From an optimization exercise on the open Yosys and OpenROAD flow, aimed at small area and a short achievable clock period; shortcuts taken in it are not production practice. RTL that was checked went through simulation tests only; none was proved equivalent to the original. Some runs may be left out. An edit can pass the tests and still lose a function that they never use. Only the layout flow was run in runs 5 to 7; the RTL was not checked for function there.

$ cat design/flow/design.v
module STREAM_REG(ready_out, valid_out, data_out, ready_in, valid_in, data_in, clk, rst_n);
	input clk, rst_n;
	input ready_in, valid_in;
	input [DATA_WIDTH-1:0] data_in;
	output ready_out, valid_out;
	output reg [DATA_WIDTH-1:0] data_out;
	parameter DATA_WIDTH = 26;
	reg data_valid, ready_in_d;
	always@(posedge clk) begin
		if (~rst_n) begin
			data_out <= 1'b0;
			data_valid <= 0;
			ready_in_d <= 0;
			end
		else begin
			ready_in_d <= ready_in;
			if (valid_in & (~data_valid | ready_in_d)) begin
				data_out <= data_in;
				data_valid <= 1;
				end
			else if (ready_in_d) begin
				data_valid <= 0;
				end
			end
	end
	assign ready_out = (~data_valid & ~valid_in) | ready_in;
	assign valid_out = ready_in_d & data_valid;
endmodule
module MSG_FIFO (
	clock,
	data,
	rdreq,
	sclr,
	wrreq,
	empty,
	q,
	usedw);
	parameter DEPTH = 32;
	parameter AW = 5;
	input	  clock;
	input	[31:0]  data;
	input	  rdreq;
	input	  sclr;
	input	  wrreq;
	output	  empty;
	output	[31:0]  q;
	output	[7:0]  usedw;
	reg [31:0] mem [0:DEPTH-1];
	reg [AW-1:0] rd_ptr, wr_ptr;
	reg [7:0] count;
	wire full = (count == DEPTH);
	wire do_rd = rdreq & (count != 0);
	wire do_wr = wrreq & ~full;
	assign empty = (count == 0);
	assign q = empty ? 32'h0 : mem[rd_ptr];
	assign usedw = count;
	always @(posedge clock) begin
		if (do_wr) mem[wr_ptr] <= data;
	end
	always @(posedge clock) begin
		if (sclr) begin
			rd_ptr <= {AW{1'b0}};
			wr_ptr <= {AW{1'b0}};
			count <= 8'h0;
		end
		else begin
			if (do_rd) rd_ptr <= rd_ptr + 1'b1;
			if (do_wr) wr_ptr <= wr_ptr + 1'b1;
			count <= count + {7'h0, do_wr} - {7'h0, do_rd};
		end
	end
endmodule
module  RGB_2_HSV(
	input                         clk,
	input                         rst,
	input	     [7:0]            rgb_r,
	input	     [7:0]            rgb_g,
	input	     [7:0]            rgb_b,
	output reg 	 [8:0] 			  hsv_h,
	output reg   [7:0] 			  hsv_s,
	output reg   [7:0] 			  hsv_v
);
reg [13:0] top_60;
reg [7:0] top, max, min, max_min, hsv_s_m, max_n, division;
reg [2:0] rgb_se, rgb_se_n;
wire r_g, r_b, g_b;
assign r_g = (rgb_r > rgb_g)? 1'b1:1'b0;
assign r_b = (rgb_r > rgb_b)? 1'b1:1'b0;
assign g_b = (rgb_g > rgb_b)? 1'b1:1'b0;
always @ (posedge clk)
begin
	if (!rst)
	begin
		max <= 8'd0;
		min <= 8'd0;
		top <= 8'd0;
		rgb_se <= 3'b010;
	end
	else
	begin
	case ({r_g,r_b,g_b})
	3'b000:
			begin 
			max <= rgb_b;
			min <= rgb_r;
			top <= rgb_g - rgb_r; 
			rgb_se <= 3'b000;
			end
	3'b001:
			begin 
			max <= rgb_g;
			min <= rgb_r;
			top <= rgb_b - rgb_r; 
			rgb_se <= 3'b001;
			end
	3'b011:
			begin 
			max <= rgb_g;
			min <= rgb_b;
			top <= rgb_r - rgb_b; 
			rgb_se <= 3'b011;
			end
	3'b100:
			begin 
			max <= rgb_b;
			min <= rgb_g;
			top <= rgb_r - rgb_g; 
			rgb_se <= 3'b100;
			end
	3'b110:
			begin 
			max <= rgb_r;
			min <= rgb_g;
			top <= rgb_b - rgb_g; 
			rgb_se <= 3'b110;
			end
	3'b111:
			begin 
			max <= rgb_r;
			min <= rgb_b;
			top <= rgb_g - rgb_b; 
			rgb_se <= 3'b111;
			end
	default
			begin
			max <= 8'd0;
			min <= 8'd0;
			top <= 8'd0;
			rgb_se <= 3'b010;
			end
	endcase
end
end
always @ (posedge clk)
begin
	if (!rst)
		begin
		top_60 <= 14'd0;
		rgb_se_n <= 3'b010;
		max_min <= 8'd0;
		max_n <= 8'd0;
		end
	else
		begin
		top_60 <= {top,6'b000000} - {top,2'b00}; 
		rgb_se_n <= rgb_se;
		max_min <= max - min;
		max_n <= max;
		end
end
always @ (*)
begin
	division = (max_min > 8'd0) ? top_60 / max_min : 8'd240; 
end
always @ (posedge clk)
begin
	if (!rst)
		hsv_h <= 9'd0;
	else
	begin
	case (rgb_se_n)
	3'b000:
			hsv_h <= 9'd240 - division; 
	3'b001:
			hsv_h <= 9'd120 + division; 
	3'b011:
			hsv_h <= 9'd120 - division; 
	3'b100:
			hsv_h <= 9'd240 + division; 
	3'b110:
			hsv_h <= 9'd360 - division; 
	3'b111:
			hsv_h <= division; 
	default
			hsv_h <= 9'd0;
	endcase
end
end
always @ (*)
begin
	hsv_s_m = (max_n > 8'd0)? (((max_min == max_n) ? 8'd255 : {max_min[7:0],8'b00000000} / max_n)) : 8'd0;
end
always@(posedge clk)
begin
	if (!rst)
      hsv_s <= 8'd0;
	else
	hsv_s <= hsv_s_m;
end
always@(posedge clk)
begin
  if (!rst)
  hsv_v <= 8'd0;
  else
  hsv_v <= max_n;
 end
endmodule
module PIXEL_PROC(
    input               clk,
    input               rst,
    input       [23:0]  pixel_in,                
    output reg  [2:0]   pixel_classification     
);
wire [7:0]   red, green, blue;
assign {red,green,blue} = pixel_in;
wire [8:0] hsv_h;
wire [7:0] hsv_s, hsv_v;
always @(*) begin
    if((hsv_h < 27 | hsv_h > 359) &  hsv_s>68 & hsv_v>24) begin
        pixel_classification <= 3'h1;
    end
    else if((hsv_h > 68 & hsv_h < 79) & hsv_s>57 & hsv_v>65) begin
        pixel_classification <= 3'h2;
    end
    else if((hsv_h > 137 & hsv_h < 170) & hsv_s>54 & hsv_v>23) begin
        pixel_classification <= 3'h3;
    end
    else if((hsv_h > 187 & hsv_h < 241) & hsv_s>35 & hsv_v>1) begin
        pixel_classification <= 3'h4;
    end
    else if((hsv_h > 0 & hsv_h < 31) & hsv_s>30 & hsv_v>58) begin
        pixel_classification <= 3'h5;
    end
    else begin
        pixel_classification <= 3'h0;
    end
end
RGB_2_HSV rgb_2_hsv(
    .clk(clk),
    .rst(rst),
    .rgb_r(red),
    .rgb_g(green),
    .rgb_b(blue),
    .hsv_h(hsv_h),
    .hsv_s(hsv_s),
    .hsv_v(hsv_v)
);
endmodule
module AVER_FILTER(
	input                         clk,
	input                         rst,
    input                         valid,
	input 					      packet_video,
	input	     [7:0]            r_in,
	input	     [7:0]            g_in,
	input	     [7:0]            b_in,
    input        [10:0]           x_in,
    input        [10:0]           y_in,
	output reg   [7:0] 			  r_out,
	output reg   [7:0] 			  g_out,
	output reg   [7:0] 			  b_out
);
reg [23:0] prev_pixel [1:0];
always @(posedge clk) begin
	if (~rst) begin
		prev_pixel[1] <= 24'h0;
		prev_pixel[0] <= 24'h0;
		{r_out,g_out,b_out} <= 24'h0;
	end
	else if (~packet_video) begin
		r_out <= r_in;
		g_out <= g_in;
		b_out <= b_in;
	end
	else if(valid) begin
		prev_pixel[1] <= prev_pixel[0];
		prev_pixel[0] <= {r_in,g_in,b_in};
		if (x_in==0 || x_in==1) begin
			{r_out,g_out,b_out} <= 24'b0;
		end
		else begin
			r_out <= ( r_in + prev_pixel[0][23:16] + prev_pixel[1][23:16] ) / 3;
			g_out <= ( g_in + prev_pixel[0][15:8] + prev_pixel[1][15:8] ) / 3;
			b_out <= ( b_in + prev_pixel[0][7:0] + prev_pixel[1][7:0] ) / 3;
		end
	end
end
endmodule
module EEE_IMGPROC(
	clk,
	reset_n,
	s_chipselect,
	s_read,
	s_write,
	s_readdata,
	s_writedata,
	s_address,
	sink_data,
	sink_valid,
	sink_ready,
	sink_sop,
	sink_eop,
	source_data,
	source_valid,
	source_ready,
	source_sop,
	source_eop,
	mode
);
input	clk;
input	reset_n;
input							s_chipselect;
input							s_read;
input							s_write;
output	reg	[31:0]				s_readdata;
input	[31:0]					s_writedata;
input	[2:0]					s_address;
input	[23:0]            		sink_data;
input							sink_valid;
output							sink_ready;
input							sink_sop;
input							sink_eop;
output	[23:0]			  	   	source_data;
output							source_valid;
input							source_ready;
output							source_sop;
output							source_eop;
input                         	mode;
parameter IMAGE_W = 11'd640;
parameter IMAGE_H = 11'd480;
parameter MESSAGE_BUF_MAX = 32;
parameter MSG_INTERVAL = 20;
parameter BB_COL_DEFAULT = 24'h00ff00;
wire [7:0]   red, green, blue; 						 
wire [7:0]   red_out, green_out, blue_out;			 
wire         sop, eop, in_valid, out_ready;			 
wire [23:0] classifier_input_pixel;					 
assign classifier_input_pixel = filtered_image;		 
wire [2:0] pixel_classification;
assign {red_out, green_out, blue_out} = (mode & ~sop & packet_video) ? overlayed_image : {red,green,blue};
reg [10:0] x, y;
reg packet_video;
always@(posedge clk) begin
	if (~reset_n) begin
		x <= 11'h0;
		y <= 11'h0;
		packet_video <= 1'b0;
	end
	else if (sop) begin
		x <= 11'h0;
		y <= 11'h0;
		packet_video <= (blue[3:0] == 3'h0);
	end
	else if (in_valid) begin
		if (x == IMAGE_W-1) begin
			x <= 11'h0;
			y <= y + 11'h1;
		end
		else begin
			x <= x + 11'h1;
		end
	end
end
PIXEL_PROC pixel_proc(
	.clk(clk),
	.rst(reset_n),
	.pixel_in(classifier_input_pixel),
	.pixel_classification(pixel_classification)
);
wire [23:0] filtered_image;
AVER_FILTER af(
	.clk(clk),
	.rst(reset_n),
	.valid(in_valid),
	.packet_video(packet_video),
	.r_in(red),
	.g_in(green),
	.b_in(blue),
	.x_in(x),
	.y_in(y),
	.r_out(filtered_image[7:0]),
	.g_out(filtered_image[15:8]),
	.b_out(filtered_image[23:16])
);
reg [23:0] colorised_image;
always@(*) begin
	case(pixel_classification)
		3'h0: begin
			colorised_image=24'h000000;
		end
		3'h1: begin
			colorised_image=24'hff0000;
		end
		3'h2: begin
			colorised_image=24'hffff00;
		end
		3'h3: begin
			colorised_image=24'h00ff00;
		end
		3'h4: begin
			colorised_image=24'h0000ff;
		end
		3'h5: begin
			colorised_image=24'hff00ff;
		end
		default: begin
			colorised_image=24'h000000;
		end
	endcase
end
reg [23:0] overlayed_image;
always@(*) begin
	if((x == left_yellow) | (x == right_yellow) | (y == top_yellow) | (y == bottom_yellow)) begin
		overlayed_image <= 24'hffff00;
	end
	else if((x == left_green) | (x == right_green) | (y == top_green) | (y == bottom_green)) begin
		overlayed_image <= 24'h00ff00;
	end
	else if((x == left_blue) | (x == right_blue) | (y == top_blue) | (y == bottom_blue)) begin
		overlayed_image <= 24'h0000ff;
	end
	else if((x == left_pink) | (x == right_pink) | (y == top_pink) | (y == bottom_pink)) begin
		overlayed_image <= 24'hff00ff;
	end
	else if((x == left_red) | (x == right_red) | (y == top_red) | (y == bottom_red)) begin
		overlayed_image <= 24'hff0000;
	end
	else begin
		overlayed_image <= colorised_image;
	end
end
reg [10:0] x_min_red, 		y_min_red, 		x_max_red, 		y_max_red;
reg [10:0] x_min_yellow, 	y_min_yellow, 	x_max_yellow, 	y_max_yellow;
reg [10:0] x_min_green, 	y_min_green, 	x_max_green, 	y_max_green;
reg [10:0] x_min_blue, 		y_min_blue, 	x_max_blue, 	y_max_blue;
reg [10:0] x_min_pink, 		y_min_pink, 	x_max_pink, 	y_max_pink;
always@(posedge clk) begin
	case(pixel_classification)
		3'h1: begin	 
			if (x < x_min_red) x_min_red <= x;
			if (x > x_max_red) x_max_red <= x;
			if (y < y_min_red) y_min_red <= y;
			y_max_red <= y;
		end
		3'h2: begin	 
			if (x < x_min_yellow) x_min_yellow <= x;
			if (x > x_max_yellow) x_max_yellow <= x;
			if (y < y_min_yellow) y_min_yellow <= y;
			y_max_yellow <= y;
		end
		3'h3: begin  
			if (x < x_min_green) x_min_green <= x;
			if (x > x_max_green) x_max_green <= x;
			if (y < y_min_green) y_min_green <= y;
			y_max_green <= y;
		end
		3'h4: begin  
			if (x < x_min_blue) x_min_blue <= x;
			if (x > x_max_blue) x_max_blue <= x;
			if (y < y_min_blue) y_min_blue <= y;
			y_max_blue <= y;
		end
		3'h5: begin  
			if (x < x_min_pink) x_min_pink <= x;
			if (x > x_max_pink) x_max_pink <= x;
			if (y < y_min_pink) y_min_pink <= y;
			y_max_pink <= y;
		end
	endcase
	if (~reset_n | (sop & in_valid)) begin
		{x_min_red,x_min_yellow,x_min_green,x_min_blue,x_min_pink} <= IMAGE_W-11'h1;
		{x_max_red,x_max_yellow,x_max_green,x_max_blue,x_max_pink} <= 0;
		{y_min_red,y_min_yellow,y_min_green,y_min_blue,y_min_pink} <= IMAGE_H-11'h1;
		{y_max_red,y_max_yellow,y_max_green,y_max_blue,y_max_pink} <= 0;
	end
end
reg [3:0] msg_state;
reg [10:0] left_red, right_red, top_red, bottom_red;
reg [10:0] left_yellow, right_yellow, top_yellow, bottom_yellow;
reg [10:0] left_green, right_green, top_green, bottom_green;
reg [10:0] left_blue, right_blue, top_blue, bottom_blue;
reg [10:0] left_pink, right_pink, top_pink, bottom_pink;
reg [7:0] frame_count;
always@(posedge clk) begin
	if (~reset_n) begin
		{left_red,right_red,top_red,bottom_red} <= 44'h0;
		{left_yellow,right_yellow,top_yellow,bottom_yellow} <= 44'h0;
		{left_green,right_green,top_green,bottom_green} <= 44'h0;
		{left_blue,right_blue,top_blue,bottom_blue} <= 44'h0;
		{left_pink,right_pink,top_pink,bottom_pink} <= 44'h0;
		frame_count <= 8'h0;
		msg_state <= 4'h0;
	end
	else begin
	if (eop & in_valid & packet_video) begin   
		left_red <= x_min_red;
		right_red <= x_max_red;
		top_red <= y_min_red;
		bottom_red <= y_max_red;
		left_yellow <= x_min_yellow;
		right_yellow <= x_max_yellow;
		top_yellow <= y_min_yellow;
		bottom_yellow <= y_max_yellow;
		left_green <= x_min_green;
		right_green <= x_max_green;
		top_green <= y_min_green;
		bottom_green <= y_max_green;
		left_blue <= x_min_blue;
		right_blue <= x_max_blue;
		top_blue <= y_min_blue;
		bottom_blue <= y_max_blue;
		left_pink <= x_min_pink;
		right_pink <= x_max_pink;
		top_pink <= y_min_pink;
		bottom_pink <= y_max_pink;
		frame_count <= frame_count - 1;
		if (frame_count == 0 && msg_buf_size <= MESSAGE_BUF_MAX - 15) begin
			msg_state <= 4'h1;
			frame_count <= MSG_INTERVAL-1;
		end
	end
	if (msg_state != 4'h0) msg_state <= msg_state + 4'b1;
	end
end
reg [31:0] msg_buf_in;
wire [31:0] msg_buf_out;
reg msg_buf_wr;
wire msg_buf_rd, msg_buf_flush;
wire [7:0] msg_buf_size;
wire msg_buf_empty;
parameter R_BOX_MSG_ID = 32'hffff0001;
parameter Y_BOX_MSG_ID = 32'hffff0002;
parameter G_BOX_MSG_ID = 32'hffff0003;
parameter B_BOX_MSG_ID = 32'hffff0004;
parameter P_BOX_MSG_ID = 32'hffff0005;
always@(*) begin	 
	case(msg_state)
		4'h0: begin
			msg_buf_in = {28'b0,msg_state};
			msg_buf_wr = 1'b0;
		end
		4'h1: begin
			msg_buf_in = R_BOX_MSG_ID;	 
			msg_buf_wr = 1'b1;
		end
		4'h2: begin
			msg_buf_in = {5'b0, left_red, 5'b0, right_red};
			msg_buf_wr = 1'b1;
		end
		4'h3: begin
			msg_buf_in = {5'b0, top_red, 5'b0, bottom_red};
			msg_buf_wr = 1'b1;
		end
		4'h4: begin
			msg_buf_in = Y_BOX_MSG_ID;	 
			msg_buf_wr = 1'b1;
		end
		4'h5: begin
			msg_buf_in = {5'b0, left_yellow, 5'b0, right_yellow};
			msg_buf_wr = 1'b1;
		end
		4'h6: begin
			msg_buf_in = {5'b0, top_yellow, 5'b0, bottom_yellow};
			msg_buf_wr = 1'b1;
		end
		4'h7: begin
			msg_buf_in = G_BOX_MSG_ID;	 
			msg_buf_wr = 1'b1;
		end
		4'h8: begin
			msg_buf_in = {5'b0, left_green, 5'b0, right_green};
			msg_buf_wr = 1'b1;
		end
		4'h9: begin
			msg_buf_in = {5'b0, top_green, 5'b0, bottom_green};
			msg_buf_wr = 1'b1;
		end
		4'ha: begin
			msg_buf_in = B_BOX_MSG_ID;	 
			msg_buf_wr = 1'b1;
		end
		4'hb: begin
			msg_buf_in = {5'b0, left_blue, 5'b0, right_blue};
			msg_buf_wr = 1'b1;
		end
		4'hc: begin
			msg_buf_in = {5'b0, top_blue, 5'b0, bottom_blue};
			msg_buf_wr = 1'b1;
		end
		4'hd: begin
			msg_buf_in = P_BOX_MSG_ID;	 
			msg_buf_wr = 1'b1;
		end
		4'he: begin
			msg_buf_in = {5'b0, left_pink, 5'b0, right_pink};
			msg_buf_wr = 1'b1;
		end
		4'hf: begin
			msg_buf_in = {5'b0, top_pink, 5'b0, bottom_pink};
			msg_buf_wr = 1'b1;
		end
	endcase
end
MSG_FIFO #(.DEPTH(MESSAGE_BUF_MAX), .AW($clog2(MESSAGE_BUF_MAX))) MSG_FIFO_inst (
	.clock (clk),
	.data (msg_buf_in),
	.rdreq (msg_buf_rd),
	.sclr (~reset_n | msg_buf_flush),
	.wrreq (msg_buf_wr),
	.q (msg_buf_out),
	.usedw (msg_buf_size),
	.empty (msg_buf_empty)
);
STREAM_REG #(.DATA_WIDTH(26)) in_reg (
	.clk(clk),
	.rst_n(reset_n),
	.ready_out(sink_ready),
	.valid_out(in_valid),
	.data_out({red,green,blue,sop,eop}),
	.ready_in(out_ready),
	.valid_in(sink_valid),
	.data_in({sink_data,sink_sop,sink_eop})
);
STREAM_REG #(.DATA_WIDTH(26)) out_reg (
	.clk(clk),
	.rst_n(reset_n),
	.ready_out(out_ready),
	.valid_out(source_valid),
	.data_out({source_data,source_sop,source_eop}),
	.ready_in(source_ready),
	.valid_in(in_valid),
	.data_in({red_out, green_out, blue_out, sop, eop})
);
reg [7:0]   reg_status;
reg	[23:0]	bb_col;
always @ (posedge clk)
begin
	if (~reset_n)
	begin
		reg_status <= 8'b0;
		bb_col <= BB_COL_DEFAULT;
	end
	else begin
		if(s_chipselect & s_write) begin
		   if      (s_address == 0)	reg_status <= s_writedata[7:0];
		   if      (s_address == 3)	bb_col <= s_writedata[23:0];
		end
	end
end
assign msg_buf_flush = (s_chipselect & s_write & (s_address == 0) & s_writedata[4]);
reg read_d;  
always @ (posedge clk)
begin
   if (~reset_n) begin
	   s_readdata <= {32'b0};
		read_d <= 1'b0;
	end
	else if (s_chipselect & s_read) begin
		if   (s_address == 0) s_readdata <= {16'b0,msg_buf_size,reg_status};
		if   (s_address == 1) s_readdata <= {msg_buf_out};
		if   (s_address == 2) s_readdata <= 32'h1234EEE2;
		if   (s_address == 3) s_readdata <= {8'h0, bb_col};
	end
	read_d <= s_read;
end
assign msg_buf_rd = s_chipselect & s_read & ~read_d & ~msg_buf_empty & (s_address == 1);
endmodule
$ cat design/flow/run.sh
#!/bin/bash
# synth_recipe.tcl (not shown) runs the flow's synth.tcl, then flattens the netlist and writes it again
# the make line also repeats each setting of config.mk as NAME=value (left out here)
make -C /OpenROAD-flow-scripts/flow DESIGN_CONFIG=/design/flow/config.mk WORK_HOME=/design/flow/orfs CLKGATE_MAP_FILE= SYNTH_SCRIPT=/design/flow/synth_recipe.tcl finish
$ cat design/flow/config.mk
export PLATFORM = sky130hd
export DESIGN_NAME = EEE_IMGPROC
export DESIGN_NICKNAME = EEE_IMGPROC
export VERILOG_FILES = /design/flow/design.v
export SDC_FILE = /design/flow/constraint.sdc
export NUM_CORES = 4
export LEC_CHECK = 0
export CAP_MARGIN = 20
export CORE_MARGIN = 2
export CORE_UTILIZATION = 40
export SLEW_MARGIN = 20
$ cat design/flow/constraint.sdc
create_clock -name core_clock -period 30.0 [get_ports {clk}]
set_input_delay 6.0000 -clock core_clock [delete_from_list [all_inputs] [get_ports {clk}]]
set_output_delay 6.0000 -clock core_clock [all_outputs]
set_load 0.01 [all_outputs]
run_1/floorplan.png
Pins as bars on the die edge. Tap cells in gray.
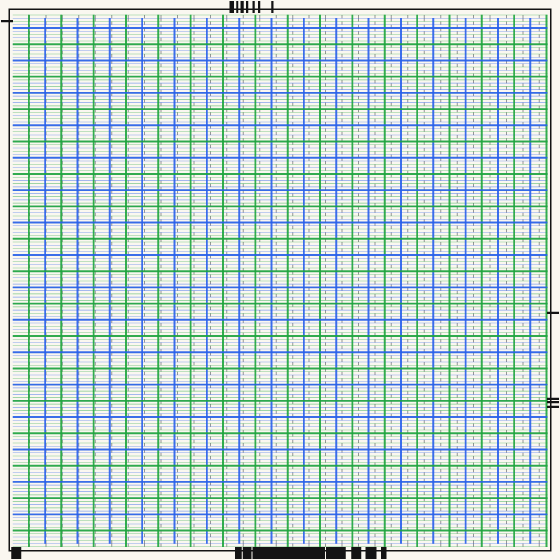
color	net
blue	VDD
green	VSS
met5 straps	32
met1 rails	165
rows	164
tap cells	2656
met4 straps	33

run_1/class_map.png
Fill, decap, tap and diode cells in gray.
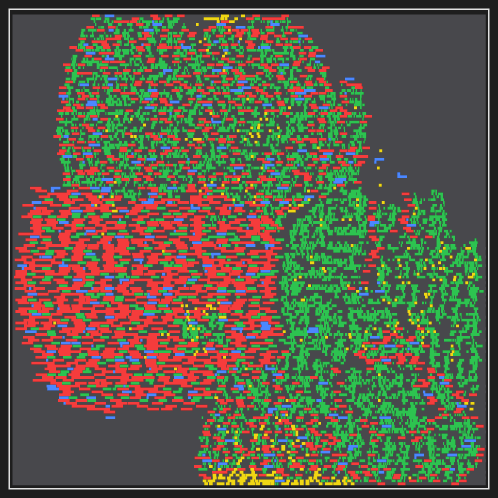
color	class	cells	share of their area
yellow	remaining buffers and delay cells	334	3.2%
green	remaining logic cells	5782	48%
blue	clock drivers and dummy loads	312	6.3%
red	sequential cells	1507	43%

run_1/clock_wires.png
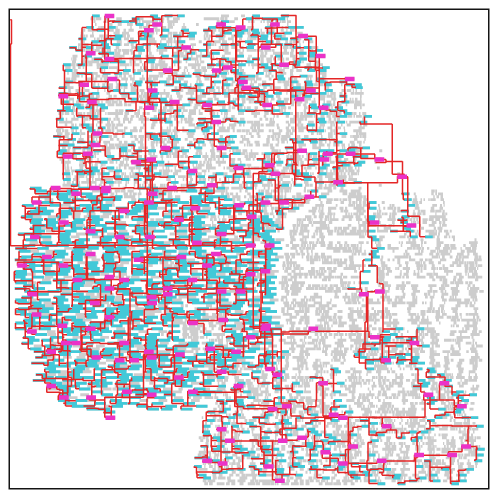
[red] clock wires | length: 19600 um
[cyan] flip-flops | count: 1507
[magenta] clock-net drivers | count: 167
routed clock nets	168

## run 1: critical path: cells and delay by family (launching register included)
kind                       cells  cell delay, ns
AOI/OAI and AO/OA             69           13.30
adders and majority gates     15            4.74
buffers and inverters          9            1.27
DFF                            1            0.41
muxes                          4            1.37
and+or+nand+nor               35            6.68
## run 1: final cells by class
class,count,area share
multi-input combinational,5437,0.4464
inverter,345,0.01416
clock inverter,78,0.01015
timing repair buffer,334,0.03119
sequential,1507,0.4107
tap,2656,0.03634
antenna,2,0.00005472
clock buffer,234,0.05094
## run 1: stage by stage
step | hold WS (ns) | area, um2 | util
after CTS | 0.4567 | 91100 | 0.4553
after global routing | 0.4777 | 91450 | 0.4571
after detailed placement | 0.4485 | 85510 | 0.4274
final | 0.4531 | 91450 | 0.4571
after floorplan | 0.3863 | 80660 | -
after global placement | 0.4456 | 85470 | 0.4272
==> impl_metrics.py, run 1 <==
metrics = {
    "status": {
        "status": "timing/DRC/antenna clean",
    },
    "worst_hold_path": {
        "holdPathStages": 2,
        "min_path_type": "flop to flop",
    },
    "grt": {
        "antenna_found_initial": 6,
        "grt_use_met3": 0.03128,
        "met2_usage": 0.3755,
        "gr-total-overflow": 0,
    },
    "route": {
        "first_iter_violations": 4599,
        "drc_errors": 0,
        "met1_length_mm": 100.4,
        "wl_met2_mm": 110.5,
        "wl_met3_mm": 12.39,
        "firstDrtPassIters": 8,
    },
    "setup_path": {
        "critical-path-slowest-cell": "or3b_2",
        "cp_common_cell": "o21a_1",
        "critical_path.endpoint": "pixel_proc.rgb_2_hsv.hsv_s[0]",
        "rrSetupSlack_ns": 2.02,
        "cp-end-kind": "flop",
    },
    "cells_and_area": {
        "nFillCells": 18370,
        "final_cells": 10590,
        "nets": 8346,
        "largest_reg_flops": 736,
    },
    "clock_tree": {
        "hold_buffers": 0,
        "ctsResizeCount": 1,
        "cts_root_buf": "clkbuf_16",
    },
    "sta": {
        "skew_ns": 0.05200,
        "min_period_ns": 27.98,
        "fmax_ghz": 0.03574,
        "tightest_slew_ns": 1.124,
    },
    "floorplanning": {
        "die_y_um": 453.1,
        "initial_core_util": 0.4032,
    },
    "synthesis": {
        "synth_xor_area_frac": 0.04582,
        "synth_edf_count": 736,
        "synthMuxAreaShare": 0.1023,
        "netlist_instances": 7698,
        "yosysMostFrequentCell": "nand2_1",
        "synth_compound_area_frac": 0.1421,
        "async_flop_share": 0,
        "ys_seq_area_frac": 0.4654,
        "synth-seq-cells": 1507,
        "synthTopCellsByCount": "908 x nand2_1, 771 x dfxtp_1, 736 x edfxtp_1, 599 x nor2_1, 470 x ha_1",
    },
    "place": {
        "portBuffers": 120,
    },
}
--- run 2 (changed files replaced; the others as in run 1) ---
==> design/flow/design.v <==
module STREAM_REG(ready_out, valid_out, data_out, ready_in, valid_in, data_in, clk, rst_n);
	input clk, rst_n;
	input ready_in, valid_in;
	input [DATA_WIDTH-1:0] data_in;
	output ready_out, valid_out;
	output reg [DATA_WIDTH-1:0] data_out;
	parameter DATA_WIDTH = 26;
	reg data_valid, ready_in_d;
	always@(posedge clk) begin
		if (~rst_n) begin
			data_out <= 1'b0;
			data_valid <= 0;
			ready_in_d <= 0;
			end
		else begin
			ready_in_d <= ready_in;
			if (valid_in & (~data_valid | ready_in_d)) begin
				data_out <= data_in;
				data_valid <= 1;
				end
			else if (ready_in_d) begin
				data_valid <= 0;
				end
			end
	end
	assign ready_out = (~data_valid & ~valid_in) | ready_in;
	assign valid_out = ready_in_d & data_valid;
endmodule
module MSG_FIFO (
	clock,
	sclr,
	wpos,
	right,
	bottom,
	left_pink,
	top_pink,
	rdreq,
	empty,
	q,
	usedw);
	input         clock;
	input         sclr;
	input  [3:0]  wpos;
	input  [9:0]  right;
	input  [10:0] bottom;
	input  [9:0]  left_pink;
	input  [10:0] top_pink;
	input         rdreq;
	output        empty;
	output [31:0] q;
	output [5:0]  usedw;
	reg [9:0]  rmem [0:10];
	reg [10:0] bmem [0:10];
	reg [9:0]  lmem [0:2];
	reg [10:0] tmem [0:2];
	reg [3:0] rw, rr, bw, br;
	reg [1:0] lw, lr, tw, tr;
	reg [3:0] hpos;
	reg [5:0] count;
	function [1:0] kind;
		input [3:0] p;
		case (p)
			4'd2, 4'd5, 4'd8, 4'd11, 4'd14: kind = 2'd1;
			4'd3, 4'd6, 4'd9, 4'd12, 4'd15: kind = 2'd2;
			default:                        kind = 2'd0;
		endcase
	endfunction
	function [2:0] msg_id;
		input [3:0] p;
		case (p)
			4'd1:    msg_id = 3'd1;
			4'd4:    msg_id = 3'd2;
			4'd7:    msg_id = 3'd3;
			4'd10:   msg_id = 3'd4;
			default: msg_id = 3'd5;
		endcase
	endfunction
	function [3:0] inc11;
		input [3:0] p;
		inc11 = (p == 4'd10) ? 4'd0 : p + 4'd1;
	endfunction
	function [1:0] inc3;
		input [1:0] p;
		inc3 = (p == 2'd2) ? 2'd0 : p + 2'd1;
	endfunction
	wire [1:0] wkind = kind(wpos);
	wire [1:0] hkind = kind(hpos);
	wire wpink = (wpos == 4'd14) | (wpos == 4'd15);
	wire hpink = (hpos == 4'd14) | (hpos == 4'd15);
	wire full = (count == 6'd32);
	assign empty = (count == 6'd0);
	wire do_rd = rdreq & ~empty;
	wire do_wr = (wpos != 4'd0) & ~full;
	wire wr_r = do_wr & (wkind == 2'd1);
	wire wr_b = do_wr & (wkind == 2'd2);
	wire rd_r = do_rd & (hkind == 2'd1);
	wire rd_b = do_rd & (hkind == 2'd2);
	wire [9:0]  lo_x = rmem[rr];
	wire [10:0] lo_y = bmem[br];
	wire [9:0]  hi_x = hpink ? lmem[lr] : 10'h0;
	wire [10:0] hi_y = hpink ? tmem[tr] : 11'h0;
	assign q = empty ? 32'h0 :
	           (hkind == 2'd1) ? {6'b0, hi_x, 6'b0, lo_x} :
	           (hkind == 2'd2) ? {5'b0, hi_y, 5'b0, lo_y} :
	           {16'hFFFF, 13'b0, msg_id(hpos)};
	assign usedw = count;
	always @(posedge clock) begin
		if (wr_r) rmem[rw] <= right;
		if (wr_b) bmem[bw] <= bottom;
		if (wr_r & wpink) lmem[lw] <= left_pink;
		if (wr_b & wpink) tmem[tw] <= top_pink;
	end
	always @(posedge clock) begin
		if (sclr) begin
			rw <= 4'd0;
			rr <= 4'd0;
			bw <= 4'd0;
			br <= 4'd0;
			lw <= 2'd0;
			lr <= 2'd0;
			tw <= 2'd0;
			tr <= 2'd0;
			count <= 6'h0;
		end
		else begin
			if (wr_r) rw <= inc11(rw);
			if (wr_b) bw <= inc11(bw);
			if (rd_r) rr <= inc11(rr);
			if (rd_b) br <= inc11(br);
			if (wr_r & wpink) lw <= inc3(lw);
			if (wr_b & wpink) tw <= inc3(tw);
			if (rd_r & hpink) lr <= inc3(lr);
			if (rd_b & hpink) tr <= inc3(tr);
			count <= count + {5'h0, do_wr} - {5'h0, do_rd};
		end
	end
	always @(posedge clock) begin
		if (empty) hpos <= wpos;
		else if (do_rd) hpos <= (hpos == 4'd15) ? 4'd1 : hpos + 4'd1;
	end
endmodule
module PIXEL_PROC(
    input       [7:0]   red,
    input       [7:0]   green,
    input       [7:0]   blue,
    output reg  [2:0]   pixel_classification     
);
wire r_g = red > green;
wire r_b = red > blue;
wire g_b = green > blue;
reg [7:0] mx, mn, md;
always @(*) begin
    case ({r_g, r_b, g_b})
    3'b000:  begin mx = blue;  mn = red;   md = green; end
    3'b001:  begin mx = green; mn = red;   md = blue;  end
    3'b011:  begin mx = green; mn = blue;  md = red;   end
    3'b100:  begin mx = blue;  mn = green; md = red;   end
    3'b110:  begin mx = red;   mn = green; md = blue;  end
    default: begin mx = red;   mn = blue;  md = green; end    
    endcase
end
wire [7:0] t = md - mn;     
wire [7:0] m = mx - mn;     
wire [15:0] T = {8'b0, t};
wire [15:0] M = {8'b0, m};
wire [15:0] X = {8'b0, mx};
wire q_le26 = T * 20 < M * 9;       
wire q_eq0  = T * 60 < M;           
wire q_ge42 = T * 10 >= M * 7;      
wire q_le51 = T * 15 < M * 13;      
wire q_ge18 = T * 10 >= M * 3;      
wire q_le49 = T * 6 < M * 5;        
wire q_le52 = T * 60 < M * 53;      
wire q_ge1  = ~q_eq0;
wire q_le30 = T * 60 < M * 31;      
wire s_gt68 = M * 256 >= X * 69;
wire s_gt57 = M * 128 >= X * 29;
wire s_gt54 = M * 256 >= X * 55;
wire s_gt35 = M * 64 >= X * 9;
wire s_gt30 = M * 256 >= X * 31;
wire sec111 = r_g & r_b & g_b;
wire sec110 = r_g & r_b & ~g_b;
wire sec100 = r_g & ~r_b & ~g_b;
wire sec011 = ~r_g & r_b & g_b;
wire sec001 = ~r_g & ~r_b & g_b;
wire sec000 = ~r_g & ~r_b & ~g_b;
wire is_red    = ((sec111 & q_le26) | (sec110 & q_eq0)) & s_gt68 & (mx > 8'd24);
wire is_yellow = sec011 & q_ge42 & q_le51 & s_gt57 & (mx > 8'd65);
wire is_green  = sec001 & q_ge18 & q_le49 & s_gt54 & (mx > 8'd23);
wire is_blue   = ((sec000 & q_le52) | (sec100 & q_eq0)) & s_gt35 & (mx > 8'd1);
wire is_pink   = sec111 & q_ge1 & q_le30 & s_gt30 & (mx > 8'd58);
always @(*) begin
    if (is_red)         pixel_classification = 3'h1;
    else if (is_yellow) pixel_classification = 3'h2;
    else if (is_green)  pixel_classification = 3'h3;
    else if (is_blue)   pixel_classification = 3'h4;
    else if (is_pink)   pixel_classification = 3'h5;
    else                pixel_classification = 3'h0;
end
endmodule
module AVER_FILTER(
	input                         clk,
	input                         rst,
	input                         valid,
	input                         packet_video,
	input        [7:0]            r_in,
	input        [7:0]            g_in,
	input        [7:0]            b_in,
	input                         x_lt2,
	output reg   [2:0]            class_out
);
reg [23:0] prev_pixel [1:0];
wire [9:0] r_sum = r_in + prev_pixel[0][23:16] + prev_pixel[1][23:16];
wire [9:0] g_sum = g_in + prev_pixel[0][15:8]  + prev_pixel[1][15:8];
wire [9:0] b_sum = b_in + prev_pixel[0][7:0]   + prev_pixel[1][7:0];
wire [20:0] r_m = r_sum * 11'd683;
wire [20:0] g_m = g_sum * 11'd683;
wire [20:0] b_m = b_sum * 11'd683;
wire [7:0] r_avg = r_m[18:11];
wire [7:0] g_avg = g_m[18:11];
wire [7:0] b_avg = b_m[18:11];
wire [7:0] c_red   = packet_video ? b_avg : b_in;
wire [7:0] c_green = packet_video ? g_avg : g_in;
wire [7:0] c_blue  = packet_video ? r_avg : r_in;
wire [2:0] cls;
PIXEL_PROC pp(
	.red(c_red),
	.green(c_green),
	.blue(c_blue),
	.pixel_classification(cls)
);
always @(posedge clk) begin
	if (~rst) begin
		prev_pixel[1] <= 24'h0;
		prev_pixel[0] <= 24'h0;
		class_out <= 3'h0;
	end
	else if (~packet_video) begin
		class_out <= cls;
	end
	else if (valid) begin
		prev_pixel[1] <= prev_pixel[0];
		prev_pixel[0] <= {r_in, g_in, b_in};
		class_out <= x_lt2 ? 3'h0 : cls;
	end
end
endmodule
module EEE_IMGPROC(
	clk,
	reset_n,
	s_chipselect,
	s_read,
	s_write,
	s_readdata,
	s_writedata,
	s_address,
	sink_data,
	sink_valid,
	sink_ready,
	sink_sop,
	sink_eop,
	source_data,
	source_valid,
	source_ready,
	source_sop,
	source_eop,
	mode
);
input	clk;
input	reset_n;
input							s_chipselect;
input							s_read;
input							s_write;
output	reg	[31:0]				s_readdata;
input	[31:0]					s_writedata;
input	[2:0]					s_address;
input	[23:0]            		sink_data;
input							sink_valid;
output							sink_ready;
input							sink_sop;
input							sink_eop;
output	[23:0]			  	   	source_data;
output							source_valid;
input							source_ready;
output							source_sop;
output							source_eop;
input                         	mode;
parameter IMAGE_W = 10'd640;
parameter IMAGE_H = 11'd480;
parameter MESSAGE_BUF_MAX = 32;
parameter MSG_INTERVAL = 20;
parameter BB_COL_DEFAULT = 24'h00ff00;
wire [7:0]   red, green, blue;		 
wire         sop, eop, in_valid, out_ready;
reg [9:0]  x;
reg [10:0] y;
reg packet_video;
always@(posedge clk) begin
	if (~reset_n) begin
		x <= 10'h0;
		y <= 11'h0;
		packet_video <= 1'b0;
	end
	else if (sop) begin
		x <= 10'h0;
		y <= 11'h0;
		packet_video <= (blue[3:0] == 4'h0);
	end
	else if (in_valid) begin
		if (x == IMAGE_W-1) begin
			x <= 10'h0;
			y <= y + 11'h1;
		end
		else begin
			x <= x + 10'h1;
		end
	end
end
wire [2:0] class_f;
reg  [2:0] class_d1, class_d2, pixel_classification;
AVER_FILTER af(
	.clk(clk),
	.rst(reset_n),
	.valid(in_valid),
	.packet_video(packet_video),
	.r_in(red),
	.g_in(green),
	.b_in(blue),
	.x_lt2(x[9:1] == 9'h0),
	.class_out(class_f)
);
always @(posedge clk) begin
	if (~reset_n) begin
		class_d1 <= 3'h0;
		class_d2 <= 3'h0;
		pixel_classification <= 3'h0;
	end
	else begin
		class_d1 <= class_f;
		class_d2 <= class_d1;
		pixel_classification <= class_d2;
	end
end
wire c_red    = (pixel_classification == 3'h1);
wire c_yellow = (pixel_classification == 3'h2);
wire c_green  = (pixel_classification == 3'h3);
wire c_blue   = (pixel_classification == 3'h4);
wire c_pink   = (pixel_classification == 3'h5);
reg [9:0]  x_max_red, x_max_yellow, x_max_green, x_max_blue, x_max_pink, x_min_pink;
reg [10:0] y_max_red, y_max_yellow, y_max_green, y_max_blue, y_max_pink, y_min_pink;
wire box_clear = ~reset_n | (sop & in_valid);
always@(posedge clk) begin
	if (box_clear) begin
		{x_max_red,x_max_yellow,x_max_green,x_max_blue,x_max_pink} <= 0;
		{y_max_red,y_max_yellow,y_max_green,y_max_blue,y_max_pink} <= 0;
		x_min_pink <= IMAGE_W-10'h1;
		y_min_pink <= IMAGE_H-11'h1;
	end
	else begin
		if (c_red) begin
			if (x > x_max_red) x_max_red <= x;
			y_max_red <= y;
		end
		if (c_yellow) begin
			if (x > x_max_yellow) x_max_yellow <= x;
			y_max_yellow <= y;
		end
		if (c_green) begin
			if (x > x_max_green) x_max_green <= x;
			y_max_green <= y;
		end
		if (c_blue) begin
			if (x > x_max_blue) x_max_blue <= x;
			y_max_blue <= y;
		end
		if (c_pink) begin
			if (x < x_min_pink) x_min_pink <= x;
			if (x > x_max_pink) x_max_pink <= x;
			if (y < y_min_pink) y_min_pink <= y;
			y_max_pink <= y;
		end
	end
end
reg [9:0]  right_red, right_yellow, right_green, right_blue, right_pink, left_pink;
reg [10:0] bottom_red, bottom_yellow, bottom_green, bottom_blue, bottom_pink, top_pink;
reg [3:0] msg_state;
reg [7:0] frame_count;
wire [5:0] msg_buf_size;
wire frame_end = eop & in_valid & packet_video;
always@(posedge clk) begin
	if (~reset_n) begin
		{right_red,right_yellow,right_green,right_blue,right_pink,left_pink} <= 60'h0;
		{bottom_red,bottom_yellow,bottom_green,bottom_blue,bottom_pink,top_pink} <= 66'h0;
	end
	else if (frame_end) begin
		right_red <= x_max_red;       bottom_red <= y_max_red;
		right_yellow <= x_max_yellow; bottom_yellow <= y_max_yellow;
		right_green <= x_max_green;   bottom_green <= y_max_green;
		right_blue <= x_max_blue;     bottom_blue <= y_max_blue;
		right_pink <= x_max_pink;     bottom_pink <= y_max_pink;
		left_pink <= x_min_pink;      top_pink <= y_min_pink;
	end
end
always@(posedge clk) begin
	if (~reset_n) begin
		frame_count <= 8'h0;
		msg_state <= 4'h0;
	end
	else begin
		if (frame_end) begin
			frame_count <= frame_count - 8'h1;
			if (frame_count == 8'h0 && msg_buf_size <= MESSAGE_BUF_MAX - 15) begin
				msg_state <= 4'h1;
				frame_count <= MSG_INTERVAL-1;
			end
		end
		if (msg_state != 4'h0) msg_state <= msg_state + 4'h1;
	end
end
reg [9:0]  msg_right;
reg [10:0] msg_bottom;
always @(*) begin
	case (msg_state)
		4'd1, 4'd2, 4'd3:    begin msg_right = right_red;    msg_bottom = bottom_red;    end
		4'd4, 4'd5, 4'd6:    begin msg_right = right_yellow; msg_bottom = bottom_yellow; end
		4'd7, 4'd8, 4'd9:    begin msg_right = right_green;  msg_bottom = bottom_green;  end
		4'd10, 4'd11, 4'd12: begin msg_right = right_blue;   msg_bottom = bottom_blue;   end
		default:             begin msg_right = right_pink;   msg_bottom = bottom_pink;   end
	endcase
end
wire [31:0] msg_buf_out;
wire msg_buf_rd, msg_buf_flush, msg_buf_empty;
MSG_FIFO MSG_FIFO_inst (
	.clock (clk),
	.sclr (~reset_n | msg_buf_flush),
	.wpos (msg_state),
	.right (msg_right),
	.bottom (msg_bottom),
	.left_pink (left_pink),
	.top_pink (top_pink),
	.rdreq (msg_buf_rd),
	.empty (msg_buf_empty),
	.q (msg_buf_out),
	.usedw (msg_buf_size)
);
wire x0 = (x == 10'h0);
wire y0 = (y == 11'h0);
wire on_yellow = x0 | y0 | (x == right_yellow) | (y == bottom_yellow);
wire on_green  = x0 | y0 | (x == right_green)  | (y == bottom_green);
wire on_blue   = x0 | y0 | (x == right_blue)   | (y == bottom_blue);
wire on_pink   = (x == left_pink) | (x == right_pink) | (y == top_pink) | (y == bottom_pink);
wire on_red    = x0 | y0 | (x == right_red)    | (y == bottom_red);
reg [2:0] ov;	 
always @(*) begin
	if (on_yellow)     ov = 3'b110;
	else if (on_green) ov = 3'b010;
	else if (on_blue)  ov = 3'b001;
	else if (on_pink)  ov = 3'b101;
	else if (on_red)   ov = 3'b100;
	else case (pixel_classification)
		3'h1:    ov = 3'b100;
		3'h2:    ov = 3'b110;
		3'h3:    ov = 3'b010;
		3'h4:    ov = 3'b001;
		3'h5:    ov = 3'b101;
		default: ov = 3'b000;
	endcase
end
wire overlay_on = mode & ~sop & packet_video;
wire [7:0] red_out   = overlay_on ? {8{ov[2]}} : red;
wire [7:0] green_out = overlay_on ? {8{ov[1]}} : green;
wire [7:0] blue_out  = overlay_on ? {8{ov[0]}} : blue;
STREAM_REG #(.DATA_WIDTH(26)) in_reg (
	.clk(clk),
	.rst_n(reset_n),
	.ready_out(sink_ready),
	.valid_out(in_valid),
	.data_out({red,green,blue,sop,eop}),
	.ready_in(out_ready),
	.valid_in(sink_valid),
	.data_in({sink_data,sink_sop,sink_eop})
);
STREAM_REG #(.DATA_WIDTH(26)) out_reg (
	.clk(clk),
	.rst_n(reset_n),
	.ready_out(out_ready),
	.valid_out(source_valid),
	.data_out({source_data,source_sop,source_eop}),
	.ready_in(source_ready),
	.valid_in(in_valid),
	.data_in({red_out, green_out, blue_out, sop, eop})
);
reg [7:0]  reg_status;
reg [23:0] bb_col;
always @ (posedge clk) begin
	if (~reset_n) begin
		reg_status <= 8'b0;
		bb_col <= BB_COL_DEFAULT;
	end
	else if (s_chipselect & s_write) begin
		if (s_address == 3'd0) reg_status <= s_writedata[7:0];
		if (s_address == 3'd3) bb_col <= s_writedata[23:0];
	end
end
assign msg_buf_flush = s_chipselect & s_write & (s_address == 3'd0) & s_writedata[4];
reg read_d;
always @ (posedge clk) begin
	if (~reset_n) begin
		s_readdata <= 32'b0;
	end
	else if (s_chipselect & s_read) begin
		case (s_address)
			3'd0: s_readdata <= {16'b0, 2'b0, msg_buf_size, reg_status};
			3'd1: s_readdata <= msg_buf_out;
			3'd2: s_readdata <= 32'h1234EEE2;
			3'd3: s_readdata <= {8'h0, bb_col};
			default: ;
		endcase
	end
end
always @ (posedge clk) read_d <= s_read;
assign msg_buf_rd = s_chipselect & s_read & ~read_d & ~msg_buf_empty & (s_address == 3'd1);
endmodule
run_2/class_map.png
Fill, decap, tap and diode cells in gray.
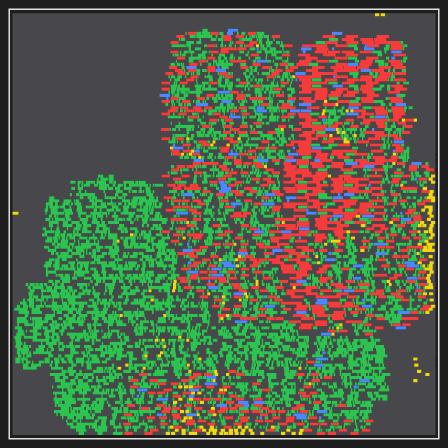
color	class	cells	share of their area
green	remaining logic cells	4771	59%
blue	clock drivers and dummy loads	154	4.9%
yellow	remaining buffers and delay cells	219	3.3%
red	sequential cells	808	32%

run_2/clock_wires.png
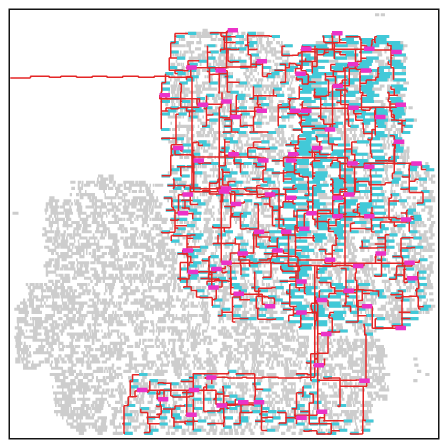
[cyan] flip-flops | count: 808
[red] clock wires | length: 10200 um
[magenta] clock-net drivers | count: 83
routed clock nets	84

run_2/layers.png
Two of the layers only.
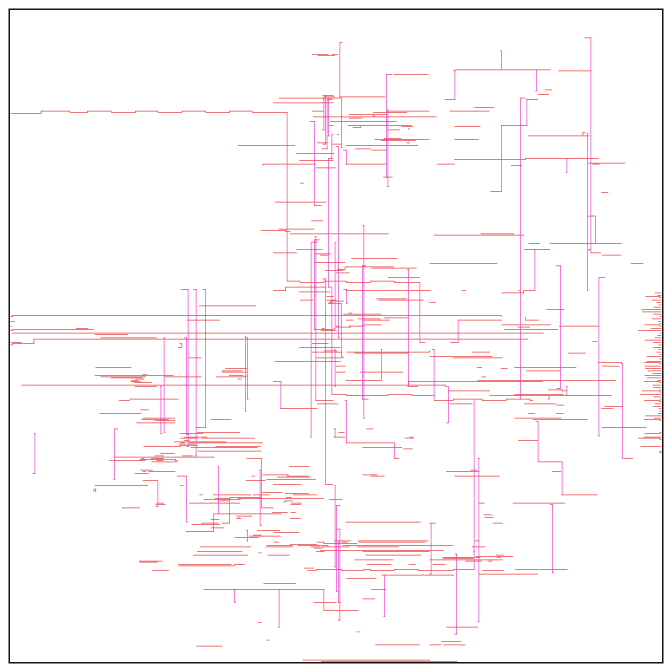
color	layer	wire length
red	M3	8250 um
magenta	M4	3630 um

==> run 2 against run 1 <==
Clock-buffer cell count shrank 131. Cell area shrank 33%. First-iteration DRC count shrank 37%. Global-route usage shrank 1.9 points. Core utilization shrank 0.97 points. Maximum frequency grew 48%. Non-clock buffer count shrank 115. Critical path type unchanged.
==> impl_metrics.py, run 2 <==
metrics = {
    "synthesis": {
        "netlist_instances": 5857,
        "synth_fa_ha_area_frac": 0.2082,
        "synthMuxAreaShare": 0.04979,
        "async_flop_share": 0,
        "synthTopCellsByCount": "766 x nand2_1, 673 x ha_1, 510 x dfxtp_1, 455 x inv_1, 354 x nor2_1",
        "synth_edf_count": 298,
        "yosysMostFrequentCell": "nand2_1",
        "synth_xor_area_frac": 0.05931,
        "synth_compound_area_frac": 0.1512,
    },
    "route": {
        "first_iter_violations": 2917,
        "firstDrtPassIters": 8,
        "drc_errors": 0,
        "vias_per_cell": 5.359,
    },
    "grt": {
        "gr-total-overflow": 0,
        "antenna_found_initial": 4,
    },
    "sta": {
        "min_period_ns": 18.90,
        "finalWorstSetupSlack_ns": 11.10,
        "fmax_ghz": 0.05291,
        "tightest_slew_ns": 1.122,
        "whs_ns": 0.4284,
    },
    "setup_path": {
        "crit_family": "adder cells",
        "critical-path-slowest-cell": "mux2i_1",
        "cp-end-kind": "flop",
        "cp_common_cell": "ha_1",
        "rrSetupSlack_ns": 11.10,
        "cp_num_buf_inv": 8,
    },
    "cells_and_area": {
        "largest_reg_flops": 121,
        "nFillCells": 13060,
        "stdcell_area_um2": 61360,
        "nets": 6772,
        "final_cells": 7748,
        "fin_util": 0.4474,
    },
    "status": {
        "status": "timing/DRC/antenna clean",
    },
    "floorplanning": {
        "die_y_um": 375.4,
        "initial_core_util": 0.4024,
    },
    "worst_hold_path": {
        "min_path_type": "flop to flop",
    },
    "clock_tree": {
        "ctsResizeCount": 0,
        "hold_buffers": 0,
        "cts_root_buf": "clkbuf_16",
    },
    "place": {
        "dpl_cell_area_um2": 58400,
        "dp_slack_ns": 11.21,
        "portBuffers": 120,
    },
}
-- run 2: cell count changes in the layout (fill, tap and decap cells not counted), sizes merged, moves of 116 or more --
cell / previous run / this run
ha: 470 / 673
edfxtp: 736 / 298
nand2: 910 / 767
mux4: 231 / 43
nor2: 600 / 355
clkbuf: 234 / 104
fa: 15 / 147
dfxtp: 771 / 510
buf: 215 / 99
-- run 2: worst paths after layout --
kind,startpoint,end,depth (start not counted)
setup reg to reg,in_reg.data_out[2],af.class_out[2],68
hold / removal,class_d1[1],class_d2[1],1
hold reg to reg,class_d1[1],class_d2[1],1
setup / recovery,in_reg.data_out[2],af.class_out[2],68
-- run 2: layout make-up --
type	count	area [um2]	area share
Antenna cell	2	5.005	0.00008156
Clock buffer	103	2232	0.03638
Clock inverter	51	651.9	0.01062
Inverter	463	1738	0.02832
Multi-Input combinational cell	4308	33380	0.5440
Sequential cell	808	19160	0.3123
Tap cell	1794	2245	0.03658
Timing Repair Buffer	219	1948	0.03175
-- run 2: layer usage --
layer / GRT usage / up-vias / wire length [um]
met4: 0.06001 / 2 / 3634
met1: 0.2814 / 19860 / 67090
met5: 0 / - / 13
li1: - / 20520 / -
met2: 0.3317 / 957 / 66070
met3: 0.02786 / 180 / 8247
## Run 3: what changed since run 2
--- a/design/flow/design.v
+++ b/design/flow/design.v
@@ -77,11 +77,24 @@
 	endfunction
 	function [3:0] inc11;
 		input [3:0] p;
-		inc11 = (p == 4'd10) ? 4'd0 : p + 4'd1;
+		inc11 = (p == 4'd10) ? 4'd0 : {p[3] ^ (&p[2:0]), p[2] ^ (&p[1:0]), p[1] ^ p[0], ~p[0]};
 	endfunction
 	function [1:0] inc3;
 		input [1:0] p;
-		inc3 = (p == 2'd2) ? 2'd0 : p + 2'd1;
+		inc3 = {p[0], ~p[1] & ~p[0]};
+	endfunction
+	function [5:0] updown6;
+		input [5:0] a;
+		input dn;
+		integer i;
+		reg c;
+		begin
+			c = 1'b1;
+			for (i = 0; i < 6; i = i + 1) begin
+				updown6[i] = a[i] ^ c;
+				c = (a[i] ^ dn) & c;
+			end
+		end
 	endfunction
 	wire [1:0] wkind = kind(wpos);
 	wire [1:0] hkind = kind(hpos);
@@ -131,12 +144,12 @@
 			if (wr_b & wpink) tw <= inc3(tw);
 			if (rd_r & hpink) lr <= inc3(lr);
 			if (rd_b & hpink) tr <= inc3(tr);
-			count <= count + {5'h0, do_wr} - {5'h0, do_rd};
+			if (do_wr != do_rd) count <= updown6(count, do_rd);
 		end
 	end
 	always @(posedge clock) begin
 		if (empty) hpos <= wpos;
-		else if (do_rd) hpos <= (hpos == 4'd15) ? 4'd1 : hpos + 4'd1;
+		else if (do_rd) hpos <= (hpos == 4'd15) ? 4'd1 : {hpos[3] ^ (&hpos[2:0]), hpos[2] ^ (&hpos[1:0]), hpos[1] ^ hpos[0], ~hpos[0]};
 	end
 endmodule
 module PIXEL_PROC(
@@ -145,9 +158,67 @@
     input       [7:0]   blue,
     output reg  [2:0]   pixel_classification     
 );
-wire r_g = red > green;
-wire r_b = red > blue;
-wire g_b = green > blue;
+function ge8;     
+    input [7:0] a, b;
+    integer i;
+    reg c;
+    begin
+        c = 1'b1;
+        for (i = 0; i < 8; i = i + 1)
+            c = (a[i] & ~b[i]) | ((a[i] | ~b[i]) & c);
+        ge8 = c;
+    end
+endfunction
+function [7:0] sub8;     
+    input [7:0] a, b;
+    integer i;
+    reg c;
+    begin
+        c = 1'b1;
+        for (i = 0; i < 8; i = i + 1) begin
+            sub8[i] = a[i] ^ ~b[i] ^ c;
+            c = (a[i] & ~b[i]) | ((a[i] | ~b[i]) & c);
+        end
+    end
+endfunction
+function ge16;     
+    input [15:0] a, b;
+    integer i;
+    reg c;
+    begin
+        c = 1'b1;
+        for (i = 0; i < 16; i = i + 1)
+            c = (a[i] & ~b[i]) | ((a[i] | ~b[i]) & c);
+        ge16 = c;
+    end
+endfunction
+function [15:0] add16;
+    input [15:0] a, b;
+    integer i;
+    reg c;
+    begin
+        c = 1'b0;
+        for (i = 0; i < 16; i = i + 1) begin
+            add16[i] = a[i] ^ b[i] ^ c;
+            c = (a[i] & b[i]) | ((a[i] | b[i]) & c);
+        end
+    end
+endfunction
+function [15:0] sub16;
+    input [15:0] a, b;
+    integer i;
+    reg c;
+    begin
+        c = 1'b1;
+        for (i = 0; i < 16; i = i + 1) begin
+            sub16[i] = a[i] ^ ~b[i] ^ c;
+            c = (a[i] & ~b[i]) | ((a[i] | ~b[i]) & c);
+        end
+    end
+endfunction
+wire r_g = ~ge8(green, red);
+wire r_b = ~ge8(blue, red);
+wire g_b = ~ge8(blue, green);
 reg [7:0] mx, mn, md;
 always @(*) begin
     case ({r_g, r_b, g_b})
@@ -159,25 +230,41 @@
     default: begin mx = red;   mn = blue;  md = green; end    
     endcase
 end
-wire [7:0] t = md - mn;     
-wire [7:0] m = mx - mn;     
-wire [15:0] T = {8'b0, t};
-wire [15:0] M = {8'b0, m};
-wire [15:0] X = {8'b0, mx};
-wire q_le26 = T * 20 < M * 9;       
-wire q_eq0  = T * 60 < M;           
-wire q_ge42 = T * 10 >= M * 7;      
-wire q_le51 = T * 15 < M * 13;      
-wire q_ge18 = T * 10 >= M * 3;      
-wire q_le49 = T * 6 < M * 5;        
-wire q_le52 = T * 60 < M * 53;      
+wire [7:0] t = sub8(md, mn);     
+wire [7:0] m = sub8(mx, mn);     
+wire [15:0] t60 = sub16({2'b0, t, 6'b0}, {6'b0, t, 2'b0});
+reg [7:0] dr;
+reg [8:0] da;
+reg [5:0] q;
+integer k;
+always @(*) begin
+    dr = t60[13:6];
+    for (k = 5; k >= 0; k = k - 1) begin
+        da = {dr, t60[k]};
+        q[k] = da[8] | ge8(da[7:0], m);
+        dr = q[k] ? sub8(da[7:0], m) : da[7:0];
+    end
+end
+wire q_le26 = q <= 6'd26;
+wire q_eq0  = q == 6'd0;
+wire q_ge42 = q >= 6'd42;
+wire q_le51 = q <= 6'd51;
+wire q_ge18 = q >= 6'd18;
+wire q_le49 = q <= 6'd49;
+wire q_le52 = q <= 6'd52;
 wire q_ge1  = ~q_eq0;
-wire q_le30 = T * 60 < M * 31;      
-wire s_gt68 = M * 256 >= X * 69;
-wire s_gt57 = M * 128 >= X * 29;
-wire s_gt54 = M * 256 >= X * 55;
-wire s_gt35 = M * 64 >= X * 9;
-wire s_gt30 = M * 256 >= X * 31;
+wire q_le30 = q <= 6'd30;
+wire [15:0] X = {8'b0, mx};
+wire [15:0] x69 = add16(add16(X << 6, X << 2), X);
+wire [15:0] x29 = sub16(sub16(X << 5, X << 1), X);
+wire [15:0] x55 = sub16(sub16(X << 6, X << 3), X);
+wire [15:0] x9  = add16(X << 3, X);
+wire [15:0] x31 = sub16(X << 5, X);
+wire s_gt68 = ge16({m, 8'b0}, x69);
+wire s_gt57 = ge16({1'b0, m, 7'b0}, x29);     
+wire s_gt54 = ge16({m, 8'b0}, x55);
+wire s_gt35 = ge16({2'b0, m, 6'b0}, x9);      
+wire s_gt30 = ge16({m, 8'b0}, x31);
 wire sec111 = r_g & r_b & g_b;
 wire sec110 = r_g & r_b & ~g_b;
 wire sec100 = r_g & ~r_b & ~g_b;
@@ -207,41 +294,68 @@
 	input        [7:0]            g_in,
 	input        [7:0]            b_in,
 	input                         x_lt2,
-	output reg   [2:0]            class_out
+	output reg   [7:0]            r_out,
+	output reg   [7:0]            g_out,
+	output reg   [7:0]            b_out
 );
 reg [23:0] prev_pixel [1:0];
-wire [9:0] r_sum = r_in + prev_pixel[0][23:16] + prev_pixel[1][23:16];
-wire [9:0] g_sum = g_in + prev_pixel[0][15:8]  + prev_pixel[1][15:8];
-wire [9:0] b_sum = b_in + prev_pixel[0][7:0]   + prev_pixel[1][7:0];
-wire [20:0] r_m = r_sum * 11'd683;
-wire [20:0] g_m = g_sum * 11'd683;
-wire [20:0] b_m = b_sum * 11'd683;
-wire [7:0] r_avg = r_m[18:11];
-wire [7:0] g_avg = g_m[18:11];
-wire [7:0] b_avg = b_m[18:11];
-wire [7:0] c_red   = packet_video ? b_avg : b_in;
-wire [7:0] c_green = packet_video ? g_avg : g_in;
-wire [7:0] c_blue  = packet_video ? r_avg : r_in;
-wire [2:0] cls;
-PIXEL_PROC pp(
-	.red(c_red),
-	.green(c_green),
-	.blue(c_blue),
-	.pixel_classification(cls)
-);
+function [9:0] add3;
+	input [7:0] a, b, c;
+	reg [7:0] sm, cy;
+	reg [9:0] u, v;
+	reg k;
+	integer i;
+	begin
+		sm = a ^ b ^ c;
+		cy = (a & b) | (a & c) | (b & c);
+		u = {2'b0, sm};
+		v = {1'b0, cy, 1'b0};
+		k = 1'b0;
+		for (i = 0; i < 10; i = i + 1) begin
+			add3[i] = u[i] ^ v[i] ^ k;
+			k = (u[i] & v[i]) | ((u[i] | v[i]) & k);
+		end
+	end
+endfunction
+function [7:0] avg3;
+	input [7:0] a, b, c;
+	reg [9:0] s;
+	reg [1:0] r;
+	reg [2:0] v;
+	integer i;
+	begin
+		s = add3(a, b, c);
+		r = 2'd0;
+		avg3 = 8'd0;
+		for (i = 9; i >= 0; i = i - 1) begin
+			v = {r, s[i]};
+			if (i < 8) avg3[i] = (v >= 3'd3);
+			r = (v >= 3'd3) ? v - 3'd3 : v[1:0];
+		end
+	end
+endfunction
 always @(posedge clk) begin
 	if (~rst) begin
 		prev_pixel[1] <= 24'h0;
 		prev_pixel[0] <= 24'h0;
-		class_out <= 3'h0;
+		{r_out,g_out,b_out} <= 24'h0;
 	end
 	else if (~packet_video) begin
-		class_out <= cls;
+		r_out <= r_in;
+		g_out <= g_in;
+		b_out <= b_in;
 	end
 	else if (valid) begin
 		prev_pixel[1] <= prev_pixel[0];
-		prev_pixel[0] <= {r_in, g_in, b_in};
-		class_out <= x_lt2 ? 3'h0 : cls;
+		prev_pixel[0] <= {r_in,g_in,b_in};
+		if (x_lt2) begin
+			{r_out,g_out,b_out} <= 24'b0;
+		end
+		else begin
+			r_out <= avg3(r_in, prev_pixel[0][23:16], prev_pixel[1][23:16]);
+			g_out <= avg3(g_in, prev_pixel[0][15:8], prev_pixel[1][15:8]);
+			b_out <= avg3(b_in, prev_pixel[0][7:0], prev_pixel[1][7:0]);
+		end
 	end
 end
 endmodule
@@ -285,6 +399,52 @@
 output							source_sop;
 output							source_eop;
 input                         	mode;
+function lt10;     
+	input [9:0] a, b;
+	integer i;
+	reg c;
+	begin
+		c = 1'b0;
+		for (i = 0; i < 10; i = i + 1)
+			c = (~a[i] & b[i]) | (~(a[i] ^ b[i]) & c);
+		lt10 = c;
+	end
+endfunction
+function lt11;     
+	input [10:0] a, b;
+	integer i;
+	reg c;
+	begin
+		c = 1'b0;
+		for (i = 0; i < 11; i = i + 1)
+			c = (~a[i] & b[i]) | (~(a[i] ^ b[i]) & c);
+		lt11 = c;
+	end
+endfunction
+function [10:0] inc11;
+	input [10:0] a;
+	integer i;
+	reg c;
+	begin
+		c = 1'b1;
+		for (i = 0; i < 11; i = i + 1) begin
+			inc11[i] = a[i] ^ c;
+			c = a[i] & c;
+		end
+	end
+endfunction
+function [7:0] dec8;
+	input [7:0] a;
+	integer i;
+	reg b;
+	begin
+		b = 1'b1;
+		for (i = 0; i < 8; i = i + 1) begin
+			dec8[i] = a[i] ^ b;
+			b = ~a[i] & b;
+		end
+	end
+endfunction
 parameter IMAGE_W = 10'd640;
 parameter IMAGE_H = 11'd480;
 parameter MESSAGE_BUF_MAX = 32;
@@ -309,15 +469,14 @@
 	else if (in_valid) begin
 		if (x == IMAGE_W-1) begin
 			x <= 10'h0;
-			y <= y + 11'h1;
+			y <= inc11(y);
 		end
 		else begin
-			x <= x + 10'h1;
+			x <= inc11({1'b0, x});
 		end
 	end
 end
-wire [2:0] class_f;
-reg  [2:0] class_d1, class_d2, pixel_classification;
+wire [7:0] f_r, f_g, f_b;
 AVER_FILTER af(
 	.clk(clk),
 	.rst(reset_n),
@@ -327,7 +486,17 @@
 	.g_in(green),
 	.b_in(blue),
 	.x_lt2(x[9:1] == 9'h0),
-	.class_out(class_f)
+	.r_out(f_r),
+	.g_out(f_g),
+	.b_out(f_b)
+);
+wire [2:0] class_f;
+reg  [2:0] class_d1, class_d2, pixel_classification;
+PIXEL_PROC pixel_proc(
+	.red(f_b),
+	.green(f_g),
+	.blue(f_r),
+	.pixel_classification(class_f)
 );
 always @(posedge clk) begin
 	if (~reset_n) begin
@@ -358,25 +527,25 @@
 	end
 	else begin
 		if (c_red) begin
-			if (x > x_max_red) x_max_red <= x;
+			if (lt10(x_max_red, x)) x_max_red <= x;
 			y_max_red <= y;
 		end
 		if (c_yellow) begin
-			if (x > x_max_yellow) x_max_yellow <= x;
+			if (lt10(x_max_yellow, x)) x_max_yellow <= x;
 			y_max_yellow <= y;
 		end
 		if (c_green) begin
-			if (x > x_max_green) x_max_green <= x;
+			if (lt10(x_max_green, x)) x_max_green <= x;
 			y_max_green <= y;
 		end
 		if (c_blue) begin
-			if (x > x_max_blue) x_max_blue <= x;
+			if (lt10(x_max_blue, x)) x_max_blue <= x;
 			y_max_blue <= y;
 		end
 		if (c_pink) begin
-			if (x < x_min_pink) x_min_pink <= x;
-			if (x > x_max_pink) x_max_pink <= x;
-			if (y < y_min_pink) y_min_pink <= y;
+			if (lt10(x, x_min_pink)) x_min_pink <= x;
+			if (lt10(x_max_pink, x)) x_max_pink <= x;
+			if (lt11(y, y_min_pink)) y_min_pink <= y;
 			y_max_pink <= y;
 		end
 	end
@@ -408,13 +577,13 @@
 	end
 	else begin
 		if (frame_end) begin
-			frame_count <= frame_count - 8'h1;
-			if (frame_count == 8'h0 && msg_buf_size <= MESSAGE_BUF_MAX - 15) begin
+			frame_count <= dec8(frame_count);
+			if (frame_count == 8'h0 && ~msg_buf_size[5] && (~msg_buf_size[4] || msg_buf_size[3:1] == 3'b000)) begin
 				msg_state <= 4'h1;
 				frame_count <= MSG_INTERVAL-1;
 			end
 		end
-		if (msg_state != 4'h0) msg_state <= msg_state + 4'h1;
+		if (msg_state != 4'h0) msg_state <= {msg_state[3] ^ (&msg_state[2:0]), msg_state[2] ^ (&msg_state[1:0]), msg_state[1] ^ msg_state[0], ~msg_state[0]};
 	end
 end
 reg [9:0]  msg_right;
--- a/design/flow/config.mk
+++ b/design/flow/config.mk
@@ -5,6 +5,7 @@
 export SDC_FILE = /design/flow/constraint.sdc
 export NUM_CORES = 4
 export LEC_CHECK = 0
+export ABC_AREA = 1
 export CAP_MARGIN = 20
 export CORE_MARGIN = 2
 export CORE_UTILIZATION = 40
run_3/floorplan.png
Pins as bars on the die edge. Tap cells in gray.
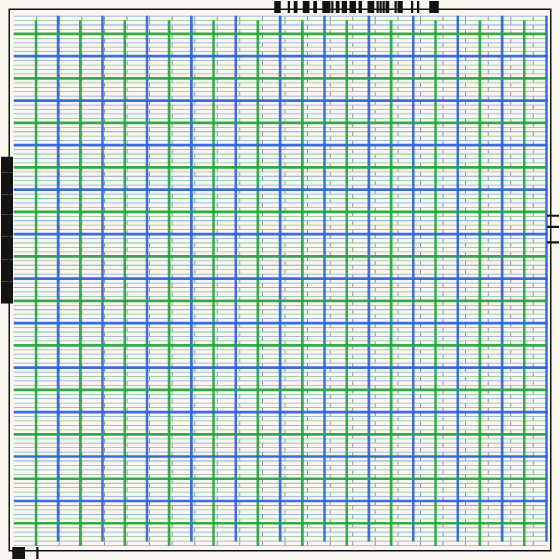
color	net
blue	VDD
green	VSS
met4 straps	24
rows	119
signal pins	129
met1 rails	120
met5 straps	23

run_3/layers.png
Two of the layers only.
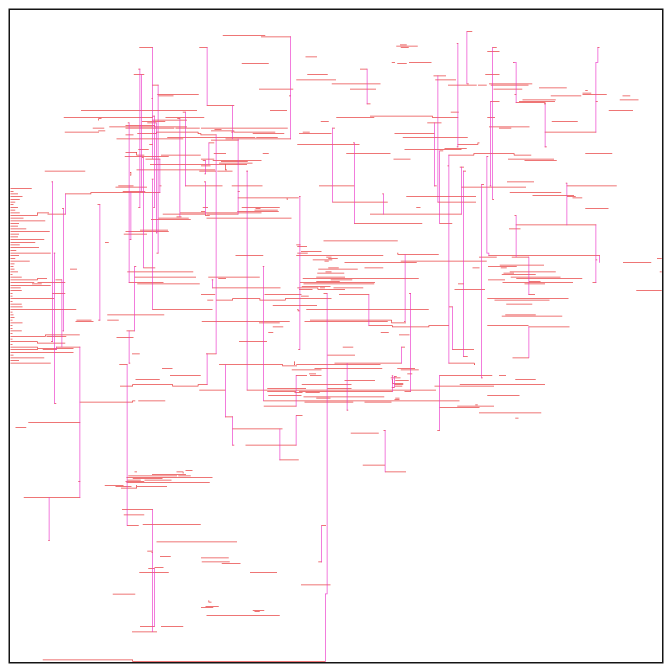
color	layer	wire length
red	M3	6800 um
magenta	M4	3420 um

run_3/clock_wires.png
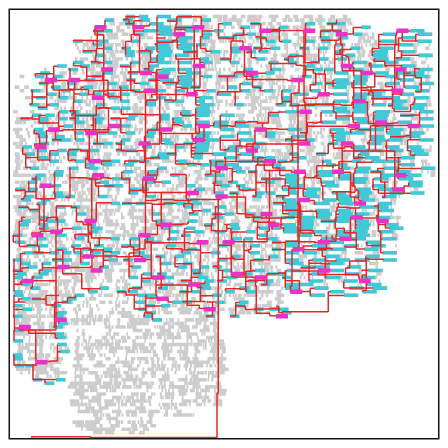
[red] clock wires | length: 10400 um
[magenta] clock-net drivers | count: 88
[cyan] flip-flops | count: 829
routed clock nets	89

==> run 3 against run 2 <==
Die area is 23% lower. Still clean on timing, DRC and antenna. Wire length is 19% lower. Global-route usage is 1.1 points higher. Critical path depth is 35 higher. Sequential share of layout area is 9.5 points higher.
==> impl_metrics.py, run 3 <==
metrics = {
    "clock_tree": {
        "hold_buffers": 0,
        "ctsResizeCount": 0,
    },
    "sta": {
        "fmax_ghz": 0.04845,
        "tightest_slew_ns": 0.9965,
        "skew_ns": 0.02895,
    },
    "worst_hold_path": {
        "min_path_type": "flop to flop",
        "hold_start": "class_d1[2]",
    },
    "synthesis": {
        "synth_edf_count": 298,
        "synth_compound_area_frac": 0.1809,
        "synth_xor_area_frac": 0.02018,
        "synthMuxAreaShare": 0.001823,
        "synthTopCellsByCount": "741 x nand2_1, 531 x dfxtp_1, 524 x o21ai_0, 513 x inv_1, 502 x nor2_1",
    },
    "cells_and_area": {
        "antenna_cells": 0,
        "final-clk-cell-share": 0.06242,
        "nNonClkInverters": 556,
        "n_all_buffers": 184,
        "largest_cell_class": "multi-input combinational cells",
        "buffer_area_frac": 0.03550,
        "multi_input_comb_area_um2": 19990,
        "nets": 5340,
    },
    "status": {
        "status": "timing/DRC/antenna clean",
    },
    "setup_path": {
        "critical-path-slowest-cell": "dfxtp_1",
        "critical_path.endpoint": "class_d1[1]",
    },
    "grt": {
        "antenna_found_initial": 6,
    },
    "route": {
        "first_iter_violations": 2703,
        "vias_per_cell": 5.308,
    },
    "place": {
        "portBuffers": 120,
    },
    "floorplanning": {
        "tapCellCount": 1391,
    },
}
-- run 3: changes by cell type after synthesis, moves of 56 or more --
cell | before | now
a21o_1 | 66 | 10
nor2_1 | 354 | 502
nand2b_1 | 59 | 0
a21oi_1 | 352 | 476
xnor2_1 | 245 | 26
ha_1 | 673 | 196
o21ai_0 | 216 | 524
inv_1 | 455 | 513
nand3_1 | 61 | 119
a21boi_0 | 241 | 0
mux2i_1 | 162 | 3
nor2b_1 | 86 | 0
-- run 3: per-stage QoR --
| stage | utilization | setup WS, ns | cell area, um2 | hold slack [ns] |
|---|---|---|---|---|
| floorplan | - | 11.47 | 42540 | 0.3905 |
| finish | 0.4563 | 9.360 | 48110 | 0.4206 |
| detailed placement | 0.4276 | 9.327 | 45080 | 0.4006 |
| global placement | 0.4276 | 9.565 | 45070 | 0.4091 |
| global route | 0.4563 | 7.774 | 48110 | 0.4541 |
| CTS | 0.4561 | 9.256 | 48080 | 0.4218 |
-- run 3: metal layers --
layer	GRT usage	vias up	routed length (um)
li1	-	16730	-
met1	0.2940	16250	52750
met2	0.3497	874	55140
met3	0.02985	193	6799
met4	0.07033	2	3415
met5	0	-	11
## Run 4: what changed since run 3
--- a/design/flow/design.v
+++ b/design/flow/design.v
@@ -232,28 +232,39 @@
 end
 wire [7:0] t = sub8(md, mn);     
 wire [7:0] m = sub8(mx, mn);     
-wire [15:0] t60 = sub16({2'b0, t, 6'b0}, {6'b0, t, 2'b0});
-reg [7:0] dr;
-reg [8:0] da;
-reg [5:0] q;
-integer k;
+wire [15:0] T = {8'b0, t};
+wire [15:0] M = {8'b0, m};
+wire [15:0] t20 = add16(T << 4, T << 2);
+wire [15:0] m9  = add16(M << 3, M);
+wire [15:0] t10 = add16(T << 3, T << 1);
+wire [15:0] m7  = sub16(M << 3, M);
+wire [15:0] t15 = sub16(T << 4, T);
+wire [15:0] m13 = sub16(sub16(M << 4, M << 1), M);
+wire [15:0] m3  = add16(M << 1, M);
+wire [15:0] t6  = add16(T << 2, T << 1);
+wire [15:0] m5  = add16(M << 2, M);
+wire [15:0] t60 = sub16(T << 6, T << 2);
+wire [15:0] m53 = sub16(sub16(sub16(M << 6, M << 3), M << 1), M);
+wire [15:0] m31 = sub16(M << 5, M);
+reg [7:0] t60s;
 always @(*) begin
-    dr = t60[13:6];
-    for (k = 5; k >= 0; k = k - 1) begin
-        da = {dr, t60[k]};
-        q[k] = da[8] | ge8(da[7:0], m);
-        dr = q[k] ? sub8(da[7:0], m) : da[7:0];
-    end
+    case (t[2:0])
+        3'd0:    t60s = 8'd0;
+        3'd1:    t60s = 8'd60;
+        3'd2:    t60s = 8'd120;
+        3'd3:    t60s = 8'd180;
+        default: t60s = 8'd240;
+    endcase
 end
-wire q_le26 = q <= 6'd26;
-wire q_eq0  = q == 6'd0;
-wire q_ge42 = q >= 6'd42;
-wire q_le51 = q <= 6'd51;
-wire q_ge18 = q >= 6'd18;
-wire q_le49 = q <= 6'd49;
-wire q_le52 = q <= 6'd52;
+wire q_eq0  = (t[7:2] == 6'd0 || t == 8'd4) && ~ge8(t60s, m);    
+wire q_le26 = ~ge16(t20, m9);     
+wire q_ge42 = ge16(t10, m7);      
+wire q_le51 = ~ge16(t15, m13);    
+wire q_ge18 = ge16(t10, m3);      
+wire q_le49 = ~ge16(t6, m5);      
+wire q_le52 = ~ge16(t60, m53);    
 wire q_ge1  = ~q_eq0;
-wire q_le30 = q <= 6'd30;
+wire q_le30 = ~ge16(t60, m31);    
 wire [15:0] X = {8'b0, mx};
 wire [15:0] x69 = add16(add16(X << 6, X << 2), X);
 wire [15:0] x29 = sub16(sub16(X << 5, X << 1), X);
@@ -335,9 +346,13 @@
 	end
 endfunction
 always @(posedge clk) begin
+	if (packet_video & valid) begin
+		prev_pixel[1] <= prev_pixel[0];
+		prev_pixel[0] <= {r_in,g_in,b_in};
+	end
+end
+always @(posedge clk) begin
 	if (~rst) begin
-		prev_pixel[1] <= 24'h0;
-		prev_pixel[0] <= 24'h0;
 		{r_out,g_out,b_out} <= 24'h0;
 	end
 	else if (~packet_video) begin
@@ -346,8 +361,6 @@
 		b_out <= b_in;
 	end
 	else if (valid) begin
-		prev_pixel[1] <= prev_pixel[0];
-		prev_pixel[0] <= {r_in,g_in,b_in};
 		if (x_lt2) begin
 			{r_out,g_out,b_out} <= 24'b0;
 		end
run_4/layers.png
Two of the layers only.
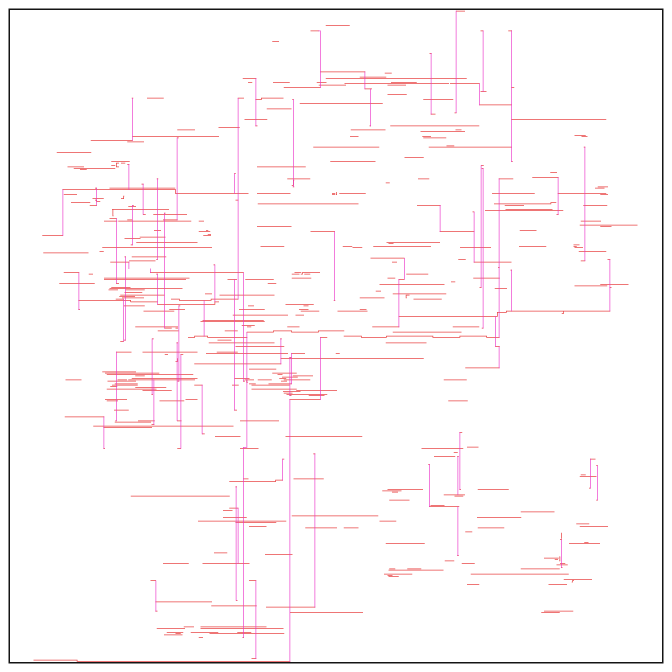
color	layer	wire length
red	M3	5570 um
magenta	M4	2470 um

run_4/floorplan.png
Pins as bars on the die edge. Tap cells in gray.
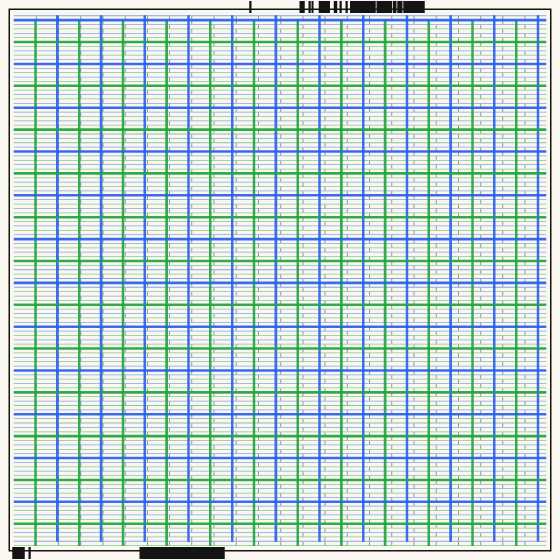
color	net
green	VSS
blue	VDD
tap cells	1414
met4 straps	24
signal pins	129
met5 straps	24

run_4/clock_wires.png
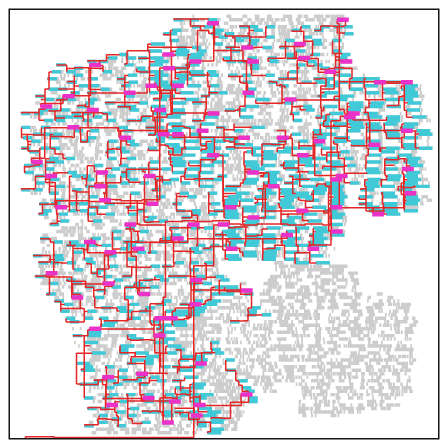
[red] clock wires | length: 10300 um
[magenta] clock-net drivers | count: 89
[cyan] flip-flops | count: 829
flops lie	widely spread
routed clock nets	90

==> run 4 against run 3 <==
Highest routed layer unchanged. Die area grew 3.2%. Maximum frequency up 57%. Area after synthesis rose by 3.3%. Hold slack got worse by 0.031 ns. Critical path depth decreased by 99.
==> impl_metrics.py, run 4 <==
metrics = {
    "worst_hold_path": {
        "hold_start": "class_d1[0]",
        "min_path_type": "flop to flop",
        "holdPathStages": 2,
    },
    "grt": {
        "gr-total-overflow": 0,
        "busiest_layer": "met2",
        "antenna_found_initial": 3,
        "use_met1": 0.2969,
    },
    "cells_and_area": {
        "largest_cell_class": "multi-input combinational cells",
        "ff_latch_area_um2": 20060,
        "final-clk-cell-share": 0.06043,
        "largest_reg_flops": 121,
        "n_all_buffers": 186,
        "sh_seq_area": 0.4049,
        "final_cells": 6603,
        "nFillCells": 10390,
        "nets": 5529,
        "stdcell_area_um2": 49540,
        "fin_util": 0.4551,
    },
    "setup_path": {
        "ff2ff_path_depth": 42,
        "critical-path-slowest-cell": "clkdlybuf4s50_1",
        "cp_num_buf_inv": 2,
        "r2r_end": "class_d1[2]",
        "cp_common_cell": "clkdlybuf4s50_1",
        "rr_startpoint": "af.r_out[3]",
        "rrSetupSlack_ns": 21.08,
        "cp-end-kind": "primary output",
    },
    "floorplanning": {
        "die_y_um": 335.4,
        "initial_core_util": 0.4036,
        "tapCellCount": 1414,
    },
    "route": {
        "first_iter_violations": 2769,
        "drc_errors": 0,
    },
    "synthesis": {
        "synth-seq-cells": 829,
        "synthTopCellsByCount": "847 x nand2_1, 549 x inv_1, 513 x o21ai_0, 483 x dfxtp_1, 470 x a21oi_1",
        "async_flop_share": 0,
        "netlist_instances": 5079,
        "synth_xor_area_frac": 0.02429,
    },
    "clock_tree": {
        "hold_buffers": 0,
    },
    "sta": {
        "whs_ns": 0.3894,
        "finalWorstSetupSlack_ns": 16.82,
        "min_period_ns": 13.18,
    },
    "place": {
        "dp_slack_ns": 16.82,
        "portBuffers": 120,
        "dpl_cell_area_um2": 46520,
    },
    "status": {
        "status": "timing/DRC/antenna clean",
    },
}
run 4: cell types whose count changed in the layout (fill, tap and decap cells not counted), sizes merged, moves of 8 or more:
cell / change
fa: -12
edfxtp: +48
ha: +40
xor2: +18
a21oi: -8
nand2: +95
o22ai: +8
nor2: -47
nand3: +15
inv: +28
clkinv: +8
dfxtp: -48
run 4: tightest hold or removal path: cells and delay by family (launching register included):
kind / cells / cell delay, ns
flip-flops: 1 / 0.31
AND/OR/NAND/NOR: 1 / 0.05
buffers and inverters: 1 / 0.04
run 4: worst max path at each step:
| stage | slack [ns] | to | depth (start not counted) | from |
|---|---|---|---|---|
| after floorplan | 17.73 | sink_ready | 1 | sink_valid |
| after global placement | 16.83 | sink_ready | 4 | source_ready |
| after detailed placement | 16.82 | sink_ready | 4 | source_ready |
| after CTS | 16.81 | sink_ready | 4 | source_ready |
| after global routing | 16.77 | sink_ready | 4 | source_ready |
| final | 16.82 | sink_ready | 4 | source_ready |
run 4: layer usage:
metal,part of all wire,wire length [um]
met1,0.46,56350
met4,0.020,2471
met3,0.046,5569
met2,0.47,57170
met5,0.000090,11
## Run 5: what changed since run 4
--- a/design/flow/design.v
+++ b/design/flow/design.v
@@ -53,8 +53,10 @@
 	reg [10:0] bmem [0:10];
 	reg [9:0]  lmem [0:2];
 	reg [10:0] tmem [0:2];
-	reg [3:0] rw, rr, bw, br;
-	reg [1:0] lw, lr, tw, tr;
+	reg [3:0] rw, bw;
+	reg [1:0] lw, tw;
+	reg [10:0] rr, br;	 
+	reg [2:0] lr, tr;
 	reg [3:0] hpos;
 	reg [5:0] count;
 	function [1:0] kind;
@@ -108,10 +110,23 @@
 	wire wr_b = do_wr & (wkind == 2'd2);
 	wire rd_r = do_rd & (hkind == 2'd1);
 	wire rd_b = do_rd & (hkind == 2'd2);
-	wire [9:0]  lo_x = rmem[rr];
-	wire [10:0] lo_y = bmem[br];
-	wire [9:0]  hi_x = hpink ? lmem[lr] : 10'h0;
-	wire [10:0] hi_y = hpink ? tmem[tr] : 11'h0;
+	reg [9:0]  lo_x, hi_x;
+	reg [10:0] lo_y, hi_y;
+	integer i;
+	always @(*) begin
+		lo_x = 10'h0;
+		lo_y = 11'h0;
+		for (i = 0; i < 11; i = i + 1) begin
+			lo_x = lo_x | (rmem[i] & {10{rr[i]}});
+			lo_y = lo_y | (bmem[i] & {11{br[i]}});
+		end
+		hi_x = 10'h0;
+		hi_y = 11'h0;
+		for (i = 0; i < 3; i = i + 1) begin
+			hi_x = hi_x | (lmem[i] & {10{lr[i] & hpink}});
+			hi_y = hi_y | (tmem[i] & {11{tr[i] & hpink}});
+		end
+	end
 	assign q = empty ? 32'h0 :
 	           (hkind == 2'd1) ? {6'b0, hi_x, 6'b0, lo_x} :
 	           (hkind == 2'd2) ? {5'b0, hi_y, 5'b0, lo_y} :
@@ -126,24 +141,24 @@
 	always @(posedge clock) begin
 		if (sclr) begin
 			rw <= 4'd0;
-			rr <= 4'd0;
+			rr <= 11'd1;
 			bw <= 4'd0;
-			br <= 4'd0;
+			br <= 11'd1;
 			lw <= 2'd0;
-			lr <= 2'd0;
+			lr <= 3'd1;
 			tw <= 2'd0;
-			tr <= 2'd0;
+			tr <= 3'd1;
 			count <= 6'h0;
 		end
 		else begin
 			if (wr_r) rw <= inc11(rw);
 			if (wr_b) bw <= inc11(bw);
-			if (rd_r) rr <= inc11(rr);
-			if (rd_b) br <= inc11(br);
+			if (rd_r) rr <= {rr[9:0], rr[10]};
+			if (rd_b) br <= {br[9:0], br[10]};
 			if (wr_r & wpink) lw <= inc3(lw);
 			if (wr_b & wpink) tw <= inc3(tw);
-			if (rd_r & hpink) lr <= inc3(lr);
-			if (rd_b & hpink) tr <= inc3(tr);
+			if (rd_r & hpink) lr <= {lr[1:0], lr[2]};
+			if (rd_b & hpink) tr <= {tr[1:0], tr[2]};
 			if (do_wr != do_rd) count <= updown6(count, do_rd);
 		end
 	end
==> design/flow/flow/run.sh (new file) <==
#!/bin/bash
# Standard layout, with the port buffers made of buf_2 instead of the flow's
# default choice (a slow delay buffer). Each tool's full log is under
# orfs/logs/; make's own output goes to make.log.
set -euo pipefail
bash standard.sh "BUFFER_PORTS_ARGS=-buffer_cell sky130_fd_sc_hd__buf_2" finish > make.log 2>&1
==> design/flow/standard.sh (new file) <==
#!/bin/bash
# synth_recipe.tcl (not shown) runs the flow's synth.tcl, then flattens the netlist and writes it again
# the make line also repeats each setting of config.mk as NAME=value (left out here)
make -C /OpenROAD-flow-scripts/flow DESIGN_CONFIG=/design/flow/config.mk WORK_HOME=/design/flow/orfs CLKGATE_MAP_FILE= SYNTH_SCRIPT=/design/flow/synth_recipe.tcl "${@:-finish}"
removed: design/flow/run.sh
run_5/floorplan.png
Pins as bars on the die edge. Tap cells in gray.
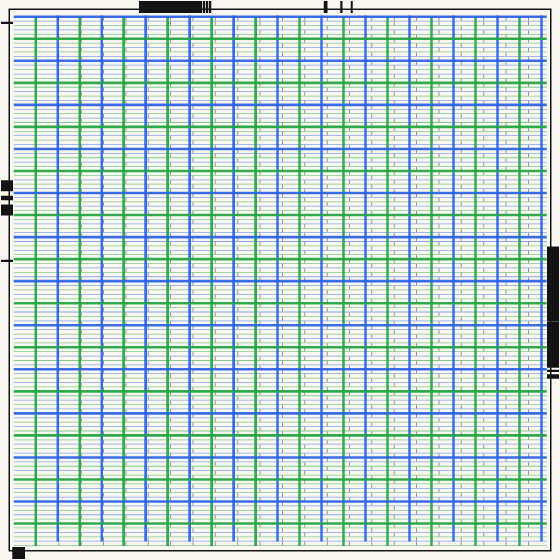
color	net
green	VSS
blue	VDD
rows	120
signal pins	129

run_5/layers.png
Two of the layers only.
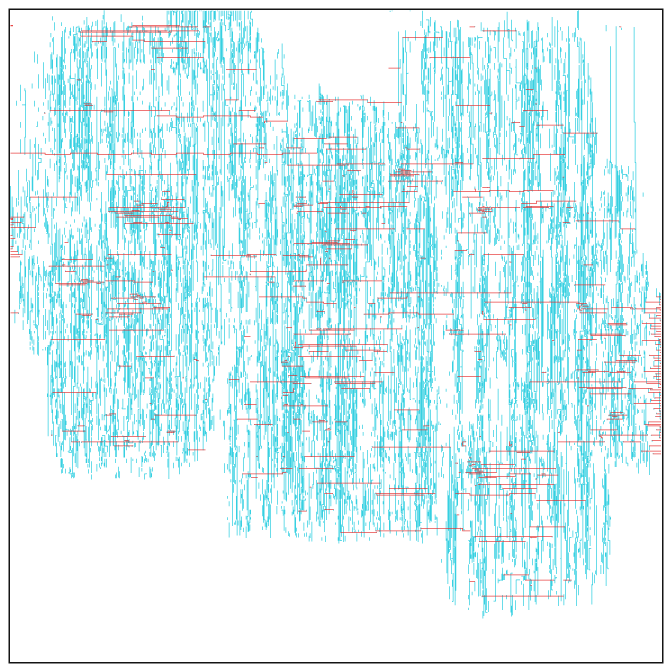
color	layer	wire length
cyan	M2	55.5 mm
red	M3	5180 um

run_5/class_map.png
Fill, decap, tap and diode cells in gray.
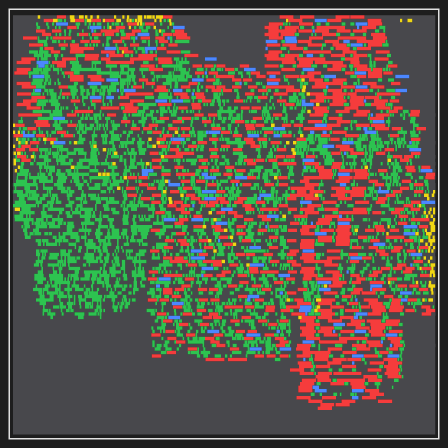
color	class	cells	share of their area
blue	clock drivers and dummy loads	163	6.4%
green	remaining logic cells	3838	48%
yellow	remaining buffers and delay cells	183	2.3%
red	sequential cells	833	43%

==> run 5 against run 4 <==
Largest cell class unchanged. Setup slack gained 0.72 ns. Cell area shrank 2.4%. Core utilization shrank 0.49 points. Area after synthesis shrank 1.3%. Clock skew shrank 0.0065 ns.
==> impl_metrics.py, run 5 <==
metrics = {
    "grt": {
        "grt_use_met3": 0.02244,
        "met2_usage": 0.3530,
        "gr-total-overflow": 0,
        "use_met1": 0.2853,
    },
    "floorplanning": {
        "die_y_um": 333.3,
        "initial_core_util": 0.4040,
    },
    "cells_and_area": {
        "nets": 5360,
        "largest_reg_flops": 121,
        "stdcell_area_um2": 48330,
        "antenna_cells": 0,
        "final_cells": 6420,
        "fin_util": 0.4502,
    },
    "sta": {
        "tightest_slew_ns": 1.121,
        "skew_ns": 0.05608,
        "min_period_ns": 12.46,
        "finalWorstSetupSlack_ns": 17.54,
        "whs_ns": 0.4087,
    },
    "synthesis": {
        "yosysMostFrequentCell": "nand2_1",
        "netlist_instances": 4900,
        "synth_fa_ha_area_frac": 0.1208,
        "avgSynthCellArea_um2": 8.851,
        "synth-seq-cells": 833,
        "synthTopCellsByCount": "852 x nand2_1, 539 x inv_1, 487 x dfxtp_1, 437 x o21ai_0, 405 x a21oi_1",
        "synthMuxAreaShare": 0.0007790,
        "synth_edf_count": 346,
        "async_flop_share": 0,
    },
    "setup_path": {
        "cp_common_cell": "buf_2",
        "cp_num_buf_inv": 2,
        "rr_startpoint": "af.r_out[1]",
        "rrSetupSlack_ns": 21.31,
        "cp-end-kind": "primary output",
    },
    "route": {
        "wl_met3_mm": 5.184,
        "firstDrtPassIters": 6,
        "wl_met2_mm": 55.49,
        "top_layer": "met4",
        "first_iter_violations": 2263,
    },
    "status": {
        "status": "timing/DRC/antenna clean",
    },
    "place": {
        "portBuffers": 120,
        "dpl_cell_area_um2": 45310,
    },
    "clock_tree": {
        "hold_buffers": 0,
        "ctsResizeCount": 0,
        "cts_root_buf": "clkbuf_16",
    },
    "worst_hold_path": {
        "whs_endpoint": "pixel_classification[1]",
        "min_path_type": "flop to flop",
        "hold_start": "class_d2[1]",
        "holdPathStages": 2,
    },
}
## run 5: cell count changes in the layout (fill, tap and decap cells not counted), sizes merged, moves of 47 or more
cell           delta
o21ai            -84
a221oi           +47
clkdlybuf4s50   -119
a21oi            -64
nor2             -75
buf             +116
## run 5: how the worst max path moves through the flow
stage / from / end / depth (start not counted) / slack (ns)
detailed placement: source_ready / sink_ready / 4 / 17.53
finish: source_ready / sink_ready / 4 / 17.54
floorplan: sink_valid / sink_ready / 1 / 17.73
global route: source_ready / sink_ready / 4 / 17.46
global placement: source_ready / sink_ready / 4 / 17.55
CTS: source_ready / sink_ready / 4 / 17.53
## run 5: layout make-up
| cell class | instances | area [um2] |
|---|---|---|
| Sequential cell | 833 | 20140 |
| Timing Repair Buffer | 183 | 1084 |
| Clock buffer | 124 | 2501 |
| Fill cell | 10280 | 59020 |
| Multi-Input combinational cell | 3260 | 20200 |
| Inverter | 578 | 2172 |
| Clock inverter | 39 | 476.7 |
| Tap cell | 1403 | 1755 |
## Run 6: what changed since run 5
--- a/design/flow/config.mk
+++ b/design/flow/config.mk
@@ -9,4 +9,5 @@
 export CAP_MARGIN = 20
 export CORE_MARGIN = 2
 export CORE_UTILIZATION = 40
+export CTS_BUF_LIST = sky130_fd_sc_hd__clkbuf_4
 export SLEW_MARGIN = 20
run_6/clock_wires.png
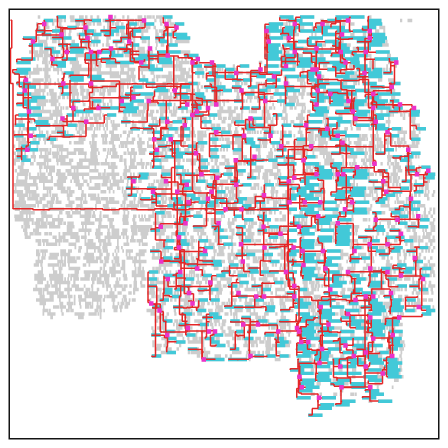
[magenta] clock-net drivers | count: 218
[red] clock wires | length: 11500 um
[cyan] flip-flops | count: 833
routed clock nets	219
flops lie	widely spread

run_6/layers.png
Two of the layers only.
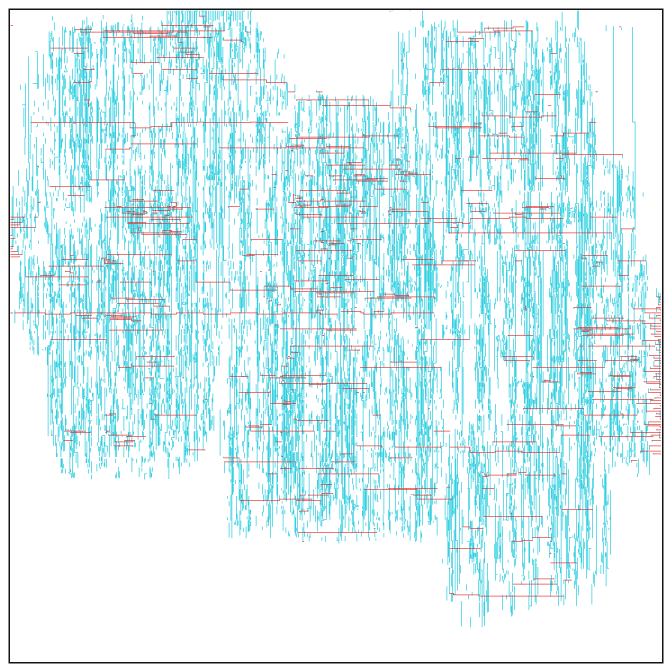
color	layer	wire length
cyan	M2	56.2 mm
red	M3	5810 um

run_6/class_map.png
Fill, decap, tap and diode cells in gray.
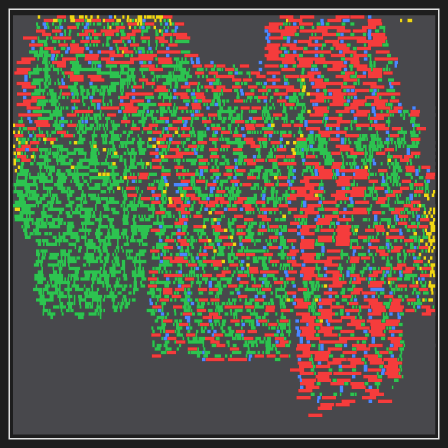
color	class	cells	share of their area
red	sequential cells	833	43%
blue	clock drivers and dummy loads	403	6.3%
green	remaining logic cells	3838	48%
yellow	remaining buffers and delay cells	180	2.3%

==> run 6 against run 5 <==
Sequential share of layout area up 0.055 points. Clock-buffer cell count up 221. Wire length up 0.69%. Area after synthesis unchanged. Highest routed layer unchanged. Still clean on timing, DRC and antenna. Non-clock buffer count down 3. Via count up 1.9%. Maximum frequency about the same. Critical endpoint unchanged. Hold slack worse by 0.0023 ns. Die area unchanged. Setup slack better by 0.0028 ns.
==> impl_metrics.py, run 6 <==
metrics = {
    "place": {
        "dp_slack_ns": 17.53,
        "portBuffers": 120,
    },
    "synthesis": {
        "avgSynthCellArea_um2": 8.851,
        "yosysMostFrequentCell": "nand2_1",
        "synth-seq-cells": 833,
        "netlist_instances": 4900,
        "synthTopCellsByCount": "852 x nand2_1, 539 x inv_1, 487 x dfxtp_1, 437 x o21ai_0, 405 x a21oi_1",
    },
    "route": {
        "wl_met2_mm": 56.23,
        "drc_errors": 0,
        "met1_length_mm": 53.93,
        "first_iter_violations": 2412,
        "firstDrtPassIters": 6,
        "top_layer": "met4",
    },
    "sta": {
        "whs_ns": 0.4064,
        "tightest_slew_ns": 1.119,
    },
    "setup_path": {
        "critical_path.startpoint": "source_ready",
        "critical-path-slowest-cell": "buf_2",
        "rr_startpoint": "af.r_out[1]",
        "rrSetupSlack_ns": 21.29,
    },
    "cells_and_area": {
        "stdcell_area_um2": 48270,
        "nFillCells": 10420,
        "nets": 5487,
    },
    "clock_tree": {
        "cts_root_buf": "clkbuf_4",
    },
    "floorplanning": {
        "die_y_um": 333.3,
        "initial_core_util": 0.4040,
    },
    "grt": {
        "use_met1": 0.2809,
        "gr-total-overflow": 0,
    },
    "worst_hold_path": {
        "whs_endpoint": "pixel_classification[2]",
    },
    "status": {
        "status": "timing/DRC/antenna clean",
    },
}
-- run 6: cell types whose count changed in the layout (fill, tap and decap cells not counted), sizes merged --
cell / change
bufinv: -6
clkinv: +28
diode: +6
clkbuf: +221
inv: +1
buf: -3
clkinvlp: -4
-- run 6: critical path: cells and delay by family --
family                 cells  cell delay (ns)
AOI/OAI and AO/OA          1             0.09
buffers and inverters      2             0.24
and+or+nand+nor            1             0.12
-- run 6: area by class of cell --
class                   instances  area [um2]  area share
inverters                     578        2172     0.04500
well taps                    1403        1755     0.03637
clock buffers                 345        2590     0.05366
repair buffers                180        1057     0.02190
flip-flops and latches        833       20140      0.4172
clock inverters                58       330.3    0.006843
diodes                          6       15.01   0.0003111
multi-input cells            3260       20210      0.4187
-- run 6: cells by family (layout without fill, tap and decap cells) --
logic type               count (synthesis)  after routing  share of synthesized area
AO/OA/AOI/OAI                         1243           1243                     0.1679
XOR/XNOR                               117            117                    0.02415
adder cells (fa/ha/maj)                352            352                     0.1208
buffers and inverters                  807           1161                    0.07152
flip-flops                             833            833                     0.4644
multiplexers                             3              3                  0.0007789
other                                    0              6                          0
AND/OR/NAND/NOR                       1545           1545                     0.1505
## Run 7: what changed since run 6
--- a/design/flow/config.mk
+++ b/design/flow/config.mk
@@ -9,5 +9,5 @@
 export CAP_MARGIN = 20
 export CORE_MARGIN = 2
 export CORE_UTILIZATION = 40
-export CTS_BUF_LIST = sky130_fd_sc_hd__clkbuf_4
+export CTS_BUF_LIST = sky130_fd_sc_hd__clkbuf_8
 export SLEW_MARGIN = 20
run_7/clock_wires.png
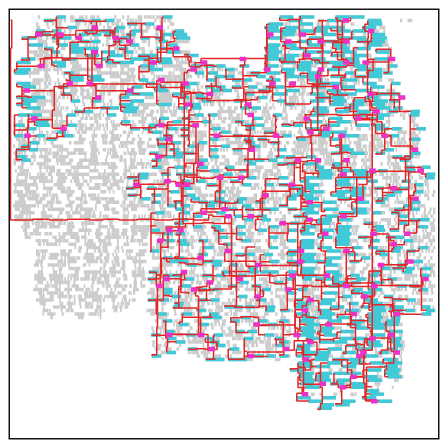
[magenta] clock-net drivers | count: 142
[red] clock wires | length: 11200 um
[cyan] flip-flops | count: 833
routed clock nets	143
flops lie	widely spread

run_7/layers.png
Two of the layers only.
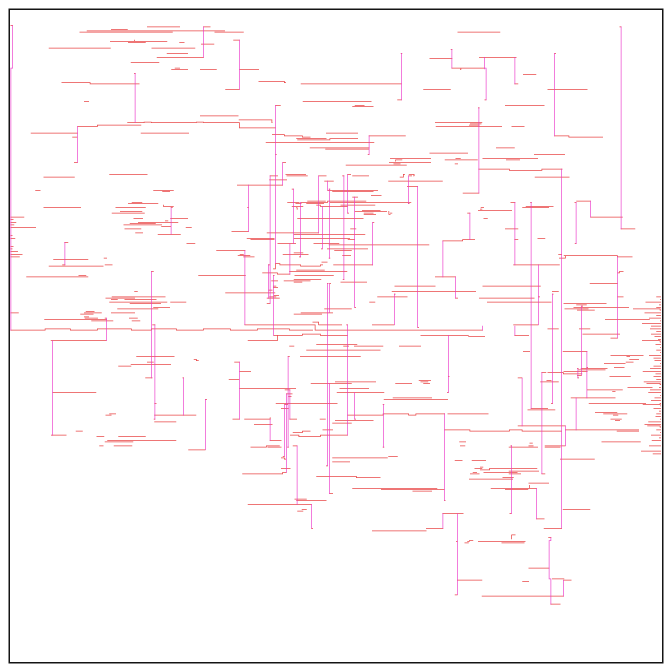
color	layer	wire length
red	M3	6100 um
magenta	M4	2800 um

run_7/class_map.png
Fill, decap, tap and diode cells in gray.
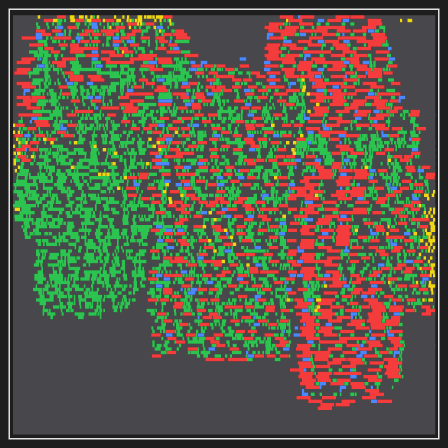
color	class	cells	share of their area
red	sequential cells	833	44%
yellow	remaining buffers and delay cells	182	2.3%
blue	clock drivers and dummy loads	253	5.8%
green	remaining logic cells	3838	48%

==> run 7 against run 6 <==
Area after synthesis did not move. Final cell count fell by 2.3%. Non-clock buffer count rose by 2. Wire length fell by 0.28%. Critical path type unchanged. Critical endpoint unchanged. Highest routed layer is now met5.
==> impl_metrics.py, run 7 <==
metrics = {
    "grt": {
        "antenna_found_initial": 2,
        "gr-total-overflow": 0,
    },
    "route": {
        "first_iter_violations": 2145,
        "firstDrtPassIters": 6,
        "vias_per_cell": 5.288,
    },
    "sta": {
        "min_period_ns": 12.46,
        "skew_ns": 0.05926,
        "finalWorstSetupSlack_ns": 17.54,
        "fmax_ghz": 0.08028,
    },
    "floorplanning": {
        "die_y_um": 333.3,
        "initial_core_util": 0.4040,
    },
    "cells_and_area": {
        "stdcell_area_um2": 48030,
        "final_cells": 6510,
        "largest_reg_flops": 121,
        "nets": 5413,
        "fin_util": 0.4474,
    },
    "synthesis": {
        "synthMuxAreaShare": 0.0007790,
        "async_flop_share": 0,
        "synth-seq-cells": 833,
        "synth_edf_count": 346,
        "netlist_instances": 4900,
        "synthTopCellsByCount": "852 x nand2_1, 539 x inv_1, 487 x dfxtp_1, 437 x o21ai_0, 405 x a21oi_1",
        "yosysMostFrequentCell": "nand2_1",
        "synth_fa_ha_area_frac": 0.1208,
        "ys_seq_area_frac": 0.4644,
        "synth_simple_gate_area_frac": 0.1505,
        "synth_top_family_by_area": "compound AO/OA/AOI/OAI gates",
        "synth_xor_area_frac": 0.02415,
        "synth_compound_area_frac": 0.1679,
    },
    "place": {
        "dpl_cell_area_um2": 45310,
        "portBuffers": 120,
    },
    "clock_tree": {
        "hold_buffers": 0,
        "ctsResizeCount": 0,
    },
    "status": {
        "status": "timing/DRC/antenna clean",
    },
}
==> run 7: cell type report <==
cell class | instances | area [um2] | share of cell area
Clock inverter | 96 | 519.2 | 0.01081
Clock buffer | 157 | 2161 | 0.04499
Timing Repair Buffer | 182 | 1076 | 0.02240
Sequential cell | 833 | 20140 | 0.4193
Multi-Input combinational cell | 3260 | 20200 | 0.4206
Tap cell | 1403 | 1755 | 0.03655
Antenna cell | 1 | 2.502 | 0.00005210
Inverter | 578 | 2172 | 0.04522
==> run 7: routing by layer <==
layer / vias up / part of all wire / track usage
met3: 197 / 0.052 / 0.03198
met5: - / 0.00014 / 0
met1: 16370 / 0.45 / 0.2814
li1: 16920 / - / -
met4: 2 / 0.024 / 0.06681
met2: 942 / 0.47 / 0.3548
==> run 7: critical path, cell delays in order <==
cell and delay, ns:
buf_2 0.10, nor2_1 0.12, o21ai_0 0.09, buf_2 0.14
==> run 7: path summary, 6_finish.rpt <==
path         cells past startpoint  slack [ns]         start                 endpoint
min                              2        0.41   class_d2[1]  pixel_classification[1]
max reg2reg                     42       21.33   af.r_out[1]              class_d1[2]
min reg2reg                      2        0.41   class_d2[1]  pixel_classification[1]
max                              4       17.54  source_ready               sink_ready
## Run 8: what changed since run 7
--- a/design/flow/design.v
+++ b/design/flow/design.v
@@ -434,7 +434,7 @@
 	begin
 		c = 1'b0;
 		for (i = 0; i < 10; i = i + 1)
-			c = (~a[i] & b[i]) | (~(a[i] ^ b[i]) & c);
+			c = (~a[i] & b[i]) | ((~a[i] | b[i]) & c);
 		lt10 = c;
 	end
 endfunction
@@ -445,7 +445,7 @@
 	begin
 		c = 1'b0;
 		for (i = 0; i < 11; i = i + 1)
-			c = (~a[i] & b[i]) | (~(a[i] ^ b[i]) & c);
+			c = (~a[i] & b[i]) | ((~a[i] | b[i]) & c);
 		lt11 = c;
 	end
 endfunction
@@ -701,20 +701,26 @@
 end
 assign msg_buf_flush = s_chipselect & s_write & (s_address == 3'd0) & s_writedata[4];
 reg read_d;
+reg [26:0] rd_low;
+reg rd_msg_id, rd_chip_id;
 always @ (posedge clk) begin
 	if (~reset_n) begin
-		s_readdata <= 32'b0;
-	end
-	else if (s_chipselect & s_read) begin
-		case (s_address)
-			3'd0: s_readdata <= {16'b0, 2'b0, msg_buf_size, reg_status};
-			3'd1: s_readdata <= msg_buf_out;
-			3'd2: s_readdata <= 32'h1234EEE2;
-			3'd3: s_readdata <= {8'h0, bb_col};
-			default: ;
+		rd_low <= 27'b0;
+		rd_msg_id <= 1'b0;
+		rd_chip_id <= 1'b0;
+	end
+	else if (s_chipselect & s_read & ~s_address[2]) begin
+		rd_msg_id <= (s_address[1:0] == 2'd1) & msg_buf_out[31];
+		rd_chip_id <= (s_address[1:0] == 2'd2);
+		case (s_address[1:0])
+			2'd0: rd_low <= {11'b0, 2'b0, msg_buf_size, reg_status};
+			2'd1: rd_low <= msg_buf_out[26:0];
+			2'd2: rd_low <= 27'h234EEE2;
+			2'd3: rd_low <= {3'h0, bb_col};
 		endcase
 	end
 end
+always @(*) s_readdata = {{3{rd_msg_id}}, rd_msg_id | rd_chip_id, rd_msg_id, rd_low};
 always @ (posedge clk) read_d <= s_read;
 assign msg_buf_rd = s_chipselect & s_read & ~read_d & ~msg_buf_empty & (s_address == 3'd1);
 endmodule
--- a/design/flow/config.mk
+++ b/design/flow/config.mk
@@ -7,7 +7,8 @@
 export LEC_CHECK = 0
 export ABC_AREA = 1
 export CAP_MARGIN = 20
-export CORE_MARGIN = 2
-export CORE_UTILIZATION = 40
-export CTS_BUF_LIST = sky130_fd_sc_hd__clkbuf_8
+export CORE_AREA = 2 2 331.27 331.27
+export CTS_CLUSTER_DIAMETER = 100
+export CTS_CLUSTER_SIZE = 30
+export DIE_AREA = 0 0 333.27 333.27
 export SLEW_MARGIN = 20
run_8/class_map.png
Fill, decap, tap and diode cells in gray.
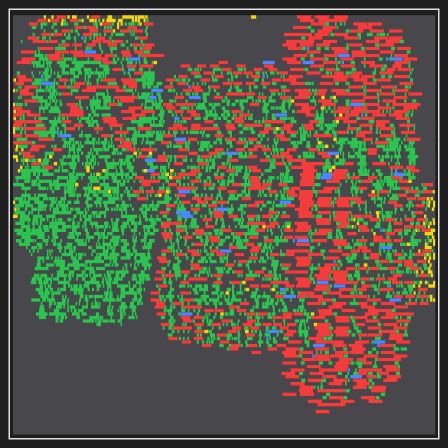
color	class	cells	share of their area
blue	clock drivers and dummy loads	60	2.3%
red	sequential cells	833	46%
green	remaining logic cells	3759	49%
yellow	remaining buffers and delay cells	171	2.3%

run_8/floorplan.png
Pins as bars on the die edge. Tap cells in gray.
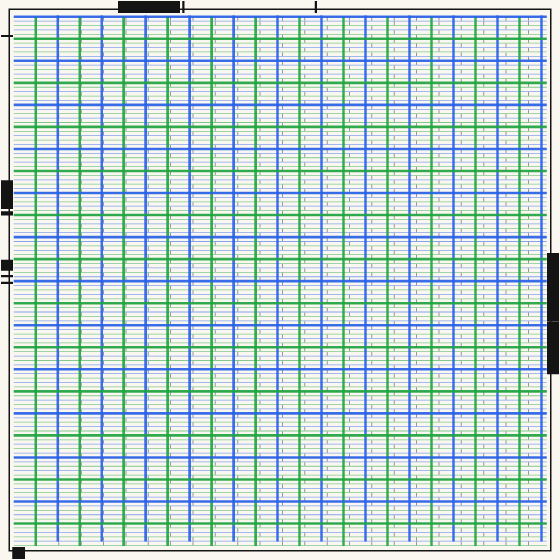
color	net
blue	VDD
green	VSS
met1 rails	121
met4 straps	24
tap cells	1403
rows	120
signal pins	129

run_8/clock_wires.png
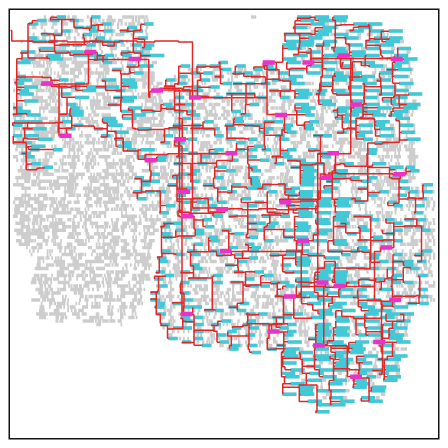
[red] clock wires | length: 9000 um
[magenta] clock-net drivers | count: 34
[cyan] flip-flops | count: 833
routed clock nets	35
flops lie	widely spread

==> run 8 against run 7 <==
Clock skew shrank 0.0081 ns. Wire length shrank 2.7%. Via count decreased by 3.1%. Highest routed layer is now met4.
==> impl_metrics.py, run 8 <==
metrics = {
    "floorplanning": {
        "initial_core_util": 0.3969,
    },
    "route": {
        "firstDrtPassIters": 6,
        "wl_met2_mm": 53.30,
        "first_iter_violations": 2713,
        "vias_per_cell": 5.359,
        "met1_length_mm": 52.35,
    },
    "cells_and_area": {
        "nets": 5151,
        "final_cells": 6227,
        "largest_reg_flops": 121,
        "stdcell_area_um2": 45550,
    },
    "clock_tree": {
        "hold_buffers": 0,
        "ctsResizeCount": 0,
    },
    "setup_path": {
        "r2r_end": "class_d1[2]",
        "path_cells": "buf_2 > nor2_1 > o21ai_0 > buf_2",
        "cp_num_buf_inv": 2,
        "rrSetupSlack_ns": 20.23,
        "ff2ff_path_depth": 42,
    },
    "grt": {
        "grt_use_met3": 0.02773,
        "gr-total-overflow": 0,
        "use_met1": 0.2794,
        "met2_usage": 0.3369,
    },
    "synthesis": {
        "synth_compound_area_frac": 0.1706,
        "synth_simple_gate_area_frac": 0.1594,
        "synth_xor_area_frac": 0.02485,
        "netlist_instances": 4830,
        "synth_edf_count": 346,
        "avgSynthCellArea_um2": 8.821,
        "synth_fa_ha_area_frac": 0.1044,
        "synthMuxAreaShare": 0.0007930,
        "synthTopCellsByCount": "824 x nand2_1, 487 x dfxtp_1, 478 x o21ai_0, 477 x inv_1, 451 x nor2_1",
    },
    "place": {
        "dp_slack_ns": 17.52,
        "portBuffers": 120,
    },
    "sta": {
        "finalWorstSetupSlack_ns": 17.53,
        "skew_ns": 0.05113,
        "min_period_ns": 12.47,
    },
    "worst_hold_path": {
        "hold_start": "class_d1[1]",
        "holdPathStages": 2,
        "whs_endpoint": "class_d2[1]",
    },
    "status": {
        "status": "timing/DRC/antenna clean",
    },
}
-- run 8: worst min-delay path, delay by kind of cell, from the launching register on --
family / cells / cell delay (ns)
DFF: 1 / 0.32
and+or+nand+nor: 1 / 0.04
buffers and inverters: 1 / 0.04
-- run 8: how the worst max path moves through the flow --
stage | start | slack [ns] | cells past startpoint | to
finish | source_ready | 17.53 | 4 | sink_ready
global route | source_ready | 17.50 | 4 | sink_ready
CTS | source_ready | 17.52 | 4 | sink_ready
detailed placement | source_ready | 17.52 | 4 | sink_ready
global placement | source_ready | 17.54 | 4 | sink_ready
floorplan | sink_valid | 17.73 | 1 | sink_ready
-- run 8: cell type report --
| class | count | area (um2) |
|---|---|---|
| Fill cell | 10570 | 61800 |
| Sequential cell | 833 | 20140 |
| Multi-Input combinational cell | 3252 | 19740 |
| Inverter | 507 | 1904 |
| Tap cell | 1403 | 1755 |
| Timing Repair Buffer | 171 | 989.7 |
| Clock buffer | 52 | 918.4 |
| Clock inverter | 8 | 108.9 |
| Antenna cell | 1 | 2.502 |
## Run 9: what changed since run 8
==> design/flow/flow/run.sh (replaced) <==
#!/bin/bash
# Standard layout, with the port buffers made of buf_2 instead of the flow's
# default choice (a slow delay buffer), and clock tree synthesis without
# dummy loads. Each tool's full log is under orfs/logs/; make's own output
# goes to make.log.
set -euo pipefail
bash standard.sh "BUFFER_PORTS_ARGS=-buffer_cell sky130_fd_sc_hd__buf_2" \
  "CTS_ARGS=-sink_clustering_enable -repair_clock_nets -sink_clustering_size 30 -sink_clustering_max_diameter 100 -dont_use_dummy_load" \
  finish > make.log 2>&1
run_9/class_map.png
Fill, decap, tap and diode cells in gray.
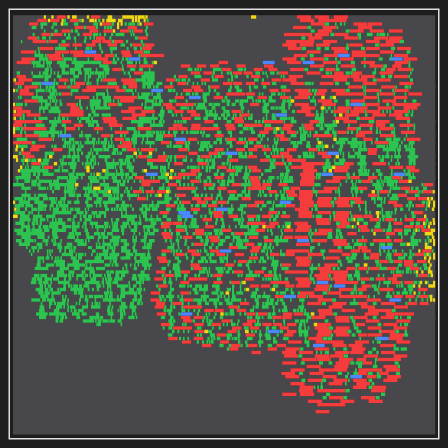
color	class	cells	share of their area
blue	clock-net drivers	34	2.0%
yellow	remaining buffers and delay cells	171	2.3%
green	remaining logic cells	3759	50%
red	sequential cells	833	46%

run_9/clock_wires.png
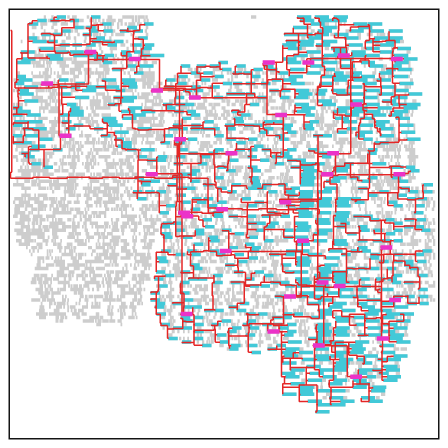
[red] clock wires | length: 8910 um
[magenta] clock-net drivers | count: 34
[cyan] flip-flops | count: 833
flops lie	widely spread

run_9/layers.png
Two of the layers only.
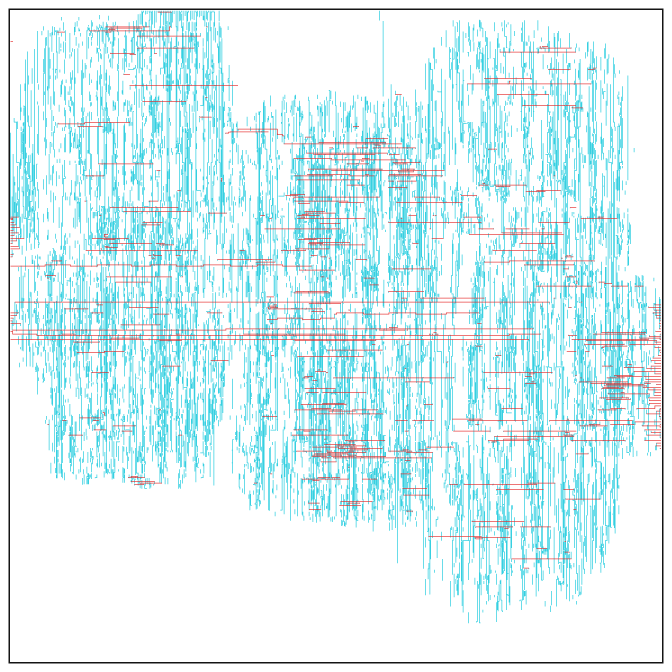
color	layer	wire length
cyan	M2	53.2 mm
red	M3	6510 um

==> run 9 against run 8 <==
Register-to-register slack got worse by 0.03 ns. Area after synthesis did not move. Flip-flop and latch count did not move. Non-clock buffer count did not move. Final cell count fell by 0.42%. Clock-buffer cell count fell by 18. Critical path depth did not move. Hold slack got worse by 0.0053 ns. Sequential share of layout area rose by 0.17 points. Highest routed layer unchanged.
==> impl_metrics.py, run 9 <==
metrics = {
    "status": {
        "status": "timing/DRC/antenna clean",
    },
    "synthesis": {
        "synthMuxAreaShare": 0.0007930,
        "netlist_instances": 4830,
        "async_flop_share": 0,
        "synth_compound_area_frac": 0.1706,
        "ys_seq_area_frac": 0.4727,
        "synth-seq-cells": 833,
        "avgSynthCellArea_um2": 8.821,
        "synth_simple_gate_area_frac": 0.1594,
        "synth_top_family_by_area": "compound AO/OA/AOI/OAI gates",
        "synth_xor_area_frac": 0.02485,
        "yosysMostFrequentCell": "nand2_1",
    },
    "grt": {
        "use_met1": 0.2792,
        "met2_usage": 0.3364,
        "gr-total-overflow": 0,
    },
    "clock_tree": {
        "cts_root_buf": "clkbuf_16",
        "ctsResizeCount": 0,
        "hold_buffers": 0,
    },
    "setup_path": {
        "cp_common_cell": "buf_2",
        "crit_family": "buffers and inverters",
        "r2r_end": "class_d1[2]",
        "rrSetupSlack_ns": 20.20,
        "ff2ff_path_depth": 42,
        "path_cells": "buf_2 > nor2_1 > o21ai_0 > buf_2",
    },
    "worst_hold_path": {
        "hold_start": "class_d1[1]",
        "whs_endpoint": "class_d2[1]",
    },
    "cells_and_area": {
        "multi_input_comb_area_um2": 19740,
        "stdcell_area_um2": 45380,
        "nFillCells": 10580,
        "largest_reg_flops": 121,
    },
    "floorplanning": {
        "die_y_um": 333.3,
    },
    "sta": {
        "tightest_slew_ns": 1.104,
        "min_period_ns": 12.47,
    },
    "place": {
        "dpl_cell_area_um2": 44510,
    },
    "route": {
        "first_iter_violations": 2678,
        "drc_errors": 0,
        "top_layer": "met4",
        "met1_length_mm": 52.60,
    },
}
-- run 9: cell counts after synthesis --
No cell type changed its count.
-- run 9: metrics by stage --
step / cells / hold slack [ns] / setup WS (ns)
5_1_grt: 6200 / 0.4300 / 17.50
3_5_place_dp: 6166 / 0.3981 / 17.52
4_1_cts: 6200 / 0.4168 / 17.52
3_3_place_gp: 6166 / 0.3926 / 17.54
6_report: 6201 / 0.4133 / 17.53
2_1_floorplan: 4830 / 0.3905 / 17.73
-- run 9: how the worst max path moves through the flow --
stage,startpoint,to,slack (ns),cells past startpoint
6_report,source_ready,sink_ready,17.53,4
5_1_grt,source_ready,sink_ready,17.50,4
2_1_floorplan,sink_valid,sink_ready,17.73,1
3_3_place_gp,source_ready,sink_ready,17.54,4
3_5_place_dp,source_ready,sink_ready,17.52,4
4_1_cts,source_ready,sink_ready,17.52,4
-- run 9: area by class of cell --
class	instances	share of cell area
well taps	1403	0.03868
repair buffers	171	0.02181
clock buffers	34	0.01875
inverters	507	0.04197
multi-input cells	3252	0.4349
diodes	1	0.00005515
flip-flops and latches	833	0.4438
## Run 10: what changed since run 9
--- a/design/flow/flow/run.sh
+++ b/design/flow/flow/run.sh
@@ -5,5 +5,5 @@
 # goes to make.log.
 set -euo pipefail
 bash standard.sh "BUFFER_PORTS_ARGS=-buffer_cell sky130_fd_sc_hd__buf_2" \
-  "CTS_ARGS=-sink_clustering_enable -repair_clock_nets -sink_clustering_size 30 -sink_clustering_max_diameter 100 -dont_use_dummy_load" \
+  "CTS_ARGS=-sink_clustering_enable -repair_clock_nets -sink_clustering_size 22 -sink_clustering_max_diameter 80 -dont_use_dummy_load" \
   finish > make.log 2>&1
--- a/design/flow/config.mk
+++ b/design/flow/config.mk
@@ -8,7 +8,7 @@
 export ABC_AREA = 1
 export CAP_MARGIN = 20
 export CORE_AREA = 2 2 331.27 331.27
-export CTS_CLUSTER_DIAMETER = 100
-export CTS_CLUSTER_SIZE = 30
+export CTS_CLUSTER_DIAMETER = 80
+export CTS_CLUSTER_SIZE = 22
 export DIE_AREA = 0 0 333.27 333.27
 export SLEW_MARGIN = 20
run_10/class_map.png
Fill, decap, tap and diode cells in gray.
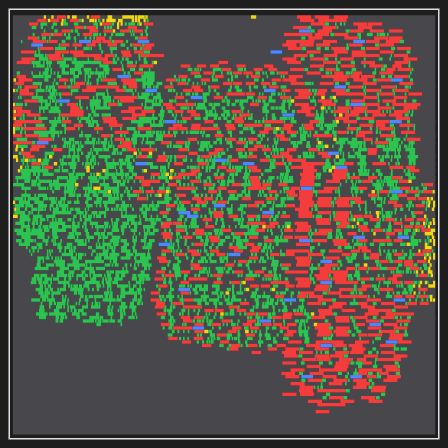
color	class	cells	share of their area
yellow	remaining buffers and delay cells	171	2.3%
green	remaining logic cells	3759	49%
red	sequential cells	833	46%
blue	clock-net drivers	46	2.6%

run_10/clock_wires.png
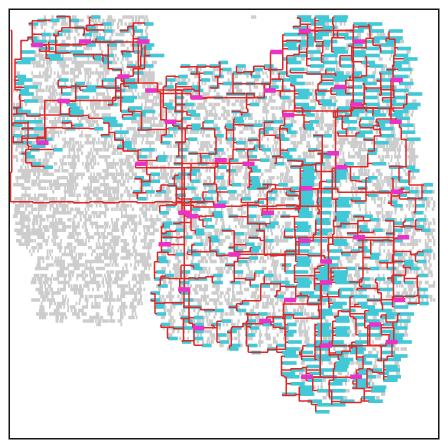
[magenta] clock-net drivers | count: 46
[cyan] flip-flops | count: 833
[red] clock wires | length: 9330 um
flops lie	widely spread

run_10/layers.png
Two of the layers only.
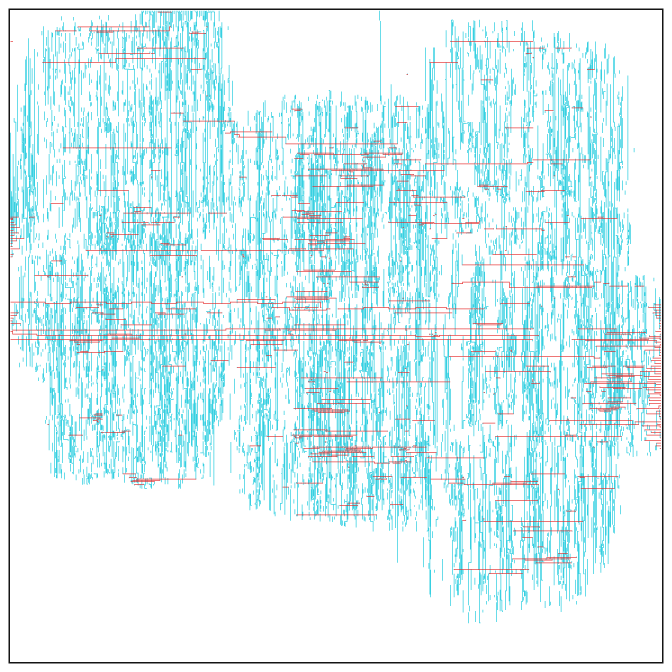
color	layer	wire length
cyan	M2	53.8 mm
red	M3	6300 um

==> run 10 against run 9 <==
Flip-flop and latch count stayed put. Critical path depth stayed put. Synthesized cell count is the same. Sequential share of layout area fell by 0.29 points. Critical path type unchanged. Largest cell class unchanged.
==> impl_metrics.py, run 10 <==
metrics = {
    "synthesis": {
        "synth_compound_area_frac": 0.1706,
        "synth_fa_ha_area_frac": 0.1044,
        "synthMuxAreaShare": 0.0007930,
        "synth_simple_gate_area_frac": 0.1594,
        "synth_xor_area_frac": 0.02485,
        "synth-seq-cells": 833,
        "ys_seq_area_frac": 0.4727,
    },
    "sta": {
        "tightest_slew_ns": 1.112,
        "min_period_ns": 12.47,
        "fmax_ghz": 0.08019,
        "skew_ns": 0.1135,
    },
    "cells_and_area": {
        "final_cells": 6213,
        "nFillCells": 10560,
        "largest_reg_flops": 121,
        "fin_util": 0.4255,
    },
    "place": {
        "placedCellCount": 6166,
        "dp_slack_ns": 17.52,
    },
    "route": {
        "vias_per_cell": 5.394,
    },
    "grt": {
        "antenna_found_initial": 0,
    },
    "setup_path": {
        "rrSetupSlack_ns": 20.20,
        "r2r_end": "class_d1[2]",
        "critical_path.endpoint": "sink_ready",
        "critical_path.startpoint": "source_ready",
        "cp.depth": 4,
        "cp_common_cell": "buf_2",
    },
    "worst_hold_path": {
        "holdPathStages": 2,
        "whs_endpoint": "pixel_classification[1]",
    },
    "status": {
        "status": "timing/DRC/antenna clean",
    },
    "clock_tree": {
        "ctsResizeCount": 0,
        "hold_buffers": 0,
    },
    "floorplanning": {
        "initial_core_util": 0.3969,
    },
}
==> run 10: cell counts after synthesis <==
No cell type changed its count.
==> run 10: cell families (layout without fill, tap and decap cells) <==
kind of cell    Yosys count  in the layout
simple gates           1605           1605
compound gates         1235           1235
flops                   833            833
buf+inv                 745            724
fa+ha+maj               289            289
xor+xnor                120            120
mux                       3              3
other cells               0              1
==> run 10: layer usage <==
metal,vias up,GRT usage,routed length (um)
met5,-,0,0
met4,0,0.05362,2666
met3,129,0.02721,6296
met2,843,0.3372,53800
met1,16090,0.2810,52850
li1,16450,-,-
==> run 10: cell type report <==
type	count	share of cell area
Inverter	507	0.04169
Tap cell	1403	0.03843
Timing Repair Buffer	171	0.02167
Antenna cell	1	0.00005478
Multi-Input combinational cell	3252	0.4321
Sequential cell	833	0.4409
Clock buffer	46	0.02520
## Run 11: what changed since run 10
==> design/flow/flow/run.sh (replaced) <==
#!/bin/bash
# Standard synthesis; then OpenROAD's restructure for area on its netlist
# (flow/restructure.tcl, registers untouched; its ABC gets the platform's
# liberty less the don't-use cells, written by flow/filter_lib.py); then the
# standard layout, with
# the port buffers made of buf_2 instead of the flow's default (a slow delay
# buffer) and clock tree synthesis without dummy loads. Each tool's full log:
# orfs/logs/ (ORFS steps), make_synth.log and make.log (make's output),
# filter_lib.log, restructure.log and rmp_abc.log (the area recovery).
set -euo pipefail
bash standard.sh synth > make_synth.log 2>&1
mkdir -p rmp
python3 flow/filter_lib.py "$FLOW_HOME/platforms/sky130hd/lib/sky130_fd_sc_hd__tt_025C_1v80.lib" rmp/lib_no_dont_use.lib > filter_lib.log 2>&1
openroad -no_init -exit flow/restructure.tcl > restructure.log 2>&1
touch orfs/results/sky130hd/EEE_IMGPROC/base/1_synth.sdc
bash standard.sh "BUFFER_PORTS_ARGS=-buffer_cell sky130_fd_sc_hd__buf_2" \
  "CTS_ARGS=-sink_clustering_enable -repair_clock_nets -sink_clustering_size 26 -sink_clustering_max_diameter 90 -dont_use_dummy_load" \
  finish > make.log 2>&1
==> design/flow/flow/filter_lib.py (new file) <==
# Writes the platform's liberty without the cells the platform marks
# don't-use (lpflow_*, probe*), for restructure's ABC run.
import re, sys
src, dst = sys.argv[1], sys.argv[2]
text = open(src).read()
out = []
pos = 0
drop = re.compile(r'sky130_fd_sc_hd__(lpflow_\w+|probe\w*)$')
for m in re.finditer(r'\n\s*cell\s*\(\s*"?([\w]+)"?\s*\)\s*\{', text):
    if m.start() < pos:
        continue
    if not drop.match(m.group(1)):
        continue
    # find the matching closing brace of this cell group
    i = m.end()
    depth = 1
    while depth:
        c = text[i]
        if c == '{':
            depth += 1
        elif c == '}':
            depth -= 1
        i += 1
    out.append(text[pos:m.start()])
    pos = i
out.append(text[pos:])
open(dst, 'w').write(''.join(out))
==> design/flow/flow/restructure.tcl (new file) <==
# Area recovery on the standard synthesis's netlist: OpenROAD's restructure
# re-synthesizes the combinational logic between the registers with ABC for
# area. Registers (names and cells) are left as they are.
set P $::env(FLOW_HOME)/platforms/sky130hd
set R orfs/results/sky130hd/EEE_IMGPROC/base
read_lef $P/lef/sky130_fd_sc_hd.tlef
read_lef $P/lef/sky130_fd_sc_hd_merged.lef
read_liberty $P/lib/sky130_fd_sc_hd__tt_025C_1v80.lib
read_db $R/1_synth.odb
read_sdc $R/1_synth.sdc
report_design_area
puts "registers before: [llength [all_registers]]"
restructure -target area -liberty_file rmp/lib_no_dont_use.lib \
  -tielo_port sky130_fd_sc_hd__conb_1/LO -tiehi_port sky130_fd_sc_hd__conb_1/HI \
  -work_dir rmp -abc_logfile rmp_abc.log
report_design_area
puts "registers after: [llength [all_registers]]"
write_db $R/1_synth.odb
==> design/flow/config.mk (replaced) <==
export PLATFORM = sky130hd
export DESIGN_NAME = EEE_IMGPROC
export DESIGN_NICKNAME = EEE_IMGPROC
export VERILOG_FILES = /design/flow/design.v
export SDC_FILE = /design/flow/constraint.sdc
export NUM_CORES = 4
export LEC_CHECK = 0
export ABC_AREA = 1
export CAP_MARGIN = 0
export CORE_AREA = 2 2 331.27 331.27
export CTS_CLUSTER_DIAMETER = 90
export CTS_CLUSTER_SIZE = 26
export DIE_AREA = 0 0 333.27 333.27
export SLEW_MARGIN = 0
run_11/class_map.png
Fill, decap, tap and diode cells in gray.
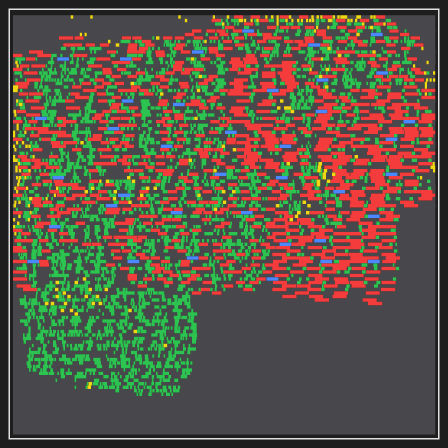
color	class	cells	share of their area
red	sequential cells	833	49%
yellow	remaining buffers and delay cells	207	3.1%
blue	clock-net drivers	38	2.3%
green	remaining logic cells	3217	45%

run_11/clock_wires.png
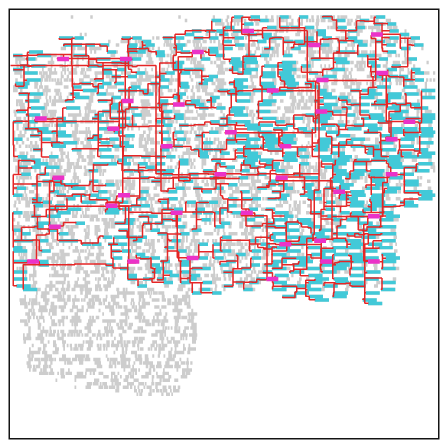
[red] clock wires | length: 9080 um
[magenta] clock-net drivers | count: 38
[cyan] flip-flops | count: 833
routed clock nets	39

run_11/floorplan.png
Pins as bars on the die edge. Tap cells in gray.
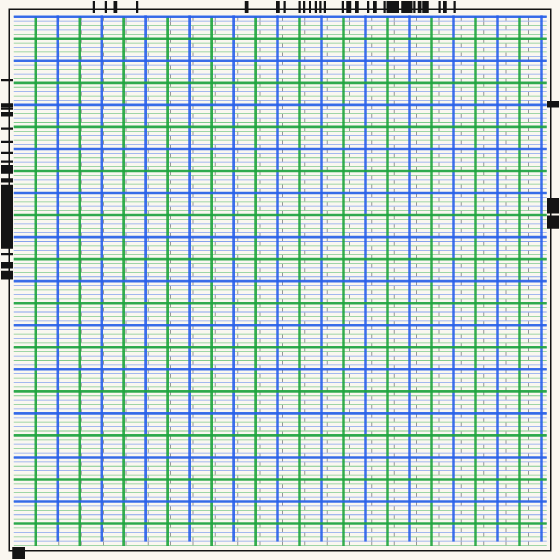
color	net
green	VSS
blue	VDD
met5 straps	24
met1 rails	121
tap cells	1403

==> run 11 against run 10 <==
Still clean on timing, DRC and antenna. Core utilization shrank 2.8 points. First-iteration DRC count grew 38%. Non-clock buffer count increased by 36.
==> impl_metrics.py, run 11 <==
metrics = {
    "sta": {
        "tightest_slew_ns": 1.320,
        "min_period_ns": 12.49,
        "whs_ns": 0.4404,
        "fmax_ghz": 0.08007,
        "skew_ns": 0.08240,
    },
    "grt": {
        "gr-total-overflow": 0,
        "antenna_found_initial": 3,
    },
    "route": {
        "firstDrtPassIters": 9,
        "drc_errors": 0,
        "vias_per_cell": 5.954,
        "first_iter_violations": 3756,
    },
    "setup_path": {
        "r2r_end": "class_d1[2]",
        "ff2ff_path_depth": 42,
        "cp_common_cell": "buf_2",
        "cp_num_buf_inv": 2,
        "rrSetupSlack_ns": 20.09,
        "critical_path.startpoint": "source_ready",
        "worst-path-max-fanout": 2,
        "cp-start-kind": "input pin",
        "critical_path.endpoint": "sink_ready",
        "cp-end-kind": "primary output",
        "critical-path-max-stage-delay_ns": 0.15,
        "cp.depth": 4,
        "crit_family": "buffers and inverters",
        "path_cells": "buf_2 > a21oi_1 > o21ai_0 > buf_2",
        "rr_startpoint": "af.b_out[1]",
        "critical-path-slowest-cell": "buf_2",
    },
    "synthesis": {
        "avgSynthCellArea_um2": 9.516,
        "netlist_instances": 4054,
    },
    "job": {
        "max-cap-violations": 0,
    },
    "worst_hold_path": {
        "holdPathStages": 2,
        "min_path_type": "flop to flop",
        "whs_endpoint": "bb_col[19]",
        "hold_start": "bb_col[19]",
    },
    "clock_tree": {
        "cts_setup_buffers": 0,
        "clk_path_buf_depth": 3,
        "hold_buffers": 0,
        "cts_root_buf": "clkbuf_16",
        "ctsResizeCount": 0,
    },
    "status": {
        "status": "timing/DRC/antenna clean",
    },
    "cells_and_area": {
        "nets": 4366,
        "final_cell_mix": "487 x dfxtp_1, 478 x o21ai_0, 471 x nor2_1",
        "final_cells": 5702,
        "largest_reg_flops": 121,
        "regMostFlops": "MSG_FIFO_inst.bmem",
    },
    "floorplanning": {
        "initial_core_util": 0.3593,
        "die_y_um": 333.3,
    },
    "place": {
        "place_hpwl_mm": 79.74,
        "placedCellCount": 5660,
        "portBuffers": 120,
    },
}
run 11: layout make-up:
cell class,count,area [um2]
fillers,10640,64690
flip-flops and latches,833,20140
multi-input cells,2778,16900
well taps,1403,1755
inverters,439,1648
repair buffers,207,1260
clock buffers,38,950.9
diodes,4,10.01
run 11: layer usage:
| layer | GRT usage | vias up | part of all wire |
|---|---|---|---|
| met5 | 0 | - | 0 |
| li1 | - | 16380 | - |
| met3 | 0.02058 | 144 | 0.058 |
| met1 | 0.2839 | 16300 | 0.45 |
| met2 | 0.3422 | 1124 | 0.47 |
| met4 | 0.05112 | 0 | 0.023 |
run 11: metrics by stage:
stage | utilization | area [um2] | setup slack [ns]
floorplan | - | 38580 | 17.71
global placement | 0.3885 | 41700 | 17.49
detailed placement | 0.3885 | 41700 | 17.51
CTS | 0.3973 | 42650 | 17.51
global route | 0.3974 | 42660 | 17.44
finish | 0.3974 | 42660 | 17.51

==> re-timing with driven ports <==
How much do the figures lean on ideal ports? The routed layouts below were timed once more, with nothing changed but the port constraints. Step 1: set_driving_cell puts a clkbuf_16 on clk and a buf_2 on each other input, an assumption about the parent block. Step 2 adds t to the input delays and takes it off the output delays; t is the mean of the earliest and latest rising clock arrival at the registers after step 1. Input paths then give back, and output paths get back, about the clock's delay inside the block. Three values: ideal ports, drivers, drivers and shift; two values: the first two.
| run | t, ns | slack for setup (ns) | slew at the worst register clock pin (ns) |
|---|---|---|---|
| run 1 | 0.891 | 2.023 / 2.023 / 2.023 | 0.07 / 0.07 |
| run 2 | 0.746 | 11.100 / 11.100 / 11.100 | 0.07 / 0.07 |
| run 3 | 0.724 | 9.360 / 9.360 / 9.360 | 0.07 / 0.07 |
| run 4 | 0.731 | 16.818 / 16.792 / 16.792 | 0.06 / 0.06 |
| run 5 | 0.724 | 17.542 / 17.522 / 17.522 | 0.07 / 0.07 |
| run 6 | 1.148 | 17.545 / 17.524 / 17.524 | 0.08 / 0.08 |
| run 7 | 0.865 | 17.544 / 17.523 / 17.523 | 0.07 / 0.07 |
| run 8 | 0.681 | 17.527 / 17.506 / 17.506 | 0.12 / 0.12 |
| run 9 | 0.653 | 17.530 / 17.508 / 17.508 | 0.12 / 0.12 |
| run 10 | 0.661 | 17.530 / 17.508 / 17.508 | 0.09 / 0.09 |
| run 11 | 0.653 | 17.510 / 17.490 / 17.490 | 0.11 / 0.11 |
After both steps setup and hold are still met in every run listed. The setup slack of run 4, which loses most, moves by -0.026 ns with the drivers and by -0.026 ns with both steps.
